This is an optimization exercise on Yosys and OpenROAD, whose aim is small area, not a production implementation. Only simulation tests tie the RTL to the original design; equivalence was not proved. Some runs may be left out. An edit can pass the tests and still lose a function that they never use. Power is estimated from default activity; no workload was simulated.

Run 1, clock nets:
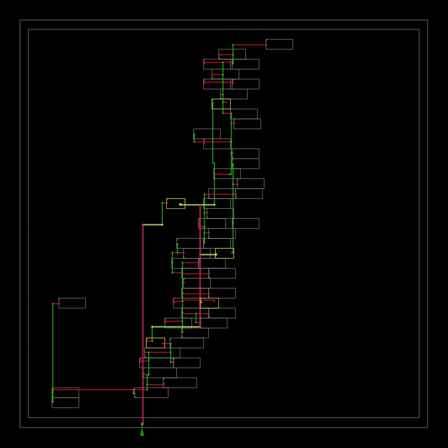
Run 1, supply network:
Scale: 4 px per um. Pins as bars on the die edge.
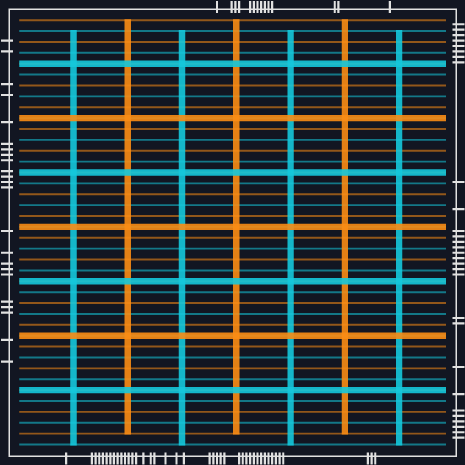
Run 1, sequential cells coloured by netlist name:
Scale: 3 px per um. Other sequential cells in the stronger grey, the rest of the logic in the fainter grey.
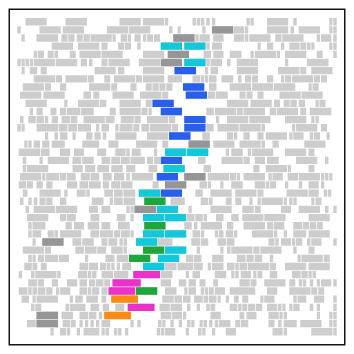
**flow/design.v**
```verilog
module ALU_TOP (
  input  wire [15:0] A,
  input  wire [15:0] B,
  input  wire [3:0]  alu_fun,
  input  wire        clk,
  input  wire        rest,
  output wire [15:0] ari_out,
  output wire        carry_out,
  output wire        ari_flag,
  output wire [15:0] log_out,
  output wire        log_flag,
  output wire [15:0] cmp_out,
  output wire        cmp_flag,
  output wire [15:0] shift_out,
  output wire        shift_flag
);
  wire inv, i_mul, i_dv, i_v1, i_v0, i_nv1, i_nv0;
  wire [16:0] cc;
  wire [15:0] e;
  wire eq;
  dec_pre u_dec (.f(alu_fun), .inv(inv), .cin(cc[0]), .mul(i_mul), .dv(i_dv),
                 .v1(i_v1), .v0(i_v0), .nv1(i_nv1), .nv0(i_nv0),
                 .ari_flag(ari_flag), .log_flag(log_flag), .shift_flag(shift_flag));
  genvar k;
  generate
    for (k = 0; k < 16; k = k + 1) begin : g_cmp
      cmp_bit u_c (.a(A[k]), .b(B[k]), .inv(inv), .ci(cc[k]), .co(cc[k+1]), .e(e[k]));
    end
  endgenerate
  eq_tree u_eq (.e(e), .eq(eq));
  wire c_next1, c_next0;
  flag_out u_fl (.f(alu_fun), .cy(cc[16]), .eq(eq), .carry_out(carry_out), .cmp_flag(cmp_flag),
                 .c1(c_next1), .c0(c_next0));
  wire [15:0] i_nb;
  generate
    for (k = 0; k < 16; k = k + 1) begin : g_nb
      inv_c u_nb (.a(B[k]), .y(i_nb[k]));
    end
  endgenerate
  wire [15:0] i_hz;
  assign i_hz[0] = i_dv;
  nand_c u_i_hz1 (.a(i_hz[0]), .b(i_nb[15]), .y(i_hz[1]));
  nor_c u_i_hz2 (.a(i_hz[1]), .b(B[14]), .y(i_hz[2]));
  nand_c u_i_hz3 (.a(i_hz[2]), .b(i_nb[13]), .y(i_hz[3]));
  nor_c u_i_hz4 (.a(i_hz[3]), .b(B[12]), .y(i_hz[4]));
  nand_c u_i_hz5 (.a(i_hz[4]), .b(i_nb[11]), .y(i_hz[5]));
  nor_c u_i_hz6 (.a(i_hz[5]), .b(B[10]), .y(i_hz[6]));
  nand_c u_i_hz7 (.a(i_hz[6]), .b(i_nb[9]), .y(i_hz[7]));
  nor_c u_i_hz8 (.a(i_hz[7]), .b(B[8]), .y(i_hz[8]));
  nand_c u_i_hz9 (.a(i_hz[8]), .b(i_nb[7]), .y(i_hz[9]));
  nor_c u_i_hz10 (.a(i_hz[9]), .b(B[6]), .y(i_hz[10]));
  nand_c u_i_hz11 (.a(i_hz[10]), .b(i_nb[5]), .y(i_hz[11]));
  nor_c u_i_hz12 (.a(i_hz[11]), .b(B[4]), .y(i_hz[12]));
  nand_c u_i_hz13 (.a(i_hz[12]), .b(i_nb[3]), .y(i_hz[13]));
  nor_c u_i_hz14 (.a(i_hz[13]), .b(B[2]), .y(i_hz[14]));
  nand_c u_i_hz15 (.a(i_hz[14]), .b(i_nb[1]), .y(i_hz[15]));
  wire [0:0] i15_x, i15_s;
  wire [1:0] i15_c;
  mxi_c u_i15_x0 (.s(A[15]), .n1(i_nv1), .n0(i_nv0), .y(i15_x[0]));
  xor_c u_i15_s0 (.a(i15_x[0]), .b(B[0]), .y(i15_s[0]));
  wire i15_cn;
  nand_c u_i15_c1 (.a(i15_x[0]), .b(B[0]), .y(i15_cn));
  inv_c u_i15_c1i (.a(i15_cn), .y(i15_c[1]));
  wire i15_sel, i15_nsel;
  wire i15_nma;
  nand_c u_i15_nma (.a(i_mul), .b(A[15]), .y(i15_nma));
  selg_n u_i15_sg (.co(i15_c[1]), .hz(i_hz[15]), .nma(i15_nma), .sel(i15_sel), .nsel(i15_nsel));
  wire [0:0] i15_out;
  mux_i u_i15_m0 (.s(i15_s[0]), .x(i15_x[0]), .sel(i15_sel), .nsel(i15_nsel), .o(i15_out[0]));
  wire [0:0] i14_rin = i15_out;
  wire [1:0] i14_x, i14_s;
  wire [2:0] i14_c;
  assign i14_x[1:1] = i14_rin;
  mxi_c u_i14_x0 (.s(A[14]), .n1(i_v1), .n0(i_v0), .y(i14_x[0]));
  xor_c u_i14_s0 (.a(i14_x[0]), .b(B[0]), .y(i14_s[0]));
  or_c u_i14_c1 (.a(i14_x[0]), .b(i_nb[0]), .y(i14_c[1]));
  fa_c u_i14_f1 (.x(i14_x[1]), .y(i_nb[1]), .ci(i14_c[1]), .s(i14_s[1]), .co(i14_c[2]));
  wire i14_sel, i14_nsel;
  selg_10 u_i14_sg (.co(i14_c[2]), .hz(i_hz[14]), .mul(i_mul), .a(A[14]), .sel(i14_sel), .nsel(i14_nsel));
  wire [1:0] i14_out;
  mux_i u_i14_m0 (.s(i14_s[0]), .x(i14_x[0]), .sel(i14_sel), .nsel(i14_nsel), .o(i14_out[0]));
  mux_i u_i14_m1 (.s(i14_s[1]), .x(i14_x[1]), .sel(i14_sel), .nsel(i14_nsel), .o(i14_out[1]));
  wire [1:0] i13_rin = i14_out;
  wire [2:0] i13_x, i13_s;
  wire [3:0] i13_c;
  assign i13_x[2:1] = i13_rin;
  mxi_c u_i13_x0 (.s(A[13]), .n1(i_nv1), .n0(i_nv0), .y(i13_x[0]));
  ha_c u_i13_h (.a(i13_x[0]), .b(B[0]), .s(i13_s[0]), .c(i13_c[1]));
  fa_c u_i13_f1 (.x(i13_x[1]), .y(B[1]), .ci(i13_c[1]), .s(i13_s[1]), .co(i13_c[2]));
  fa_c u_i13_f2 (.x(i13_x[2]), .y(B[2]), .ci(i13_c[2]), .s(i13_s[2]), .co(i13_c[3]));
  wire i13_sel, i13_nsel;
  wire i13_nma;
  nand_c u_i13_nma (.a(i_mul), .b(A[13]), .y(i13_nma));
  selg_n u_i13_sg (.co(i13_c[3]), .hz(i_hz[13]), .nma(i13_nma), .sel(i13_sel), .nsel(i13_nsel));
  wire [2:0] i13_out;
  mux_i u_i13_m0 (.s(i13_s[0]), .x(i13_x[0]), .sel(i13_sel), .nsel(i13_nsel), .o(i13_out[0]));
  mux_i u_i13_m1 (.s(i13_s[1]), .x(i13_x[1]), .sel(i13_sel), .nsel(i13_nsel), .o(i13_out[1]));
  mux_i u_i13_m2 (.s(i13_s[2]), .x(i13_x[2]), .sel(i13_sel), .nsel(i13_nsel), .o(i13_out[2]));
  wire [2:0] i12_rin = i13_out;
  wire [3:0] i12_x, i12_s;
  wire [4:0] i12_c;
  assign i12_x[3:1] = i12_rin;
  mxi_c u_i12_x0 (.s(A[12]), .n1(i_v1), .n0(i_v0), .y(i12_x[0]));
  xor_c u_i12_s0 (.a(i12_x[0]), .b(B[0]), .y(i12_s[0]));
  or_c u_i12_c1 (.a(i12_x[0]), .b(i_nb[0]), .y(i12_c[1]));
  fa_c u_i12_f1 (.x(i12_x[1]), .y(i_nb[1]), .ci(i12_c[1]), .s(i12_s[1]), .co(i12_c[2]));
  fa_c u_i12_f2 (.x(i12_x[2]), .y(i_nb[2]), .ci(i12_c[2]), .s(i12_s[2]), .co(i12_c[3]));
  fa_c u_i12_f3 (.x(i12_x[3]), .y(i_nb[3]), .ci(i12_c[3]), .s(i12_s[3]), .co(i12_c[4]));
  wire i12_sel, i12_nsel;
  selg_10 u_i12_sg (.co(i12_c[4]), .hz(i_hz[12]), .mul(i_mul), .a(A[12]), .sel(i12_sel), .nsel(i12_nsel));
  wire [3:0] i12_out;
  mux_i u_i12_m0 (.s(i12_s[0]), .x(i12_x[0]), .sel(i12_sel), .nsel(i12_nsel), .o(i12_out[0]));
  mux_i u_i12_m1 (.s(i12_s[1]), .x(i12_x[1]), .sel(i12_sel), .nsel(i12_nsel), .o(i12_out[1]));
  mux_i u_i12_m2 (.s(i12_s[2]), .x(i12_x[2]), .sel(i12_sel), .nsel(i12_nsel), .o(i12_out[2]));
  mux_i u_i12_m3 (.s(i12_s[3]), .x(i12_x[3]), .sel(i12_sel), .nsel(i12_nsel), .o(i12_out[3]));
  wire [3:0] i11_rin = i12_out;
  wire [4:0] i11_x, i11_s;
  wire [5:0] i11_c;
  assign i11_x[4:1] = i11_rin;
  mxi_c u_i11_x0 (.s(A[11]), .n1(i_v1), .n0(i_v0), .y(i11_x[0]));
  xor_c u_i11_s0 (.a(i11_x[0]), .b(B[0]), .y(i11_s[0]));
  nor_c u_i11_c1 (.a(i11_x[0]), .b(i_nb[0]), .y(i11_c[1]));
  fa_c u_i11_f1 (.x(i11_x[1]), .y(B[1]), .ci(i11_c[1]), .s(i11_s[1]), .co(i11_c[2]));
  fa_c u_i11_f2 (.x(i11_x[2]), .y(B[2]), .ci(i11_c[2]), .s(i11_s[2]), .co(i11_c[3]));
  fa_c u_i11_f3 (.x(i11_x[3]), .y(B[3]), .ci(i11_c[3]), .s(i11_s[3]), .co(i11_c[4]));
  fa_c u_i11_f4 (.x(i11_x[4]), .y(B[4]), .ci(i11_c[4]), .s(i11_s[4]), .co(i11_c[5]));
  wire i11_sel, i11_nsel;
  wire i11_nma;
  nand_c u_i11_nma (.a(i_mul), .b(A[11]), .y(i11_nma));
  selg_n u_i11_sg (.co(i11_c[5]), .hz(i_hz[11]), .nma(i11_nma), .sel(i11_sel), .nsel(i11_nsel));
  wire [4:0] i11_out;
  mux_i u_i11_m0 (.s(i11_s[0]), .x(i11_x[0]), .sel(i11_sel), .nsel(i11_nsel), .o(i11_out[0]));
  mux_i u_i11_m1 (.s(i11_s[1]), .x(i11_x[1]), .sel(i11_sel), .nsel(i11_nsel), .o(i11_out[1]));
  mux_i u_i11_m2 (.s(i11_s[2]), .x(i11_x[2]), .sel(i11_sel), .nsel(i11_nsel), .o(i11_out[2]));
  mux_i u_i11_m3 (.s(i11_s[3]), .x(i11_x[3]), .sel(i11_sel), .nsel(i11_nsel), .o(i11_out[3]));
  mux_i u_i11_m4 (.s(i11_s[4]), .x(i11_x[4]), .sel(i11_sel), .nsel(i11_nsel), .o(i11_out[4]));
  wire [4:0] i10_rin = i11_out;
  wire [5:0] i10_x, i10_s;
  wire [6:0] i10_c;
  assign i10_x[5:1] = i10_rin;
  mxi_c u_i10_x0 (.s(A[10]), .n1(i_nv1), .n0(i_nv0), .y(i10_x[0]));
  ha_c u_i10_h (.a(i10_x[0]), .b(B[0]), .s(i10_s[0]), .c(i10_c[1]));
  fa_c u_i10_f1 (.x(i10_x[1]), .y(B[1]), .ci(i10_c[1]), .s(i10_s[1]), .co(i10_c[2]));
  wire i10_ci2;
  inv_c u_i10_i2 (.a(i10_c[2]), .y(i10_ci2));
  fa_c u_i10_f2 (.x(i10_x[2]), .y(i_nb[2]), .ci(i10_ci2), .s(i10_s[2]), .co(i10_c[3]));
  fa_c u_i10_f3 (.x(i10_x[3]), .y(i_nb[3]), .ci(i10_c[3]), .s(i10_s[3]), .co(i10_c[4]));
  fa_c u_i10_f4 (.x(i10_x[4]), .y(i_nb[4]), .ci(i10_c[4]), .s(i10_s[4]), .co(i10_c[5]));
  fa_c u_i10_f5 (.x(i10_x[5]), .y(i_nb[5]), .ci(i10_c[5]), .s(i10_s[5]), .co(i10_c[6]));
  wire i10_sel, i10_nsel;
  selg_10 u_i10_sg (.co(i10_c[6]), .hz(i_hz[10]), .mul(i_mul), .a(A[10]), .sel(i10_sel), .nsel(i10_nsel));
  wire [5:0] i10_out;
  mux_i u_i10_m0 (.s(i10_s[0]), .x(i10_x[0]), .sel(i10_sel), .nsel(i10_nsel), .o(i10_out[0]));
  mux_i u_i10_m1 (.s(i10_s[1]), .x(i10_x[1]), .sel(i10_sel), .nsel(i10_nsel), .o(i10_out[1]));
  mux_i u_i10_m2 (.s(i10_s[2]), .x(i10_x[2]), .sel(i10_sel), .nsel(i10_nsel), .o(i10_out[2]));
  mux_i u_i10_m3 (.s(i10_s[3]), .x(i10_x[3]), .sel(i10_sel), .nsel(i10_nsel), .o(i10_out[3]));
  mux_i u_i10_m4 (.s(i10_s[4]), .x(i10_x[4]), .sel(i10_sel), .nsel(i10_nsel), .o(i10_out[4]));
  mux_i u_i10_m5 (.s(i10_s[5]), .x(i10_x[5]), .sel(i10_sel), .nsel(i10_nsel), .o(i10_out[5]));
  wire [5:0] i9_rin = i10_out;
  wire [6:0] i9_x, i9_s;
  wire [7:0] i9_c;
  assign i9_x[6:1] = i9_rin;
  mxi_c u_i9_x0 (.s(A[9]), .n1(i_v1), .n0(i_v0), .y(i9_x[0]));
  xor_c u_i9_s0 (.a(i9_x[0]), .b(B[0]), .y(i9_s[0]));
  or_c u_i9_c1 (.a(i9_x[0]), .b(i_nb[0]), .y(i9_c[1]));
  fa_c u_i9_f1 (.x(i9_x[1]), .y(i_nb[1]), .ci(i9_c[1]), .s(i9_s[1]), .co(i9_c[2]));
  fa_c u_i9_f2 (.x(i9_x[2]), .y(i_nb[2]), .ci(i9_c[2]), .s(i9_s[2]), .co(i9_c[3]));
  wire i9_ci3;
  inv_c u_i9_i3 (.a(i9_c[3]), .y(i9_ci3));
  fa_c u_i9_f3 (.x(i9_x[3]), .y(B[3]), .ci(i9_ci3), .s(i9_s[3]), .co(i9_c[4]));
  fa_c u_i9_f4 (.x(i9_x[4]), .y(B[4]), .ci(i9_c[4]), .s(i9_s[4]), .co(i9_c[5]));
  fa_c u_i9_f5 (.x(i9_x[5]), .y(B[5]), .ci(i9_c[5]), .s(i9_s[5]), .co(i9_c[6]));
  fa_c u_i9_f6 (.x(i9_x[6]), .y(B[6]), .ci(i9_c[6]), .s(i9_s[6]), .co(i9_c[7]));
  wire i9_sel, i9_nsel;
  wire i9_nma;
  nand_c u_i9_nma (.a(i_mul), .b(A[9]), .y(i9_nma));
  selg_n u_i9_sg (.co(i9_c[7]), .hz(i_hz[9]), .nma(i9_nma), .sel(i9_sel), .nsel(i9_nsel));
  wire [6:0] i9_out;
  mux_i u_i9_m0 (.s(i9_s[0]), .x(i9_x[0]), .sel(i9_sel), .nsel(i9_nsel), .o(i9_out[0]));
  mux_i u_i9_m1 (.s(i9_s[1]), .x(i9_x[1]), .sel(i9_sel), .nsel(i9_nsel), .o(i9_out[1]));
  mux_i u_i9_m2 (.s(i9_s[2]), .x(i9_x[2]), .sel(i9_sel), .nsel(i9_nsel), .o(i9_out[2]));
  mux_i u_i9_m3 (.s(i9_s[3]), .x(i9_x[3]), .sel(i9_sel), .nsel(i9_nsel), .o(i9_out[3]));
  mux_i u_i9_m4 (.s(i9_s[4]), .x(i9_x[4]), .sel(i9_sel), .nsel(i9_nsel), .o(i9_out[4]));
  mux_i u_i9_m5 (.s(i9_s[5]), .x(i9_x[5]), .sel(i9_sel), .nsel(i9_nsel), .o(i9_out[5]));
  mux_i u_i9_m6 (.s(i9_s[6]), .x(i9_x[6]), .sel(i9_sel), .nsel(i9_nsel), .o(i9_out[6]));
  wire [6:0] i8_rin = i9_out;
  wire [7:0] i8_x, i8_s;
  wire [8:0] i8_c;
  assign i8_x[7:1] = i8_rin;
  mxi_c u_i8_x0 (.s(A[8]), .n1(i_nv1), .n0(i_nv0), .y(i8_x[0]));
  ha_c u_i8_h (.a(i8_x[0]), .b(B[0]), .s(i8_s[0]), .c(i8_c[1]));
  fa_c u_i8_f1 (.x(i8_x[1]), .y(B[1]), .ci(i8_c[1]), .s(i8_s[1]), .co(i8_c[2]));
  fa_c u_i8_f2 (.x(i8_x[2]), .y(B[2]), .ci(i8_c[2]), .s(i8_s[2]), .co(i8_c[3]));
  fa_c u_i8_f3 (.x(i8_x[3]), .y(B[3]), .ci(i8_c[3]), .s(i8_s[3]), .co(i8_c[4]));
  wire i8_ci4;
  inv_c u_i8_i4 (.a(i8_c[4]), .y(i8_ci4));
  fa_c u_i8_f4 (.x(i8_x[4]), .y(i_nb[4]), .ci(i8_ci4), .s(i8_s[4]), .co(i8_c[5]));
  fa_c u_i8_f5 (.x(i8_x[5]), .y(i_nb[5]), .ci(i8_c[5]), .s(i8_s[5]), .co(i8_c[6]));
  fa_c u_i8_f6 (.x(i8_x[6]), .y(i_nb[6]), .ci(i8_c[6]), .s(i8_s[6]), .co(i8_c[7]));
  fa_c u_i8_f7 (.x(i8_x[7]), .y(i_nb[7]), .ci(i8_c[7]), .s(i8_s[7]), .co(i8_c[8]));
  wire i8_sel, i8_nsel;
  selg_10 u_i8_sg (.co(i8_c[8]), .hz(i_hz[8]), .mul(i_mul), .a(A[8]), .sel(i8_sel), .nsel(i8_nsel));
  wire [7:0] i8_out;
  mux_i u_i8_m0 (.s(i8_s[0]), .x(i8_x[0]), .sel(i8_sel), .nsel(i8_nsel), .o(i8_out[0]));
  mux_i u_i8_m1 (.s(i8_s[1]), .x(i8_x[1]), .sel(i8_sel), .nsel(i8_nsel), .o(i8_out[1]));
  mux_i u_i8_m2 (.s(i8_s[2]), .x(i8_x[2]), .sel(i8_sel), .nsel(i8_nsel), .o(i8_out[2]));
  mux_i u_i8_m3 (.s(i8_s[3]), .x(i8_x[3]), .sel(i8_sel), .nsel(i8_nsel), .o(i8_out[3]));
  mux_i u_i8_m4 (.s(i8_s[4]), .x(i8_x[4]), .sel(i8_sel), .nsel(i8_nsel), .o(i8_out[4]));
  mux_i u_i8_m5 (.s(i8_s[5]), .x(i8_x[5]), .sel(i8_sel), .nsel(i8_nsel), .o(i8_out[5]));
  mux_i u_i8_m6 (.s(i8_s[6]), .x(i8_x[6]), .sel(i8_sel), .nsel(i8_nsel), .o(i8_out[6]));
  mux_i u_i8_m7 (.s(i8_s[7]), .x(i8_x[7]), .sel(i8_sel), .nsel(i8_nsel), .o(i8_out[7]));
  wire [7:0] i7_rin = i8_out;
  wire [8:0] i7_x, i7_s;
  wire [9:0] i7_c;
  assign i7_x[8:1] = i7_rin;
  mxi_c u_i7_x0 (.s(A[7]), .n1(i_v1), .n0(i_v0), .y(i7_x[0]));
  xor_c u_i7_s0 (.a(i7_x[0]), .b(B[0]), .y(i7_s[0]));
  or_c u_i7_c1 (.a(i7_x[0]), .b(i_nb[0]), .y(i7_c[1]));
  fa_c u_i7_f1 (.x(i7_x[1]), .y(i_nb[1]), .ci(i7_c[1]), .s(i7_s[1]), .co(i7_c[2]));
  fa_c u_i7_f2 (.x(i7_x[2]), .y(i_nb[2]), .ci(i7_c[2]), .s(i7_s[2]), .co(i7_c[3]));
  fa_c u_i7_f3 (.x(i7_x[3]), .y(i_nb[3]), .ci(i7_c[3]), .s(i7_s[3]), .co(i7_c[4]));
  fa_c u_i7_f4 (.x(i7_x[4]), .y(i_nb[4]), .ci(i7_c[4]), .s(i7_s[4]), .co(i7_c[5]));
  wire i7_ci5;
  inv_c u_i7_i5 (.a(i7_c[5]), .y(i7_ci5));
  fa_c u_i7_f5 (.x(i7_x[5]), .y(B[5]), .ci(i7_ci5), .s(i7_s[5]), .co(i7_c[6]));
  fa_c u_i7_f6 (.x(i7_x[6]), .y(B[6]), .ci(i7_c[6]), .s(i7_s[6]), .co(i7_c[7]));
  fa_c u_i7_f7 (.x(i7_x[7]), .y(B[7]), .ci(i7_c[7]), .s(i7_s[7]), .co(i7_c[8]));
  fa_c u_i7_f8 (.x(i7_x[8]), .y(B[8]), .ci(i7_c[8]), .s(i7_s[8]), .co(i7_c[9]));
  wire i7_sel, i7_nsel;
  wire i7_nma;
  nand_c u_i7_nma (.a(i_mul), .b(A[7]), .y(i7_nma));
  selg_n u_i7_sg (.co(i7_c[9]), .hz(i_hz[7]), .nma(i7_nma), .sel(i7_sel), .nsel(i7_nsel));
  wire [8:0] i7_out;
  mux_i u_i7_m0 (.s(i7_s[0]), .x(i7_x[0]), .sel(i7_sel), .nsel(i7_nsel), .o(i7_out[0]));
  mux_i u_i7_m1 (.s(i7_s[1]), .x(i7_x[1]), .sel(i7_sel), .nsel(i7_nsel), .o(i7_out[1]));
  mux_i u_i7_m2 (.s(i7_s[2]), .x(i7_x[2]), .sel(i7_sel), .nsel(i7_nsel), .o(i7_out[2]));
  mux_i u_i7_m3 (.s(i7_s[3]), .x(i7_x[3]), .sel(i7_sel), .nsel(i7_nsel), .o(i7_out[3]));
  mux_i u_i7_m4 (.s(i7_s[4]), .x(i7_x[4]), .sel(i7_sel), .nsel(i7_nsel), .o(i7_out[4]));
  mux_i u_i7_m5 (.s(i7_s[5]), .x(i7_x[5]), .sel(i7_sel), .nsel(i7_nsel), .o(i7_out[5]));
  mux_i u_i7_m6 (.s(i7_s[6]), .x(i7_x[6]), .sel(i7_sel), .nsel(i7_nsel), .o(i7_out[6]));
  mux_i u_i7_m7 (.s(i7_s[7]), .x(i7_x[7]), .sel(i7_sel), .nsel(i7_nsel), .o(i7_out[7]));
  mux_i u_i7_m8 (.s(i7_s[8]), .x(i7_x[8]), .sel(i7_sel), .nsel(i7_nsel), .o(i7_out[8]));
  wire [8:0] i6_rin = i7_out;
  wire [9:0] i6_x, i6_s;
  wire [10:0] i6_c;
  assign i6_x[9:1] = i6_rin;
  mxi_c u_i6_x0 (.s(A[6]), .n1(i_nv1), .n0(i_nv0), .y(i6_x[0]));
  ha_c u_i6_h (.a(i6_x[0]), .b(B[0]), .s(i6_s[0]), .c(i6_c[1]));
  fa_c u_i6_f1 (.x(i6_x[1]), .y(B[1]), .ci(i6_c[1]), .s(i6_s[1]), .co(i6_c[2]));
  fa_c u_i6_f2 (.x(i6_x[2]), .y(B[2]), .ci(i6_c[2]), .s(i6_s[2]), .co(i6_c[3]));
  fa_c u_i6_f3 (.x(i6_x[3]), .y(B[3]), .ci(i6_c[3]), .s(i6_s[3]), .co(i6_c[4]));
  fa_c u_i6_f4 (.x(i6_x[4]), .y(B[4]), .ci(i6_c[4]), .s(i6_s[4]), .co(i6_c[5]));
  fa_c u_i6_f5 (.x(i6_x[5]), .y(B[5]), .ci(i6_c[5]), .s(i6_s[5]), .co(i6_c[6]));
  wire i6_ci6;
  inv_c u_i6_i6 (.a(i6_c[6]), .y(i6_ci6));
  fa_c u_i6_f6 (.x(i6_x[6]), .y(i_nb[6]), .ci(i6_ci6), .s(i6_s[6]), .co(i6_c[7]));
  fa_c u_i6_f7 (.x(i6_x[7]), .y(i_nb[7]), .ci(i6_c[7]), .s(i6_s[7]), .co(i6_c[8]));
  fa_c u_i6_f8 (.x(i6_x[8]), .y(i_nb[8]), .ci(i6_c[8]), .s(i6_s[8]), .co(i6_c[9]));
  fa_c u_i6_f9 (.x(i6_x[9]), .y(i_nb[9]), .ci(i6_c[9]), .s(i6_s[9]), .co(i6_c[10]));
  wire i6_sel, i6_nsel;
  selg_10 u_i6_sg (.co(i6_c[10]), .hz(i_hz[6]), .mul(i_mul), .a(A[6]), .sel(i6_sel), .nsel(i6_nsel));
  wire [9:0] i6_out;
  mux_i u_i6_m0 (.s(i6_s[0]), .x(i6_x[0]), .sel(i6_sel), .nsel(i6_nsel), .o(i6_out[0]));
  mux_i u_i6_m1 (.s(i6_s[1]), .x(i6_x[1]), .sel(i6_sel), .nsel(i6_nsel), .o(i6_out[1]));
  mux_i u_i6_m2 (.s(i6_s[2]), .x(i6_x[2]), .sel(i6_sel), .nsel(i6_nsel), .o(i6_out[2]));
  mux_i u_i6_m3 (.s(i6_s[3]), .x(i6_x[3]), .sel(i6_sel), .nsel(i6_nsel), .o(i6_out[3]));
  mux_i u_i6_m4 (.s(i6_s[4]), .x(i6_x[4]), .sel(i6_sel), .nsel(i6_nsel), .o(i6_out[4]));
  mux_i u_i6_m5 (.s(i6_s[5]), .x(i6_x[5]), .sel(i6_sel), .nsel(i6_nsel), .o(i6_out[5]));
  mux_i u_i6_m6 (.s(i6_s[6]), .x(i6_x[6]), .sel(i6_sel), .nsel(i6_nsel), .o(i6_out[6]));
  mux_i u_i6_m7 (.s(i6_s[7]), .x(i6_x[7]), .sel(i6_sel), .nsel(i6_nsel), .o(i6_out[7]));
  mux_i u_i6_m8 (.s(i6_s[8]), .x(i6_x[8]), .sel(i6_sel), .nsel(i6_nsel), .o(i6_out[8]));
  mux_i u_i6_m9 (.s(i6_s[9]), .x(i6_x[9]), .sel(i6_sel), .nsel(i6_nsel), .o(i6_out[9]));
  wire [9:0] i5_rin = i6_out;
  wire [10:0] i5_x, i5_s;
  wire [11:0] i5_c;
  assign i5_x[10:1] = i5_rin;
  mxi_c u_i5_x0 (.s(A[5]), .n1(i_nv1), .n0(i_nv0), .y(i5_x[0]));
  xor_c u_i5_s0 (.a(i5_x[0]), .b(B[0]), .y(i5_s[0]));
  nand_c u_i5_c1 (.a(i5_x[0]), .b(B[0]), .y(i5_c[1]));
  fa_c u_i5_f1 (.x(i5_x[1]), .y(i_nb[1]), .ci(i5_c[1]), .s(i5_s[1]), .co(i5_c[2]));
  fa_c u_i5_f2 (.x(i5_x[2]), .y(i_nb[2]), .ci(i5_c[2]), .s(i5_s[2]), .co(i5_c[3]));
  fa_c u_i5_f3 (.x(i5_x[3]), .y(i_nb[3]), .ci(i5_c[3]), .s(i5_s[3]), .co(i5_c[4]));
  fa_c u_i5_f4 (.x(i5_x[4]), .y(i_nb[4]), .ci(i5_c[4]), .s(i5_s[4]), .co(i5_c[5]));
  fa_c u_i5_f5 (.x(i5_x[5]), .y(i_nb[5]), .ci(i5_c[5]), .s(i5_s[5]), .co(i5_c[6]));
  fa_c u_i5_f6 (.x(i5_x[6]), .y(i_nb[6]), .ci(i5_c[6]), .s(i5_s[6]), .co(i5_c[7]));
  wire i5_ci7;
  inv_c u_i5_i7 (.a(i5_c[7]), .y(i5_ci7));
  fa_c u_i5_f7 (.x(i5_x[7]), .y(B[7]), .ci(i5_ci7), .s(i5_s[7]), .co(i5_c[8]));
  fa_c u_i5_f8 (.x(i5_x[8]), .y(B[8]), .ci(i5_c[8]), .s(i5_s[8]), .co(i5_c[9]));
  fa_c u_i5_f9 (.x(i5_x[9]), .y(B[9]), .ci(i5_c[9]), .s(i5_s[9]), .co(i5_c[10]));
  fa_c u_i5_f10 (.x(i5_x[10]), .y(B[10]), .ci(i5_c[10]), .s(i5_s[10]), .co(i5_c[11]));
  wire i5_sel, i5_nsel;
  wire i5_nma;
  nand_c u_i5_nma (.a(i_mul), .b(A[5]), .y(i5_nma));
  selg_n u_i5_sg (.co(i5_c[11]), .hz(i_hz[5]), .nma(i5_nma), .sel(i5_sel), .nsel(i5_nsel));
  wire [10:0] i5_out;
  mux_i u_i5_m0 (.s(i5_s[0]), .x(i5_x[0]), .sel(i5_sel), .nsel(i5_nsel), .o(i5_out[0]));
  mux_i u_i5_m1 (.s(i5_s[1]), .x(i5_x[1]), .sel(i5_sel), .nsel(i5_nsel), .o(i5_out[1]));
  mux_i u_i5_m2 (.s(i5_s[2]), .x(i5_x[2]), .sel(i5_sel), .nsel(i5_nsel), .o(i5_out[2]));
  mux_i u_i5_m3 (.s(i5_s[3]), .x(i5_x[3]), .sel(i5_sel), .nsel(i5_nsel), .o(i5_out[3]));
  mux_i u_i5_m4 (.s(i5_s[4]), .x(i5_x[4]), .sel(i5_sel), .nsel(i5_nsel), .o(i5_out[4]));
  mux_i u_i5_m5 (.s(i5_s[5]), .x(i5_x[5]), .sel(i5_sel), .nsel(i5_nsel), .o(i5_out[5]));
  mux_i u_i5_m6 (.s(i5_s[6]), .x(i5_x[6]), .sel(i5_sel), .nsel(i5_nsel), .o(i5_out[6]));
  mux_i u_i5_m7 (.s(i5_s[7]), .x(i5_x[7]), .sel(i5_sel), .nsel(i5_nsel), .o(i5_out[7]));
  mux_i u_i5_m8 (.s(i5_s[8]), .x(i5_x[8]), .sel(i5_sel), .nsel(i5_nsel), .o(i5_out[8]));
  mux_i u_i5_m9 (.s(i5_s[9]), .x(i5_x[9]), .sel(i5_sel), .nsel(i5_nsel), .o(i5_out[9]));
  mux_i u_i5_m10 (.s(i5_s[10]), .x(i5_x[10]), .sel(i5_sel), .nsel(i5_nsel), .o(i5_out[10]));
  reg [10:0] rr;          
  reg [10:0] qr;          
  reg [4:0] ar;          
  reg [15:0] br;
  reg [3:0]  f;
  reg [1:0]  c;
  always @(posedge clk) begin
    rr <= i5_out;
    qr <= {i15_sel, i14_sel, i13_sel, i12_sel, i11_sel, i10_sel, i9_sel, i8_sel, i7_sel, i6_sel, i5_sel};
    ar <= A[4:0];
    br <= B;
  end
  always @(posedge clk or negedge rest) begin
    if (!rest) begin
      f <= 4'b1000;
      c <= 2'b00;
    end else begin
      f <= alu_fun;
      c <= {c_next1, c_next0};
    end
  end
  assign cmp_out = {14'b0, c};
  wire mul, dv, v1, v0, nv1, nv0, g0, ng0, e_q, e_t, e_f, e_nt, e_nf, l_np1, l_np0, l_op0, l_nop0;
  wire s_ar, s_al, s_br, s_bl, s_nar, s_nal;
  dec_post u_decp (.f(f), .a0(ar[0]), .mul(mul), .dv(dv), .v1(v1), .v0(v0), .nv1(nv1), .nv0(nv0),
                   .g0(g0), .ng0(ng0), .e_q(e_q), .e_t(e_t), .e_f(e_f), .e_nt(e_nt), .e_nf(e_nf),
                   .l_np1(l_np1), .l_np0(l_np0), .l_op0(l_op0), .l_nop0(l_nop0),
                   .s_ar(s_ar), .s_al(s_al), .s_br(s_br), .s_bl(s_bl), .s_nar(s_nar), .s_nal(s_nal));
  wire [15:0] nbr;
  generate
    for (k = 0; k < 16; k = k + 1) begin : g_nbr
      inv_c u_nbr (.a(br[k]), .y(nbr[k]));
    end
  endgenerate
  wire [15:0] hz;
  assign hz[0] = dv;
  nand_c u_hz1 (.a(hz[0]), .b(nbr[15]), .y(hz[1]));
  nor_c u_hz2 (.a(hz[1]), .b(br[14]), .y(hz[2]));
  nand_c u_hz3 (.a(hz[2]), .b(nbr[13]), .y(hz[3]));
  nor_c u_hz4 (.a(hz[3]), .b(br[12]), .y(hz[4]));
  assign hz[5] = 1'b0;
  assign hz[6] = 1'b0;
  assign hz[7] = 1'b0;
  assign hz[8] = 1'b0;
  assign hz[9] = 1'b0;
  assign hz[10] = 1'b0;
  assign hz[11] = 1'b0;
  assign hz[12] = 1'b0;
  assign hz[13] = 1'b0;
  assign hz[14] = 1'b0;
  assign hz[15] = 1'b0;
  wire [10:0] p4_rin = rr;
  wire p0_y0;
  nor_c u_p0_y0 (.a(nbr[0]), .b(ng0), .y(p0_y0));
  wire [11:0] p4_x, p4_s;
  wire [12:0] p4_c;
  assign p4_x[11:1] = p4_rin;
  mxi_c u_p4_x0 (.s(ar[4]), .n1(v1), .n0(v0), .y(p4_x[0]));
  xor_c u_p4_s0 (.a(p4_x[0]), .b(br[0]), .y(p4_s[0]));
  or_c u_p4_c1 (.a(p4_x[0]), .b(nbr[0]), .y(p4_c[1]));
  fa_c u_p4_f1 (.x(p4_x[1]), .y(nbr[1]), .ci(p4_c[1]), .s(p4_s[1]), .co(p4_c[2]));
  wire p4_ci2;
  inv_c u_p4_i2 (.a(p4_c[2]), .y(p4_ci2));
  fa_c u_p4_f2 (.x(p4_x[2]), .y(br[2]), .ci(p4_ci2), .s(p4_s[2]), .co(p4_c[3]));
  fa_c u_p4_f3 (.x(p4_x[3]), .y(br[3]), .ci(p4_c[3]), .s(p4_s[3]), .co(p4_c[4]));
  fa_c u_p4_f4 (.x(p4_x[4]), .y(br[4]), .ci(p4_c[4]), .s(p4_s[4]), .co(p4_c[5]));
  fa_c u_p4_f5 (.x(p4_x[5]), .y(br[5]), .ci(p4_c[5]), .s(p4_s[5]), .co(p4_c[6]));
  fa_c u_p4_f6 (.x(p4_x[6]), .y(br[6]), .ci(p4_c[6]), .s(p4_s[6]), .co(p4_c[7]));
  fa_c u_p4_f7 (.x(p4_x[7]), .y(br[7]), .ci(p4_c[7]), .s(p4_s[7]), .co(p4_c[8]));
  wire p4_ci8;
  inv_c u_p4_i8 (.a(p4_c[8]), .y(p4_ci8));
  fa_c u_p4_f8 (.x(p4_x[8]), .y(nbr[8]), .ci(p4_ci8), .s(p4_s[8]), .co(p4_c[9]));
  fa_c u_p4_f9 (.x(p4_x[9]), .y(nbr[9]), .ci(p4_c[9]), .s(p4_s[9]), .co(p4_c[10]));
  fa_c u_p4_f10 (.x(p4_x[10]), .y(nbr[10]), .ci(p4_c[10]), .s(p4_s[10]), .co(p4_c[11]));
  fa_c u_p4_f11 (.x(p4_x[11]), .y(nbr[11]), .ci(p4_c[11]), .s(p4_s[11]), .co(p4_c[12]));
  wire p4_sel, p4_nsel;
  selg_10 u_p4_sg (.co(p4_c[12]), .hz(hz[4]), .mul(mul), .a(ar[4]), .sel(p4_sel), .nsel(p4_nsel));
  wire [11:0] p4_out;
  mux_i u_p4_m0 (.s(p4_s[0]), .x(p4_x[0]), .sel(p4_sel), .nsel(p4_nsel), .o(p4_out[0]));
  mux_i u_p4_m1 (.s(p4_s[1]), .x(p4_x[1]), .sel(p4_sel), .nsel(p4_nsel), .o(p4_out[1]));
  mux_i u_p4_m2 (.s(p4_s[2]), .x(p4_x[2]), .sel(p4_sel), .nsel(p4_nsel), .o(p4_out[2]));
  mux_i u_p4_m3 (.s(p4_s[3]), .x(p4_x[3]), .sel(p4_sel), .nsel(p4_nsel), .o(p4_out[3]));
  mux_i u_p4_m4 (.s(p4_s[4]), .x(p4_x[4]), .sel(p4_sel), .nsel(p4_nsel), .o(p4_out[4]));
  mux_i u_p4_m5 (.s(p4_s[5]), .x(p4_x[5]), .sel(p4_sel), .nsel(p4_nsel), .o(p4_out[5]));
  mux_i u_p4_m6 (.s(p4_s[6]), .x(p4_x[6]), .sel(p4_sel), .nsel(p4_nsel), .o(p4_out[6]));
  mux_i u_p4_m7 (.s(p4_s[7]), .x(p4_x[7]), .sel(p4_sel), .nsel(p4_nsel), .o(p4_out[7]));
  mux_i u_p4_m8 (.s(p4_s[8]), .x(p4_x[8]), .sel(p4_sel), .nsel(p4_nsel), .o(p4_out[8]));
  mux_i u_p4_m9 (.s(p4_s[9]), .x(p4_x[9]), .sel(p4_sel), .nsel(p4_nsel), .o(p4_out[9]));
  mux_i u_p4_m10 (.s(p4_s[10]), .x(p4_x[10]), .sel(p4_sel), .nsel(p4_nsel), .o(p4_out[10]));
  mux_i u_p4_m11 (.s(p4_s[11]), .x(p4_x[11]), .sel(p4_sel), .nsel(p4_nsel), .o(p4_out[11]));
  wire [11:0] p3_rin = p4_out;
  wire [12:0] p3_x, p3_s;
  wire [13:0] p3_c;
  assign p3_x[12:1] = p3_rin;
  mxi_c u_p3_x0 (.s(ar[3]), .n1(nv1), .n0(nv0), .y(p3_x[0]));
  ha_c u_p3_h (.a(p3_x[0]), .b(br[0]), .s(p3_s[0]), .c(p3_c[1]));
  fa_c u_p3_f1 (.x(p3_x[1]), .y(br[1]), .ci(p3_c[1]), .s(p3_s[1]), .co(p3_c[2]));
  fa_c u_p3_f2 (.x(p3_x[2]), .y(br[2]), .ci(p3_c[2]), .s(p3_s[2]), .co(p3_c[3]));
  wire p3_ci3;
  inv_c u_p3_i3 (.a(p3_c[3]), .y(p3_ci3));
  fa_c u_p3_f3 (.x(p3_x[3]), .y(nbr[3]), .ci(p3_ci3), .s(p3_s[3]), .co(p3_c[4]));
  fa_c u_p3_f4 (.x(p3_x[4]), .y(nbr[4]), .ci(p3_c[4]), .s(p3_s[4]), .co(p3_c[5]));
  fa_c u_p3_f5 (.x(p3_x[5]), .y(nbr[5]), .ci(p3_c[5]), .s(p3_s[5]), .co(p3_c[6]));
  fa_c u_p3_f6 (.x(p3_x[6]), .y(nbr[6]), .ci(p3_c[6]), .s(p3_s[6]), .co(p3_c[7]));
  fa_c u_p3_f7 (.x(p3_x[7]), .y(nbr[7]), .ci(p3_c[7]), .s(p3_s[7]), .co(p3_c[8]));
  fa_c u_p3_f8 (.x(p3_x[8]), .y(nbr[8]), .ci(p3_c[8]), .s(p3_s[8]), .co(p3_c[9]));
  wire p3_ci9;
  inv_c u_p3_i9 (.a(p3_c[9]), .y(p3_ci9));
  fa_c u_p3_f9 (.x(p3_x[9]), .y(br[9]), .ci(p3_ci9), .s(p3_s[9]), .co(p3_c[10]));
  fa_c u_p3_f10 (.x(p3_x[10]), .y(br[10]), .ci(p3_c[10]), .s(p3_s[10]), .co(p3_c[11]));
  fa_c u_p3_f11 (.x(p3_x[11]), .y(br[11]), .ci(p3_c[11]), .s(p3_s[11]), .co(p3_c[12]));
  fa_c u_p3_f12 (.x(p3_x[12]), .y(br[12]), .ci(p3_c[12]), .s(p3_s[12]), .co(p3_c[13]));
  wire p3_sel, p3_nsel;
  wire p3_nma;
  nand_c u_p3_nma (.a(mul), .b(ar[3]), .y(p3_nma));
  selg_n u_p3_sg (.co(p3_c[13]), .hz(hz[3]), .nma(p3_nma), .sel(p3_sel), .nsel(p3_nsel));
  wire [12:0] p3_out;
  mux_i u_p3_m0 (.s(p3_s[0]), .x(p3_x[0]), .sel(p3_sel), .nsel(p3_nsel), .o(p3_out[0]));
  mux_i u_p3_m1 (.s(p3_s[1]), .x(p3_x[1]), .sel(p3_sel), .nsel(p3_nsel), .o(p3_out[1]));
  mux_i u_p3_m2 (.s(p3_s[2]), .x(p3_x[2]), .sel(p3_sel), .nsel(p3_nsel), .o(p3_out[2]));
  mux_i u_p3_m3 (.s(p3_s[3]), .x(p3_x[3]), .sel(p3_sel), .nsel(p3_nsel), .o(p3_out[3]));
  mux_i u_p3_m4 (.s(p3_s[4]), .x(p3_x[4]), .sel(p3_sel), .nsel(p3_nsel), .o(p3_out[4]));
  mux_i u_p3_m5 (.s(p3_s[5]), .x(p3_x[5]), .sel(p3_sel), .nsel(p3_nsel), .o(p3_out[5]));
  mux_i u_p3_m6 (.s(p3_s[6]), .x(p3_x[6]), .sel(p3_sel), .nsel(p3_nsel), .o(p3_out[6]));
  mux_i u_p3_m7 (.s(p3_s[7]), .x(p3_x[7]), .sel(p3_sel), .nsel(p3_nsel), .o(p3_out[7]));
  mux_i u_p3_m8 (.s(p3_s[8]), .x(p3_x[8]), .sel(p3_sel), .nsel(p3_nsel), .o(p3_out[8]));
  mux_i u_p3_m9 (.s(p3_s[9]), .x(p3_x[9]), .sel(p3_sel), .nsel(p3_nsel), .o(p3_out[9]));
  mux_i u_p3_m10 (.s(p3_s[10]), .x(p3_x[10]), .sel(p3_sel), .nsel(p3_nsel), .o(p3_out[10]));
  mux_i u_p3_m11 (.s(p3_s[11]), .x(p3_x[11]), .sel(p3_sel), .nsel(p3_nsel), .o(p3_out[11]));
  mux_i u_p3_m12 (.s(p3_s[12]), .x(p3_x[12]), .sel(p3_sel), .nsel(p3_nsel), .o(p3_out[12]));
  wire [12:0] p2_rin = p3_out;
  wire [13:0] p2_x, p2_s;
  wire [14:0] p2_c;
  assign p2_x[13:1] = p2_rin;
  mxi_c u_p2_x0 (.s(ar[2]), .n1(nv1), .n0(nv0), .y(p2_x[0]));
  xor_c u_p2_s0 (.a(p2_x[0]), .b(br[0]), .y(p2_s[0]));
  nand_c u_p2_c1 (.a(p2_x[0]), .b(br[0]), .y(p2_c[1]));
  fa_c u_p2_f1 (.x(p2_x[1]), .y(nbr[1]), .ci(p2_c[1]), .s(p2_s[1]), .co(p2_c[2]));
  fa_c u_p2_f2 (.x(p2_x[2]), .y(nbr[2]), .ci(p2_c[2]), .s(p2_s[2]), .co(p2_c[3]));
  fa_c u_p2_f3 (.x(p2_x[3]), .y(nbr[3]), .ci(p2_c[3]), .s(p2_s[3]), .co(p2_c[4]));
  wire p2_ci4;
  inv_c u_p2_i4 (.a(p2_c[4]), .y(p2_ci4));
  fa_c u_p2_f4 (.x(p2_x[4]), .y(br[4]), .ci(p2_ci4), .s(p2_s[4]), .co(p2_c[5]));
  fa_c u_p2_f5 (.x(p2_x[5]), .y(br[5]), .ci(p2_c[5]), .s(p2_s[5]), .co(p2_c[6]));
  fa_c u_p2_f6 (.x(p2_x[6]), .y(br[6]), .ci(p2_c[6]), .s(p2_s[6]), .co(p2_c[7]));
  fa_c u_p2_f7 (.x(p2_x[7]), .y(br[7]), .ci(p2_c[7]), .s(p2_s[7]), .co(p2_c[8]));
  fa_c u_p2_f8 (.x(p2_x[8]), .y(br[8]), .ci(p2_c[8]), .s(p2_s[8]), .co(p2_c[9]));
  fa_c u_p2_f9 (.x(p2_x[9]), .y(br[9]), .ci(p2_c[9]), .s(p2_s[9]), .co(p2_c[10]));
  wire p2_ci10;
  inv_c u_p2_i10 (.a(p2_c[10]), .y(p2_ci10));
  fa_c u_p2_f10 (.x(p2_x[10]), .y(nbr[10]), .ci(p2_ci10), .s(p2_s[10]), .co(p2_c[11]));
  fa_c u_p2_f11 (.x(p2_x[11]), .y(nbr[11]), .ci(p2_c[11]), .s(p2_s[11]), .co(p2_c[12]));
  fa_c u_p2_f12 (.x(p2_x[12]), .y(nbr[12]), .ci(p2_c[12]), .s(p2_s[12]), .co(p2_c[13]));
  fa_c u_p2_f13 (.x(p2_x[13]), .y(nbr[13]), .ci(p2_c[13]), .s(p2_s[13]), .co(p2_c[14]));
  wire p2_sel, p2_nsel;
  selg_10 u_p2_sg (.co(p2_c[14]), .hz(hz[2]), .mul(mul), .a(ar[2]), .sel(p2_sel), .nsel(p2_nsel));
  wire [13:0] p2_out;
  mux_i u_p2_m0 (.s(p2_s[0]), .x(p2_x[0]), .sel(p2_sel), .nsel(p2_nsel), .o(p2_out[0]));
  mux_i u_p2_m1 (.s(p2_s[1]), .x(p2_x[1]), .sel(p2_sel), .nsel(p2_nsel), .o(p2_out[1]));
  mux_i u_p2_m2 (.s(p2_s[2]), .x(p2_x[2]), .sel(p2_sel), .nsel(p2_nsel), .o(p2_out[2]));
  mux_i u_p2_m3 (.s(p2_s[3]), .x(p2_x[3]), .sel(p2_sel), .nsel(p2_nsel), .o(p2_out[3]));
  mux_i u_p2_m4 (.s(p2_s[4]), .x(p2_x[4]), .sel(p2_sel), .nsel(p2_nsel), .o(p2_out[4]));
  mux_i u_p2_m5 (.s(p2_s[5]), .x(p2_x[5]), .sel(p2_sel), .nsel(p2_nsel), .o(p2_out[5]));
  mux_i u_p2_m6 (.s(p2_s[6]), .x(p2_x[6]), .sel(p2_sel), .nsel(p2_nsel), .o(p2_out[6]));
  mux_i u_p2_m7 (.s(p2_s[7]), .x(p2_x[7]), .sel(p2_sel), .nsel(p2_nsel), .o(p2_out[7]));
  mux_i u_p2_m8 (.s(p2_s[8]), .x(p2_x[8]), .sel(p2_sel), .nsel(p2_nsel), .o(p2_out[8]));
  mux_i u_p2_m9 (.s(p2_s[9]), .x(p2_x[9]), .sel(p2_sel), .nsel(p2_nsel), .o(p2_out[9]));
  mux_i u_p2_m10 (.s(p2_s[10]), .x(p2_x[10]), .sel(p2_sel), .nsel(p2_nsel), .o(p2_out[10]));
  mux_i u_p2_m11 (.s(p2_s[11]), .x(p2_x[11]), .sel(p2_sel), .nsel(p2_nsel), .o(p2_out[11]));
  mux_i u_p2_m12 (.s(p2_s[12]), .x(p2_x[12]), .sel(p2_sel), .nsel(p2_nsel), .o(p2_out[12]));
  mux_i u_p2_m13 (.s(p2_s[13]), .x(p2_x[13]), .sel(p2_sel), .nsel(p2_nsel), .o(p2_out[13]));
  wire [13:0] p1_rin = p2_out;
  wire [14:0] p1_x, p1_s;
  wire [15:0] p1_c;
  assign p1_x[14:1] = p1_rin;
  mxi_c u_p1_x0 (.s(ar[1]), .n1(v1), .n0(v0), .y(p1_x[0]));
  xor_c u_p1_s0 (.a(p1_x[0]), .b(br[0]), .y(p1_s[0]));
  or_c u_p1_c1 (.a(p1_x[0]), .b(nbr[0]), .y(p1_c[1]));
  fa_c u_p1_f1 (.x(p1_x[1]), .y(nbr[1]), .ci(p1_c[1]), .s(p1_s[1]), .co(p1_c[2]));
  wire p1_ci2;
  inv_c u_p1_i2 (.a(p1_c[2]), .y(p1_ci2));
  fa_c u_p1_f2 (.x(p1_x[2]), .y(br[2]), .ci(p1_ci2), .s(p1_s[2]), .co(p1_c[3]));
  fa_c u_p1_f3 (.x(p1_x[3]), .y(br[3]), .ci(p1_c[3]), .s(p1_s[3]), .co(p1_c[4]));
  fa_c u_p1_f4 (.x(p1_x[4]), .y(br[4]), .ci(p1_c[4]), .s(p1_s[4]), .co(p1_c[5]));
  wire p1_ci5;
  inv_c u_p1_i5 (.a(p1_c[5]), .y(p1_ci5));
  fa_c u_p1_f5 (.x(p1_x[5]), .y(nbr[5]), .ci(p1_ci5), .s(p1_s[5]), .co(p1_c[6]));
  fa_c u_p1_f6 (.x(p1_x[6]), .y(nbr[6]), .ci(p1_c[6]), .s(p1_s[6]), .co(p1_c[7]));
  fa_c u_p1_f7 (.x(p1_x[7]), .y(nbr[7]), .ci(p1_c[7]), .s(p1_s[7]), .co(p1_c[8]));
  fa_c u_p1_f8 (.x(p1_x[8]), .y(nbr[8]), .ci(p1_c[8]), .s(p1_s[8]), .co(p1_c[9]));
  fa_c u_p1_f9 (.x(p1_x[9]), .y(nbr[9]), .ci(p1_c[9]), .s(p1_s[9]), .co(p1_c[10]));
  fa_c u_p1_f10 (.x(p1_x[10]), .y(nbr[10]), .ci(p1_c[10]), .s(p1_s[10]), .co(p1_c[11]));
  wire p1_ci11;
  inv_c u_p1_i11 (.a(p1_c[11]), .y(p1_ci11));
  fa_c u_p1_f11 (.x(p1_x[11]), .y(br[11]), .ci(p1_ci11), .s(p1_s[11]), .co(p1_c[12]));
  fa_c u_p1_f12 (.x(p1_x[12]), .y(br[12]), .ci(p1_c[12]), .s(p1_s[12]), .co(p1_c[13]));
  fa_c u_p1_f13 (.x(p1_x[13]), .y(br[13]), .ci(p1_c[13]), .s(p1_s[13]), .co(p1_c[14]));
  fa_c u_p1_f14 (.x(p1_x[14]), .y(br[14]), .ci(p1_c[14]), .s(p1_s[14]), .co(p1_c[15]));
  wire p1_sel, p1_nsel;
  wire p1_nma;
  nand_c u_p1_nma (.a(mul), .b(ar[1]), .y(p1_nma));
  selg_n u_p1_sg (.co(p1_c[15]), .hz(hz[1]), .nma(p1_nma), .sel(p1_sel), .nsel(p1_nsel));
  wire [14:0] p1_out;
  mux_i u_p1_m0 (.s(p1_s[0]), .x(p1_x[0]), .sel(p1_sel), .nsel(p1_nsel), .o(p1_out[0]));
  mux_i u_p1_m1 (.s(p1_s[1]), .x(p1_x[1]), .sel(p1_sel), .nsel(p1_nsel), .o(p1_out[1]));
  mux_i u_p1_m2 (.s(p1_s[2]), .x(p1_x[2]), .sel(p1_sel), .nsel(p1_nsel), .o(p1_out[2]));
  mux_i u_p1_m3 (.s(p1_s[3]), .x(p1_x[3]), .sel(p1_sel), .nsel(p1_nsel), .o(p1_out[3]));
  mux_i u_p1_m4 (.s(p1_s[4]), .x(p1_x[4]), .sel(p1_sel), .nsel(p1_nsel), .o(p1_out[4]));
  mux_i u_p1_m5 (.s(p1_s[5]), .x(p1_x[5]), .sel(p1_sel), .nsel(p1_nsel), .o(p1_out[5]));
  mux_i u_p1_m6 (.s(p1_s[6]), .x(p1_x[6]), .sel(p1_sel), .nsel(p1_nsel), .o(p1_out[6]));
  mux_i u_p1_m7 (.s(p1_s[7]), .x(p1_x[7]), .sel(p1_sel), .nsel(p1_nsel), .o(p1_out[7]));
  mux_i u_p1_m8 (.s(p1_s[8]), .x(p1_x[8]), .sel(p1_sel), .nsel(p1_nsel), .o(p1_out[8]));
  mux_i u_p1_m9 (.s(p1_s[9]), .x(p1_x[9]), .sel(p1_sel), .nsel(p1_nsel), .o(p1_out[9]));
  mux_i u_p1_m10 (.s(p1_s[10]), .x(p1_x[10]), .sel(p1_sel), .nsel(p1_nsel), .o(p1_out[10]));
  mux_i u_p1_m11 (.s(p1_s[11]), .x(p1_x[11]), .sel(p1_sel), .nsel(p1_nsel), .o(p1_out[11]));
  mux_i u_p1_m12 (.s(p1_s[12]), .x(p1_x[12]), .sel(p1_sel), .nsel(p1_nsel), .o(p1_out[12]));
  mux_i u_p1_m13 (.s(p1_s[13]), .x(p1_x[13]), .sel(p1_sel), .nsel(p1_nsel), .o(p1_out[13]));
  mux_i u_p1_m14 (.s(p1_s[14]), .x(p1_x[14]), .sel(p1_sel), .nsel(p1_nsel), .o(p1_out[14]));
  wire [14:0] p0_rin = p1_out;
  wire [15:0] p0_x, p0_s;
  wire [16:0] p0_c;
  assign p0_x[15:1] = p0_rin;
  mxi_c u_p0_x0 (.s(ar[0]), .n1(nv1), .n0(nv0), .y(p0_x[0]));
  ha_c u_p0_h (.a(p0_x[0]), .b(p0_y0), .s(p0_s[0]), .c(p0_c[1]));
  wire p0_y1;
  nor_c u_p0_y1 (.a(nbr[1]), .b(ng0), .y(p0_y1));
  fa_c u_p0_f1 (.x(p0_x[1]), .y(p0_y1), .ci(p0_c[1]), .s(p0_s[1]), .co(p0_c[2]));
  wire p0_y2;
  nor_c u_p0_y2 (.a(nbr[2]), .b(ng0), .y(p0_y2));
  fa_c u_p0_f2 (.x(p0_x[2]), .y(p0_y2), .ci(p0_c[2]), .s(p0_s[2]), .co(p0_c[3]));
  wire p0_ci3;
  inv_c u_p0_i3 (.a(p0_c[3]), .y(p0_ci3));
  wire p0_y3;
  nand_c u_p0_y3 (.a(br[3]), .b(g0), .y(p0_y3));
  fa_c u_p0_f3 (.x(p0_x[3]), .y(p0_y3), .ci(p0_ci3), .s(p0_s[3]), .co(p0_c[4]));
  wire p0_y4;
  nand_c u_p0_y4 (.a(br[4]), .b(g0), .y(p0_y4));
  fa_c u_p0_f4 (.x(p0_x[4]), .y(p0_y4), .ci(p0_c[4]), .s(p0_s[4]), .co(p0_c[5]));
  wire p0_y5;
  nand_c u_p0_y5 (.a(br[5]), .b(g0), .y(p0_y5));
  fa_c u_p0_f5 (.x(p0_x[5]), .y(p0_y5), .ci(p0_c[5]), .s(p0_s[5]), .co(p0_c[6]));
  wire p0_ci6;
  inv_c u_p0_i6 (.a(p0_c[6]), .y(p0_ci6));
  wire p0_y6;
  nor_c u_p0_y6 (.a(nbr[6]), .b(ng0), .y(p0_y6));
  fa_c u_p0_f6 (.x(p0_x[6]), .y(p0_y6), .ci(p0_ci6), .s(p0_s[6]), .co(p0_c[7]));
  wire p0_y7;
  nor_c u_p0_y7 (.a(nbr[7]), .b(ng0), .y(p0_y7));
  fa_c u_p0_f7 (.x(p0_x[7]), .y(p0_y7), .ci(p0_c[7]), .s(p0_s[7]), .co(p0_c[8]));
  wire p0_y8;
  nor_c u_p0_y8 (.a(nbr[8]), .b(ng0), .y(p0_y8));
  fa_c u_p0_f8 (.x(p0_x[8]), .y(p0_y8), .ci(p0_c[8]), .s(p0_s[8]), .co(p0_c[9]));
  wire p0_y9;
  nor_c u_p0_y9 (.a(nbr[9]), .b(ng0), .y(p0_y9));
  fa_c u_p0_f9 (.x(p0_x[9]), .y(p0_y9), .ci(p0_c[9]), .s(p0_s[9]), .co(p0_c[10]));
  wire p0_y10;
  nor_c u_p0_y10 (.a(nbr[10]), .b(ng0), .y(p0_y10));
  fa_c u_p0_f10 (.x(p0_x[10]), .y(p0_y10), .ci(p0_c[10]), .s(p0_s[10]), .co(p0_c[11]));
  wire p0_y11;
  nor_c u_p0_y11 (.a(nbr[11]), .b(ng0), .y(p0_y11));
  fa_c u_p0_f11 (.x(p0_x[11]), .y(p0_y11), .ci(p0_c[11]), .s(p0_s[11]), .co(p0_c[12]));
  wire p0_ci12;
  inv_c u_p0_i12 (.a(p0_c[12]), .y(p0_ci12));
  wire p0_y12;
  nand_c u_p0_y12 (.a(br[12]), .b(g0), .y(p0_y12));
  fa_c u_p0_f12 (.x(p0_x[12]), .y(p0_y12), .ci(p0_ci12), .s(p0_s[12]), .co(p0_c[13]));
  wire p0_y13;
  nand_c u_p0_y13 (.a(br[13]), .b(g0), .y(p0_y13));
  fa_c u_p0_f13 (.x(p0_x[13]), .y(p0_y13), .ci(p0_c[13]), .s(p0_s[13]), .co(p0_c[14]));
  wire p0_y14;
  nand_c u_p0_y14 (.a(br[14]), .b(g0), .y(p0_y14));
  fa_c u_p0_f14 (.x(p0_x[14]), .y(p0_y14), .ci(p0_c[14]), .s(p0_s[14]), .co(p0_c[15]));
  wire p0_y15;
  nand_c u_p0_y15 (.a(br[15]), .b(g0), .y(p0_y15));
  fa_c u_p0_f15 (.x(p0_x[15]), .y(p0_y15), .ci(p0_c[15]), .s(p0_s[15]), .co(p0_c[16]));
  wire p0_ok;
  okg_10 u_p0_ok (.co(p0_c[16]), .hz(hz[0]), .ok(p0_ok));
  wire [15:0] a_p = {rr, ar};
  wire [15:0] q = {qr, p4_sel, p3_sel, p2_sel, p1_sel, p0_ok};
  aout u_ao0 (.q(q[0]), .s(p0_s[0]), .eq(e_q), .ea(e_t), .neb(e_nf), .o(ari_out[0]));
  aout u_ao1 (.q(q[1]), .s(p0_s[1]), .eq(e_q), .ea(e_t), .neb(e_nf), .o(ari_out[1]));
  aout u_ao2 (.q(q[2]), .s(p0_s[2]), .eq(e_q), .ea(e_t), .neb(e_nf), .o(ari_out[2]));
  aout u_ao3 (.q(q[3]), .s(p0_s[3]), .eq(e_q), .ea(e_f), .neb(e_nt), .o(ari_out[3]));
  aout u_ao4 (.q(q[4]), .s(p0_s[4]), .eq(e_q), .ea(e_f), .neb(e_nt), .o(ari_out[4]));
  aout u_ao5 (.q(q[5]), .s(p0_s[5]), .eq(e_q), .ea(e_f), .neb(e_nt), .o(ari_out[5]));
  aout u_ao6 (.q(q[6]), .s(p0_s[6]), .eq(e_q), .ea(e_t), .neb(e_nf), .o(ari_out[6]));
  aout u_ao7 (.q(q[7]), .s(p0_s[7]), .eq(e_q), .ea(e_t), .neb(e_nf), .o(ari_out[7]));
  aout u_ao8 (.q(q[8]), .s(p0_s[8]), .eq(e_q), .ea(e_t), .neb(e_nf), .o(ari_out[8]));
  aout u_ao9 (.q(q[9]), .s(p0_s[9]), .eq(e_q), .ea(e_t), .neb(e_nf), .o(ari_out[9]));
  aout u_ao10 (.q(q[10]), .s(p0_s[10]), .eq(e_q), .ea(e_t), .neb(e_nf), .o(ari_out[10]));
  aout u_ao11 (.q(q[11]), .s(p0_s[11]), .eq(e_q), .ea(e_t), .neb(e_nf), .o(ari_out[11]));
  aout u_ao12 (.q(q[12]), .s(p0_s[12]), .eq(e_q), .ea(e_f), .neb(e_nt), .o(ari_out[12]));
  aout u_ao13 (.q(q[13]), .s(p0_s[13]), .eq(e_q), .ea(e_f), .neb(e_nt), .o(ari_out[13]));
  aout u_ao14 (.q(q[14]), .s(p0_s[14]), .eq(e_q), .ea(e_f), .neb(e_nt), .o(ari_out[14]));
  aout u_ao15 (.q(q[15]), .s(p0_s[15]), .eq(e_q), .ea(e_f), .neb(e_nt), .o(ari_out[15]));
  logb u_lg0 (.a(a_p[0]), .b(br[0]), .c(l_op0), .np1(l_np1), .np0(l_np0), .o(log_out[0]));
  logb u_lg1 (.a(a_p[1]), .b(br[1]), .c(l_op0), .np1(l_np1), .np0(l_np0), .o(log_out[1]));
  logb u_lg2 (.a(a_p[2]), .b(br[2]), .c(l_op0), .np1(l_np1), .np0(l_np0), .o(log_out[2]));
  logb u_lg3 (.a(a_p[3]), .b(br[3]), .c(l_op0), .np1(l_np1), .np0(l_np0), .o(log_out[3]));
  logb u_lg4 (.a(a_p[4]), .b(br[4]), .c(l_op0), .np1(l_np1), .np0(l_np0), .o(log_out[4]));
  logb u_lg5 (.a(a_p[5]), .b(nbr[5]), .c(l_nop0), .np1(l_np0), .np0(l_np1), .o(log_out[5]));
  logb u_lg6 (.a(a_p[6]), .b(br[6]), .c(l_op0), .np1(l_np1), .np0(l_np0), .o(log_out[6]));
  logb u_lg7 (.a(a_p[7]), .b(br[7]), .c(l_op0), .np1(l_np1), .np0(l_np0), .o(log_out[7]));
  logb u_lg8 (.a(a_p[8]), .b(br[8]), .c(l_op0), .np1(l_np1), .np0(l_np0), .o(log_out[8]));
  logb u_lg9 (.a(a_p[9]), .b(br[9]), .c(l_op0), .np1(l_np1), .np0(l_np0), .o(log_out[9]));
  logb u_lg10 (.a(a_p[10]), .b(br[10]), .c(l_op0), .np1(l_np1), .np0(l_np0), .o(log_out[10]));
  logb u_lg11 (.a(a_p[11]), .b(br[11]), .c(l_op0), .np1(l_np1), .np0(l_np0), .o(log_out[11]));
  logb u_lg12 (.a(a_p[12]), .b(nbr[12]), .c(l_nop0), .np1(l_np0), .np0(l_np1), .o(log_out[12]));
  logb u_lg13 (.a(a_p[13]), .b(nbr[13]), .c(l_nop0), .np1(l_np0), .np0(l_np1), .o(log_out[13]));
  logb u_lg14 (.a(a_p[14]), .b(nbr[14]), .c(l_nop0), .np1(l_np0), .np0(l_np1), .o(log_out[14]));
  logb u_lg15 (.a(a_p[15]), .b(nbr[15]), .c(l_nop0), .np1(l_np0), .np0(l_np1), .o(log_out[15]));
  shb_tx u_sh0 (.a1(a_p[1]), .er(s_ar), .b1(br[1]), .ebr(s_br), .o(shift_out[0]));
  shb_tt u_sh1 (.a1(a_p[2]), .er(s_ar), .b1(br[2]), .ebr(s_br), .a0(a_p[0]), .el(s_al), .b0(br[0]), .ebl(s_bl), .o(shift_out[1]));
  shb_tt u_sh2 (.a1(a_p[3]), .er(s_ar), .b1(br[3]), .ebr(s_br), .a0(a_p[1]), .el(s_al), .b0(br[1]), .ebl(s_bl), .o(shift_out[2]));
  shb_tt u_sh3 (.a1(a_p[4]), .er(s_ar), .b1(br[4]), .ebr(s_br), .a0(a_p[2]), .el(s_al), .b0(br[2]), .ebl(s_bl), .o(shift_out[3]));
  shb_nt u_sh4 (.a1(a_p[5]), .er(s_nar), .b1(br[5]), .ebr(s_br), .a0(a_p[3]), .el(s_al), .b0(br[3]), .ebl(s_bl), .o(shift_out[4]));
  shb_tt u_sh5 (.a1(a_p[6]), .er(s_ar), .b1(br[6]), .ebr(s_br), .a0(a_p[4]), .el(s_al), .b0(br[4]), .ebl(s_bl), .o(shift_out[5]));
  shb_tn u_sh6 (.a1(a_p[7]), .er(s_ar), .b1(br[7]), .ebr(s_br), .a0(a_p[5]), .el(s_nal), .b0(br[5]), .ebl(s_bl), .o(shift_out[6]));
  shb_tt u_sh7 (.a1(a_p[8]), .er(s_ar), .b1(br[8]), .ebr(s_br), .a0(a_p[6]), .el(s_al), .b0(br[6]), .ebl(s_bl), .o(shift_out[7]));
  shb_tt u_sh8 (.a1(a_p[9]), .er(s_ar), .b1(br[9]), .ebr(s_br), .a0(a_p[7]), .el(s_al), .b0(br[7]), .ebl(s_bl), .o(shift_out[8]));
  shb_tt u_sh9 (.a1(a_p[10]), .er(s_ar), .b1(br[10]), .ebr(s_br), .a0(a_p[8]), .el(s_al), .b0(br[8]), .ebl(s_bl), .o(shift_out[9]));
  shb_tt u_sh10 (.a1(a_p[11]), .er(s_ar), .b1(br[11]), .ebr(s_br), .a0(a_p[9]), .el(s_al), .b0(br[9]), .ebl(s_bl), .o(shift_out[10]));
  shb_nt u_sh11 (.a1(a_p[12]), .er(s_nar), .b1(br[12]), .ebr(s_br), .a0(a_p[10]), .el(s_al), .b0(br[10]), .ebl(s_bl), .o(shift_out[11]));
  shb_nt u_sh12 (.a1(a_p[13]), .er(s_nar), .b1(br[13]), .ebr(s_br), .a0(a_p[11]), .el(s_al), .b0(br[11]), .ebl(s_bl), .o(shift_out[12]));
  shb_nn u_sh13 (.a1(a_p[14]), .er(s_nar), .b1(br[14]), .ebr(s_br), .a0(a_p[12]), .el(s_nal), .b0(br[12]), .ebl(s_bl), .o(shift_out[13]));
  shb_nn u_sh14 (.a1(a_p[15]), .er(s_nar), .b1(br[15]), .ebr(s_br), .a0(a_p[13]), .el(s_nal), .b0(br[13]), .ebl(s_bl), .o(shift_out[14]));
  shb_xn u_sh15 (.a0(a_p[14]), .el(s_nal), .b0(br[14]), .ebl(s_bl), .o(shift_out[15]));
endmodule
module aout (input q, input s, input eq, input ea, input neb, output o);
  assign o = (q & eq) | (s & ea) | ~(s | neb);
endmodule
module cmp_bit (input a, input b, input inv, input ci, output co, output e);
  wire y = b ^ inv;
  assign co = (a & y) | (ci & (a | y));
  assign e = ~(a ^ b);
endmodule
module dec_post (input [3:0] f, input a0, output mul, output dv, output v1, output v0, output nv1, output nv0, output g0, output ng0, output e_q, output e_t, output e_f, output e_nt, output e_nf, output l_np1, output l_np0, output l_op0, output l_nop0, output s_ar, output s_al, output s_br, output s_bl, output s_nar, output s_nal);
  wire ari_en = (f[3:2] == 2'b00);
  wire log_en = (f[3:2] == 2'b01);
  wire sh_en  = (f[3:2] == 2'b11);
  wire sub = (f == 4'b0001);
  assign mul = (f == 4'b0010);
  assign dv  = (f == 4'b0011);
  wire inj = sub | dv;
  assign v1 = ~mul & ~inj;
  assign v0 = ~mul & inj;
  assign nv1 = ~v1;
  assign nv0 = ~v0;
  assign g0 = a0 | ~mul;        
  assign ng0 = ~g0;
  assign e_q = ari_en & dv;             
  assign e_t = ari_en & ~dv & ~sub;     
  assign e_f = ari_en & sub;            
  assign e_nt = ~e_t;
  assign e_nf = ~e_f;
  assign l_np1 = ~(log_en & ~f[1]);    
  assign l_np0 = ~(log_en & f[1]);     
  assign l_op0 = f[0];
  assign l_nop0 = ~f[0];
  assign s_ar = sh_en & (f[1:0] == 2'b00);    
  assign s_al = sh_en & (f[1:0] == 2'b01);    
  assign s_br = sh_en & (f[1:0] == 2'b10);    
  assign s_bl = sh_en & (f[1:0] == 2'b11);    
  assign s_nar = ~s_ar;
  assign s_nal = ~s_al;
endmodule
module dec_pre (input [3:0] f, output inv, output cin, output mul, output dv, output v1, output v0, output nv1, output nv0, output ari_flag, output log_flag, output shift_flag);
  assign ari_flag   = (f[3:2] == 2'b00);
  assign log_flag   = (f[3:2] == 2'b01);
  assign shift_flag = (f[3:2] == 2'b11);
  assign inv = f[0] | f[3];
  assign cin = f[0];
  assign mul = (f == 4'b0010);
  assign dv  = (f == 4'b0011);
  wire inj = (f == 4'b0001) | dv;
  assign v1 = ~mul & ~inj;
  assign v0 = ~mul & inj;
  assign nv1 = ~v1;
  assign nv0 = ~v0;
endmodule
module eq_tree (input [15:0] e, output eq);
  assign eq = &e;
endmodule
module fa_c (input x, input y, input ci, output s, output co);
  assign s  = x ^ y ^ ci;
  assign co = (x & y) | (ci & (x ^ y));
endmodule
module flag_out (input [3:0] f, input cy, input eq, output carry_out, output cmp_flag, output c1, output c0);
  wire [1:0] op = f[1:0];
  assign carry_out = (f[3:2] == 2'b00) & ~op[1] & (cy ^ op[0]);
  assign cmp_flag = (f[3:2] == 2'b10) & ((op == 2'b00) | ((op == 2'b01) & eq) |
                                         ((op == 2'b10) & cy) | ((op == 2'b11) & ~cy));
  assign c1 = cmp_flag & op[1];
  assign c0 = cmp_flag & op[0];
endmodule
module ha_c (input a, input b, output s, output c);
  assign s = a ^ b;
  assign c = a & b;
endmodule
module inv_c (input a, output y);
  assign y = ~a;
endmodule
module logb (input a, input b, input c, input np1, input np0, output o);
  assign o = ~(((a & b) | (c & (a | b))) ? np1 : np0);
endmodule
module mux_i (input s, input x, input sel, input nsel, output o);
  assign o = ~((s | nsel) & (x | sel));
endmodule
module mxi_c (input s, input n1, input n0, output y);
  assign y = ~(s ? n1 : n0);
endmodule
module nand_c (input a, input b, output y);
  assign y = ~(a & b);
endmodule
module nor_c (input a, input b, output y);
  assign y = ~(a | b);
endmodule
module okg_10 (input co, input hz, output ok);
  assign ok = co & hz;
endmodule
module or_c (input a, input b, output y);
  assign y = a | b;
endmodule
module selg_10 (input co, input hz, input mul, input a, output sel, output nsel);
  wire t = (mul & a) | (co & hz);
  assign sel = t;
  assign nsel = ~t;
endmodule
module selg_n (input co, input hz, input nma, output sel, output nsel);
  wire t = ~nma | (~co & ~hz);
  assign sel = t;
  assign nsel = ~t;
endmodule
module shb_nn (input a1, input b1, input er, input ebr, input a0, input b0, input el, input ebl, output o);
  assign o = (~a1 & ~er) | (b1 & ebr) | (~a0 & ~el) | (b0 & ebl);
endmodule
module shb_nt (input a1, input b1, input er, input ebr, input a0, input b0, input el, input ebl, output o);
  assign o = (~a1 & ~er) | (b1 & ebr) | (a0 & el) | (b0 & ebl);
endmodule
module shb_tn (input a1, input b1, input er, input ebr, input a0, input b0, input el, input ebl, output o);
  assign o = (a1 & er) | (b1 & ebr) | (~a0 & ~el) | (b0 & ebl);
endmodule
module shb_tt (input a1, input b1, input er, input ebr, input a0, input b0, input el, input ebl, output o);
  assign o = (a1 & er) | (b1 & ebr) | (a0 & el) | (b0 & ebl);
endmodule
module shb_tx (input a1, input b1, input er, input ebr, output o);
  assign o = (a1 & er) | (b1 & ebr);
endmodule
module shb_xn (input a0, input b0, input el, input ebl, output o);
  assign o = (~a0 & ~el) | (b0 & ebl);
endmodule
module xor_c (input a, input b, output y);
  assign y = a ^ b;
endmodule
```
**flow/flow/run.sh**
```bash
#!/bin/bash
# Standard ORFS layout (standard.sh, with its unchanged synthesis), except:
#  - port buffers use the smallest buffer cell, not the one buffer_ports picks;
#  - the clock tree uses clkbuf_8 cells and no dummy loads (the tree stays
#    balanced by CTS as usual).
set -euo pipefail
bash standard.sh \
  "BUFFER_PORTS_ARGS=-buffer_cell sky130_fd_sc_hd__buf_1" \
  "CTS_ARGS=-sink_clustering_enable -repair_clock_nets -dont_use_dummy_load -buf_list sky130_fd_sc_hd__clkbuf_8" \
  finish > standard_flow.log 2>&1
```
**flow/standard.sh**
```bash
#!/bin/bash
# synth_recipe.tcl (not shown) runs the flow's synth.tcl, then flattens the netlist and writes it again
# the make line also repeats each setting of config.mk as NAME=value (left out here)
make -C /OpenROAD-flow-scripts/flow DESIGN_CONFIG=/design/flow/config.mk WORK_HOME=/design/flow/orfs CLKGATE_MAP_FILE= SYNTH_SCRIPT=/design/flow/synth_recipe.tcl "${@:-finish}"
```
**flow/config.mk**
```make
export PLATFORM = sky130hd
export DESIGN_NAME = ALU_TOP
export DESIGN_NICKNAME = ALU_TOP
export VERILOG_FILES = /design/flow/design.v
export SDC_FILE = /design/flow/constraint.sdc
export NUM_CORES = 4
export LEC_CHECK = 0
export CAP_MARGIN = 20
export CORE_MARGIN = 2
export CORE_UTILIZATION = 60
export SLEW_MARGIN = 20
export SYNTH_HIERARCHICAL = 1
```
**flow/constraint.sdc**
```tcl
create_clock -name core_clock -period 35.0 [get_ports {clk}]
set_input_delay 7.0000 -clock core_clock [delete_from_list [all_inputs] [get_ports {clk}]]
set_output_delay 7.0000 -clock core_clock [all_outputs]
set_load 0.01 [all_outputs]
```
==> impl_results.md, run 1 <==
* Leakage at 2.92 nW
* Share of cells above drive strength 1 at 0.0957
* Largest buffer count on any clock path at 2
* Met1 GRT Util at 0.424
* Synth Flop Type: dfxtp_1
* Cell mode on critical path: fa_1
* Placed instance count at 920
* Area of the multi-input gates at 0.00565 mm^2
* Top flop regs: br: 16 flops, qr: 11 flops, rr: 11 flops
* F_max at 0.0296 GHz
* Routed Antenna Nets at 0
* Final hold viol count at 0
* Non-clk invs at 53
* Synthesis-to-layout area growth at 9.27%
* Min Hold Slack at 6560 ps
* Residual DRC at 0
* CP endpoint kind: flip-flop
* Placed Area at 0.00742 mm^2
* P_comb at ~0.13 mW
* GR Layer Usage met3 at 0.0299
* Sequential share of the synthesized area at 0.146
* Initial antenna violation count at 0
* CTS Root Cell: clkbuf_8
* Synth unique cells at 46
* Seq/total area at 0.134
* Final Non-Filler Cells at 927
* Initial DRC Count at 525
* Worst slew margin at 0.214
* Largest stage delay, worst path at 460 ps
* Uppermost routed layer: met4
* Fin Setup TNS at 0 ps
* Max Cap Viol at 0
* HPWL after DPL at 16,300 um
* Met2 wire length at 10,200 um
* Minimum clock period at 33,740 ps
* Data required time of the worst path at 35,140 ps
* Design area at 0.00755 mm^2
* Post-CTS Setup Repair Bufs at 0
* Final setup viols at 0
* Yosys warning total at 7
* Startpoint Class: input pin
* Sequential cell area at 0.00101 mm^2
* Status: finished clean
* Cell taking the most area after synthesis: fa_1
* Final Max Tran Viols at 0
* Filler cells at between 900 and 1,000
* Post-place setup slack at 563 ps
* Non-clk bufs at approximately 110
* WL/cell at approximately 22 um
* EDFF count, synth at 0
* Clock distribution power at around 0.029 mW
* Total gr overflow at 0
* Multi-input comb cells at 572
* Routed WL at 20,100 um
* Via count of the first global-routing pass at 6,075
* Top power group: combinational cells
* Met2 GRT Util at 0.563
* # port buffers at 92
* Worst Tran Pin Value at approximately 1200 ps
* Sequential power at 0.0683 mW
* P_int at approximately 0.13 mW
* Number of synthesized register bits at between 40 and 50
* Biggest register: br
* Met3 wire length at 1290 um
* Hold/Removal Path Class: input pin to asynchronous set/reset pin
* Slowest CP cell: fa_1
* Gate Count Post-Synth at approximately 700
* Crit path DAT at approximately 34,000 ps
* Fraction of area in multi-input gates at 0.748
* Worst Path Class, Setup: input pin to flip-flop
* Combinational power share at 0.577
* Sw power at 0.101 mW
* # IOs at 107
* PD cells at 30.4 mW/mm^2
Notes on 'clock nets' above:
final sequential cell count: 49
CTS Sinks: 49
clk_buf instances: 5
Num CTS Buffers: 5

Notes on 'supply network' above:
orange -> VDD
cyan -> VSS
rows = 39
met1 rails = 40
core box area: 0.0113 mm^2
VDD IR max: 14.9 uV
Die Wd: 111 um
Die Ht: 111 um

Notes on 'sequential cells coloured by netlist name' above:
orange -> c  # placed flops 2
green -> ar  # placed flops 5, where bottom middle
blue -> rr  # placed flops 11
cyan -> br  # placed flops 16
magenta -> f  # placed flops 4
not coloured = 11

run 1: modules after synthesis, one instance, submodules excluded, excerpt:
module    copies in the design  flops+latches  cells inside
cmp_bit                     16              0             3
dec_post                     1              0            31
okg_10                       1              0             1
mux_i                      120              0             1
shb_tt                       8              0             3
ALU_TOP                      1             49            64
shb_tn                       1              0             3
aout                        16              0             2
inv_c                       48              0             1
shb_nn                       2              0             3
run 1: logic make-up (layout without fill, tap and decap cells):
| kind of cell | after synthesis | after routing | synth area share |
|---|---|---|---|
| adders and majority gates | 158 | 158 | 0.410 |
| AOI/OAI and AO/OA | 201 | 201 | 0.202 |
| xor gates and xnor gates | 43 | 43 | 0.0545 |
| buffers and inverters | 73 | 163 | 0.0516 |
| DFF | 49 | 49 | 0.146 |
| and+or+nand+nor | 124 | 124 | 0.0879 |
| muxes | 32 | 32 | 0.0463 |
| other | 1 | 14 | 0.000542 |
run 1: critical path, delay by kind of cell:
| kind | cells | cell delay, ps |
|---|---|---|
| fa+ha+maj | 55 | 18610 |
| compound gates | 22 | 5130 |
| simple gates | 17 | 2530 |
| buf+inv | 7 | 570 |
## Run 2: what changed since run 1
--- a/flow/config.mk
+++ b/flow/config.mk
@@ -5,8 +5,8 @@
 export SDC_FILE = /design/flow/constraint.sdc
 export NUM_CORES = 4
 export LEC_CHECK = 0
-export CAP_MARGIN = 20
+export CAP_MARGIN = 5
 export CORE_MARGIN = 2
 export CORE_UTILIZATION = 60
-export SLEW_MARGIN = 20
+export SLEW_MARGIN = 5
 export SYNTH_HIERARCHICAL = 1
Run 2, signal metal coverage by tile:
Scale: 3 px per um. The die is cut into 22 by 22 equal tiles; dark purple is low, yellow is high, scaled to the fullest tile. Values are wire area over tile area, all layers added.
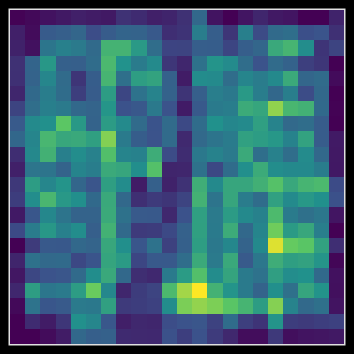
nearly empty tiles = 2.9%
mean over tiles = 0.26
tiles over half the peak = 23%
DR vias: 5,937
Routed WL: 20,100 um
gr usage total: 0.324
WL/cell: 21.7 um

Run 2, the metal 2 layer:
Scale: 4 px per um.
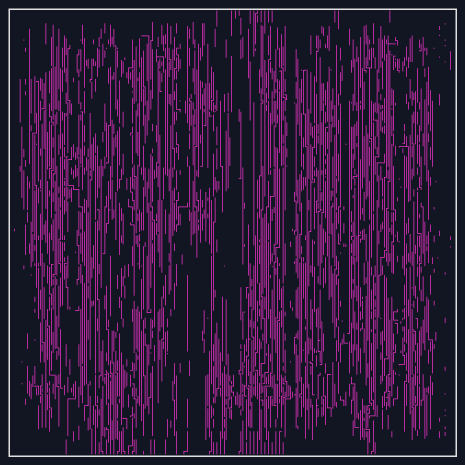
nets with wire on the layer = 837
longest straight run = 75.8 um
main direction = vertical
met2 GRT Util: 0.563

==> run 2 against run 1 <==
Effect of this change:
- largest power group unchanged
- via count unchanged
- combinational power is essentially flat
- sequential share of layout area unchanged
- still clean
==> impl_results.md, run 2 <==
* CTS Sinks at 49 (unchanged)
* Startpoint Class: input pin
* Minimum clock period at 33,740 ps (unchanged)
* CTS tree: built
* Post-CTS Setup Repair Bufs at 0 (unchanged)
* Worst Tran Pin Value at 1170 ps (unchanged)
* Gate Count Post-Synth at 681 (unchanged)
* HPWL after DPL at 16,300 um (unchanged)
* Synth Area in Compound Gates at 0.202 (unchanged)
* 1st-pass router iterations at 5
* Cell mode on critical path: fa_1
* Status: finished clean
* Sequential cell area at 0.00101 mm^2 (unchanged)
* Crit-path max FO at 11
* Area contributors post-synth: fa_1 35%, dfxtp_1 12%, o22ai_1 11%
* Hold/Removal Path Class: input pin to asynchronous set/reset pin
* Residual DRC at 0 (unchanged)
* Initial DRC Count at 525 (unchanged)
* Largest stage delay, worst path at 460 ps (about the same)
* Clk_buf instances at 5 (unchanged)
* Final Cycle Share at 0.964
* Non-clk invs at 53 (unchanged)
* Max Cap Viol at 0 (unchanged)
* Via count of the first global-routing pass at 6,075 (unchanged)
* XOR/XNOR Fraction of Synth Area at 0.0545 (unchanged)
* Hold-fix buffers, CTS at 0
* Vias/cell at 6.40
* Final hold viol count at 0 (unchanged)
* Synthesized area at approximately 0.0069 mm^2
* Area of the multi-input gates at 0.00565 mm^2 (unchanged)
* Num CTS Buffers at 5 (unchanged)
* CP endpoint kind: flip-flop
* Largest buffer count on any clock path at 2 (unchanged)
* # port buffers at 92 (unchanged)
* Final setup viols at 0 (unchanged)
* Final sequential cell count at 49 (unchanged)
* H-tree depth at 2
* Initial antenna violation count at 0 (unchanged)
* Leakage at 2.92 nW (unchanged)
* Cell taking the most area after synthesis: fa_1
* Share of the synthesized area in the top cell type at 0.347
* Routed Antenna Nets at 0 (unchanged)
* Top flop regs: br: 16 flops, qr: 11 flops, rr: 11 flops
* Largest net degree at the start of global routing at 22
* Worst setup margin at 1260 ps
* Total power at ~0.23 mW
* Largest family of logic cells by synthesized area: adder cells
* Post-place setup slack at 563 ps (unchanged)
* Mux contribution to synthesized area at 0.0463 (unchanged)
* Yosys warning total at 7 (unchanged)
* Initial Util at 0.611
* Synth unique cells at 46 (unchanged)
* CTS Root Cell: clkbuf_8
* Dominant class by area: multi-input combinational cells
* Fraction of area in multi-input gates at 0.748 (unchanged)
* First-pass GRT wire length at 31,700 um
* Post-synth top cells: 120 x fa_1, 120 x o22ai_1, 53 x inv_1, 44 x nand2_1, 43 x dfxtp_1
* Nets at 950
* Total gr overflow at 0 (unchanged)
* VDD IR max at 14.9 uV (unchanged)
* Data required time of the worst path at 35,140 ps (about the same)
* Placed Area at 0.00742 mm^2 (unchanged)
* Synth Flop Type: dfxtp_1
* Die Wd at 111 um (unchanged)
* Share of cells above drive strength 1 at 0.0957 (unchanged)
* Site Rows at 39
* Adder-cell share of the synthesized area at 0.410 (unchanged)
* Min Hold Slack at 6560 ps (unchanged)
* Signal buf overhead at 0.0588
* Antenna cell count at 0
* Post-layout util at 0.667
* Die Ht at 111 um (unchanged)
* Multi-input comb cells at 572 (unchanged)
* Core box area at 0.0113 mm^2 (unchanged)
* Final Wtd Congestion at 0.909
* Slowest CP cell: fa_1
* CTS clk-pin slew, worst paths at 70 ps
* Area of the die at 0.0124 mm^2
* Clk tree area frac at 0.00911
* Ys async rst share at 0.122
* Fin Setup TNS at 0 ps (unchanged)
* Synth Area per Inst at 10.2 um^2
* Worst Path Class, Setup: input pin to flip-flop
* Non-clk bufs at 105 (unchanged)
* Final Non-Filler Cells at 927 (unchanged)
* Crit path DAT at 33,880 ps (about the same)
* Number of synthesized register bits at 49 (unchanged)
* Biggest register: br
* Design area at 0.00755 mm^2 (unchanged)
* Sequential share of the synthesized area at 0.146 (unchanged)
* Most frequent cells in the layout: 120 x fa_1, 118 x o22ai_1, 91 x buf_1, 53 x inv_1, 44 x nand2_1
* Post-Synth Simple-Gate Area at 0.0879 (unchanged)
* PD cells at 30.4 mW/mm^2 (unchanged)
* EDFF count, synth at 0 (unchanged)
* CTS resizes at 0
* Most common cell after layout, fill and taps aside: fa_1
* # IOs at 107 (unchanged)
* Max FFs per register at 16
* F_max at 0.0296 GHz (unchanged)
* Worst slew margin at 0.214 (unchanged)
* Final Max Tran Viols at 0 (unchanged)
* Placed instance count at 920 (unchanged)
* Synthesis-to-layout area growth at 9.27% (unchanged)
Run 2, placement view:
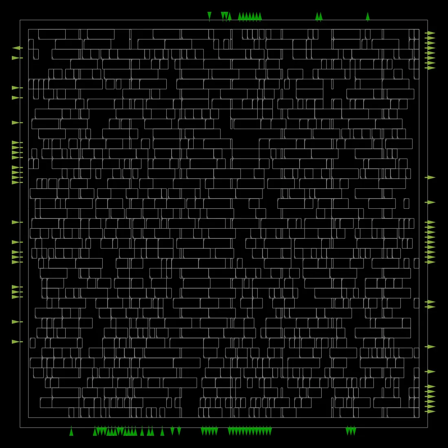
Seq/total area: 0.134
tap cell count: 143
Filler cells: 943

## run 2: cell counts in the layout (fill, tap and decap cells not counted)
Identical to the previous run, type by type.
## run 2: worst paths after layout
| check | slack (ps) | start | cells past startpoint | to |
|---|---|---|---|---|
| max | 1260 | alu_fun[3] | 101 | rr[9]$_DFF_P_ |
| min | 6560 | rest | 1 | c[1]$_DFF_PN0_ |
| max in group asynchronous | 28160 | rest | 1 | f[3]$_DFF_PN1_ |
| min in group core_clock | 6890 | A[3] | 1 | ar[3]$_DFF_P_ |
## run 2: layer usage
| metal | vias up | GRT usage | share of wire |
|---|---|---|---|
| li1 | 2675 | - | - |
| met1 | 2926 | 0.424 | 0.40 |
| met2 | 291 | 0.563 | 0.51 |
| met3 | 45 | 0.0299 | 0.064 |
| met4 | 0 | 0.125 | 0.032 |
| met5 | - | 0 | 0 |
## run 2: critical path, delay by kind of cell
family	cells	cell delay (ps)
compound gates	22	5130
fa+ha+maj	55	18610
buf+inv	7	570
simple gates	17	2530
## run 2: power by group
part	leakage, nW	internal, mW	total, mW	switching (mW)
sequential	0.432	0.0597	0.0683	0.00860
combinational	2.45	0.0557	0.132	0.0767
clock	0.0359	0.0129	0.0287	0.0158
## Run 3: what changed since run 2
--- a/flow/flow/run.sh
+++ b/flow/flow/run.sh
@@ -6,5 +6,5 @@
 set -euo pipefail
 bash standard.sh \
   "BUFFER_PORTS_ARGS=-buffer_cell sky130_fd_sc_hd__buf_1" \
-  "CTS_ARGS=-sink_clustering_enable -repair_clock_nets -dont_use_dummy_load -buf_list sky130_fd_sc_hd__clkbuf_8" \
+  "CTS_ARGS=-sink_clustering_enable -repair_clock_nets -dont_use_dummy_load -sink_clustering_size 25 -buf_list sky130_fd_sc_hd__clkbuf_8" \
   finish > standard_flow.log 2>&1
--- a/flow/config.mk
+++ b/flow/config.mk
@@ -5,8 +5,8 @@
 export SDC_FILE = /design/flow/constraint.sdc
 export NUM_CORES = 4
 export LEC_CHECK = 0
-export CAP_MARGIN = 5
+export CAP_MARGIN = 20
 export CORE_MARGIN = 2
 export CORE_UTILIZATION = 60
-export SLEW_MARGIN = 5
+export SLEW_MARGIN = 20
 export SYNTH_HIERARCHICAL = 1
==> run 3 against run 2 <==
Effect of this change:
- die area stayed put
- utilization stayed put
- clock power hardly changed
- wire length stayed put
- sequential share of layout area stayed put
- global-route usage stayed put
- sequential power hardly changed
- critical path depth stayed put
- final cell count stayed put
- worst setup slack stayed put
- largest power group unchanged
==> impl_results.md, run 3 <==
* Status: finished clean
* CTS tree: built
* Die Wd at 111 um (unchanged)
* Most common cell after layout, fill and taps aside: fa_1
* Design area at 0.00755 mm^2 (unchanged)
* Routed WL at 20,100 um (unchanged)
* First-pass GRT wire length at 31,700 um (unchanged)
* Max FFs per register at 16 (unchanged)
* Slowest CP cell: fa_1
* Worst slew margin at 0.214 (unchanged)
* Largest net degree at the start of global routing at 22 (unchanged)
* WL/cell at 21.7 um (unchanged)
* Met3 wire length at 1290 um (unchanged)
* Number of synthesized register bits at 49 (unchanged)
* Cell taking the most area after synthesis: fa_1
* Yosys warning total at 7 (unchanged)
* Crit path to: rr[9]$_DFF_P_
* Worst Path Class, Setup: input pin to flip-flop
* Largest buffer count on any clock path at 2 (unchanged)
* Total power at 0.229 mW (unchanged)
* Worst Tran Pin Value at 1170 ps (unchanged)
* Met2 wire length at 10,200 um (unchanged)
* Site Rows at 39 (unchanged)
* # IOs at 107 (unchanged)
* Gr usage total at 0.324 (unchanged)
* Gate Count Post-Synth at 681 (unchanged)
* HPWL after DPL at 16,300 um (unchanged)
* CP top delay family: adder cells
* 1st-pass router iterations at 5 (unchanged)
* Synthesis-to-layout area growth at 9.27% (unchanged)
* Routed Antenna Nets at 0 (unchanged)
* Leakage at 2.92 nW (unchanged)
* Antenna cell count at 0 (unchanged)
* Initial Util at 0.611 (unchanged)
* Hold-fix buffers, CTS at 0 (unchanged)
* Share of cells above drive strength 1 at 0.0957 (unchanged)
* Final Non-Filler Cells at 927 (unchanged)
* Share of the synthesized area in the top cell type at 0.347 (unchanged)
* VDD IR max at 14.9 uV (unchanged)
* Most frequent cells in the layout: 120 x fa_1, 118 x o22ai_1, 91 x buf_1, 53 x inv_1, 44 x nand2_1
* Largest stage delay, worst path at 460 ps (about the same)
* Met2 GRT Util at 0.563 (unchanged)
* Worst setup margin at 1260 ps (unchanged)
* Synth Flop Type: dfxtp_1
* PD cells at 30.4 mW/mm^2 (unchanged)
* Ys async rst share at 0.122 (unchanged)
* CTS Root Cell: clkbuf_8
* Die Ht at 111 um (unchanged)
* EDFF count, synth at 0 (unchanged)
* DR vias at 5,937 (unchanged)
* Top flop regs: br: 16 flops, qr: 11 flops, rr: 11 flops
* Nets at 950 (unchanged)
* Post-synth top cells: 120 x fa_1, 120 x o22ai_1, 53 x inv_1, 44 x nand2_1, 43 x dfxtp_1
* Min Hold Slack at 6560 ps (unchanged)
* Area of the die at 0.0124 mm^2 (unchanged)
* Startpoint Class: input pin
* CTS Sinks at 49 (unchanged)
* Met1 GRT Util at 0.424 (unchanged)
* Busiest grt layer: met2
* Synth unique cells at 46 (unchanged)
* Number of stages on the worst setup path at 101 (unchanged)
* Crit path DAT at 33,880 ps (about the same)
* Final Max Tran Viols at 0 (unchanged)
* Critical Path Source: alu_fun[3]
* Cell mode on critical path: fa_1
* F_max at 0.0296 GHz (unchanged)
* GR Layer Usage met3 at 0.0299 (unchanged)
* Num CTS Buffers at 5 (unchanged)
* Initial antenna violation count at 0 (unchanged)
* Residual DRC at 0 (unchanged)
* Via count of the first global-routing pass at 6,075 (unchanged)
* Crit path buf inv count at 7 (unchanged)
* Data required time of the worst path at 35,140 ps (about the same)
* # port buffers at 92 (unchanged)
* H-tree depth at 2 (unchanged)
* Crit-path max FO at 11 (unchanged)
* Max Cap Viol at 0 (unchanged)
* Final Wtd Congestion at 0.909 (unchanged)
* Minimum clock period at 33,740 ps (unchanged)
* Placed instance count at 920 (unchanged)
* Final hold viol count at 0 (unchanged)
* Initial DRC Count at 525 (unchanged)
* Biggest register: br
* Hold/Removal Path Class: input pin to asynchronous set/reset pin
* Total gr overflow at 0 (unchanged)
* Final Cycle Share at 0.964 (unchanged)
* CP endpoint kind: flip-flop
* Uppermost routed layer: met4
* Synth Area per Inst at 10.2 um^2 (unchanged)
* Fin Setup TNS at 0 ps (unchanged)
* Vias/cell at 6.40 (unchanged)
* Area contributors post-synth: fa_1 35%, dfxtp_1 12%, o22ai_1 11%
* Post-place setup slack at 563 ps (unchanged)
* Post-layout util at 0.667 (unchanged)
* Final setup viols at 0 (unchanged)
* Core box area at 0.0113 mm^2 (unchanged)
* Met1 wire length at 7940 um (unchanged)
* CTS clk-pin slew, worst paths at 70 ps (about the same)
* Synthesized area at 0.00691 mm^2 (unchanged)
* Sequential share of the synthesized area at 0.146 (unchanged)
* Placed Area at 0.00742 mm^2 (unchanged)
[run 3: cell counts after synthesis]
No cell type changed its count.
[run 3: area by class of cell]
type | count | area (um^2)
multi-input combinational | 572 | 5650
fill | 943 | 3770
sequential | 49 | 1010
timing repair buffer | 105 | 444
inverter | 53 | 199
tap | 143 | 179
clock buffer | 5 | 68.8
[run 3: cells by family (layout without fill, tap and decap cells)]
| family | after synthesis | after routing | share of synthesized area |
|---|---|---|---|
| AOI/OAI and AO/OA | 201 | 201 | 0.202 |
| xor gates and xnor gates | 43 | 43 | 0.0545 |
| adders and majority gates | 158 | 158 | 0.410 |
| buffers and inverters | 73 | 163 | 0.0516 |
| DFF | 49 | 49 | 0.146 |
| muxes | 32 | 32 | 0.0463 |
| other | 1 | 14 | 0.000542 |
| and+or+nand+nor | 124 | 124 | 0.0879 |
[run 3: report_power, final]
part           leakage (nW)  switching, mW  total, mW  internal [mW]
Sequential            0.432        0.00860     0.0683         0.0597
Combinational          2.45         0.0767      0.132         0.0557
Clock                0.0359         0.0158     0.0287         0.0129
[run 3: what timing repair did]
item / CTS / global route
buffers inserted: 0 / 2
gates resized for setup: 0 / 13
endpoints found under the setup margin: 0 / 12
hold endpoints to repair: 0 / 0

[port drivers added, routing unchanged]
How much do the figures lean on ideal ports? The routed layouts below were timed once more, with nothing changed but the port constraints.
Step 1: set_driving_cell puts a clkbuf_16 on clk and a buf_2 on each other input, an assumption about the parent block.
Step 2 also shifts input and output timing later by t, the mid clock arrival at the registers, as if the neighbouring blocks saw the same clock.
Three values: ideal, step 1, step 2; two values: the first two.
run	t (ns)	setup WS [ns]	worst setup path at the end
run 1	0.319	1.257 / 1.268 / 0.949	input to register
run 2	0.319	1.257 / 1.268 / 0.949	input to register
run 3	0.319	1.257 / 1.268 / 0.949	input to register
After both steps setup and hold are still met in every run listed.
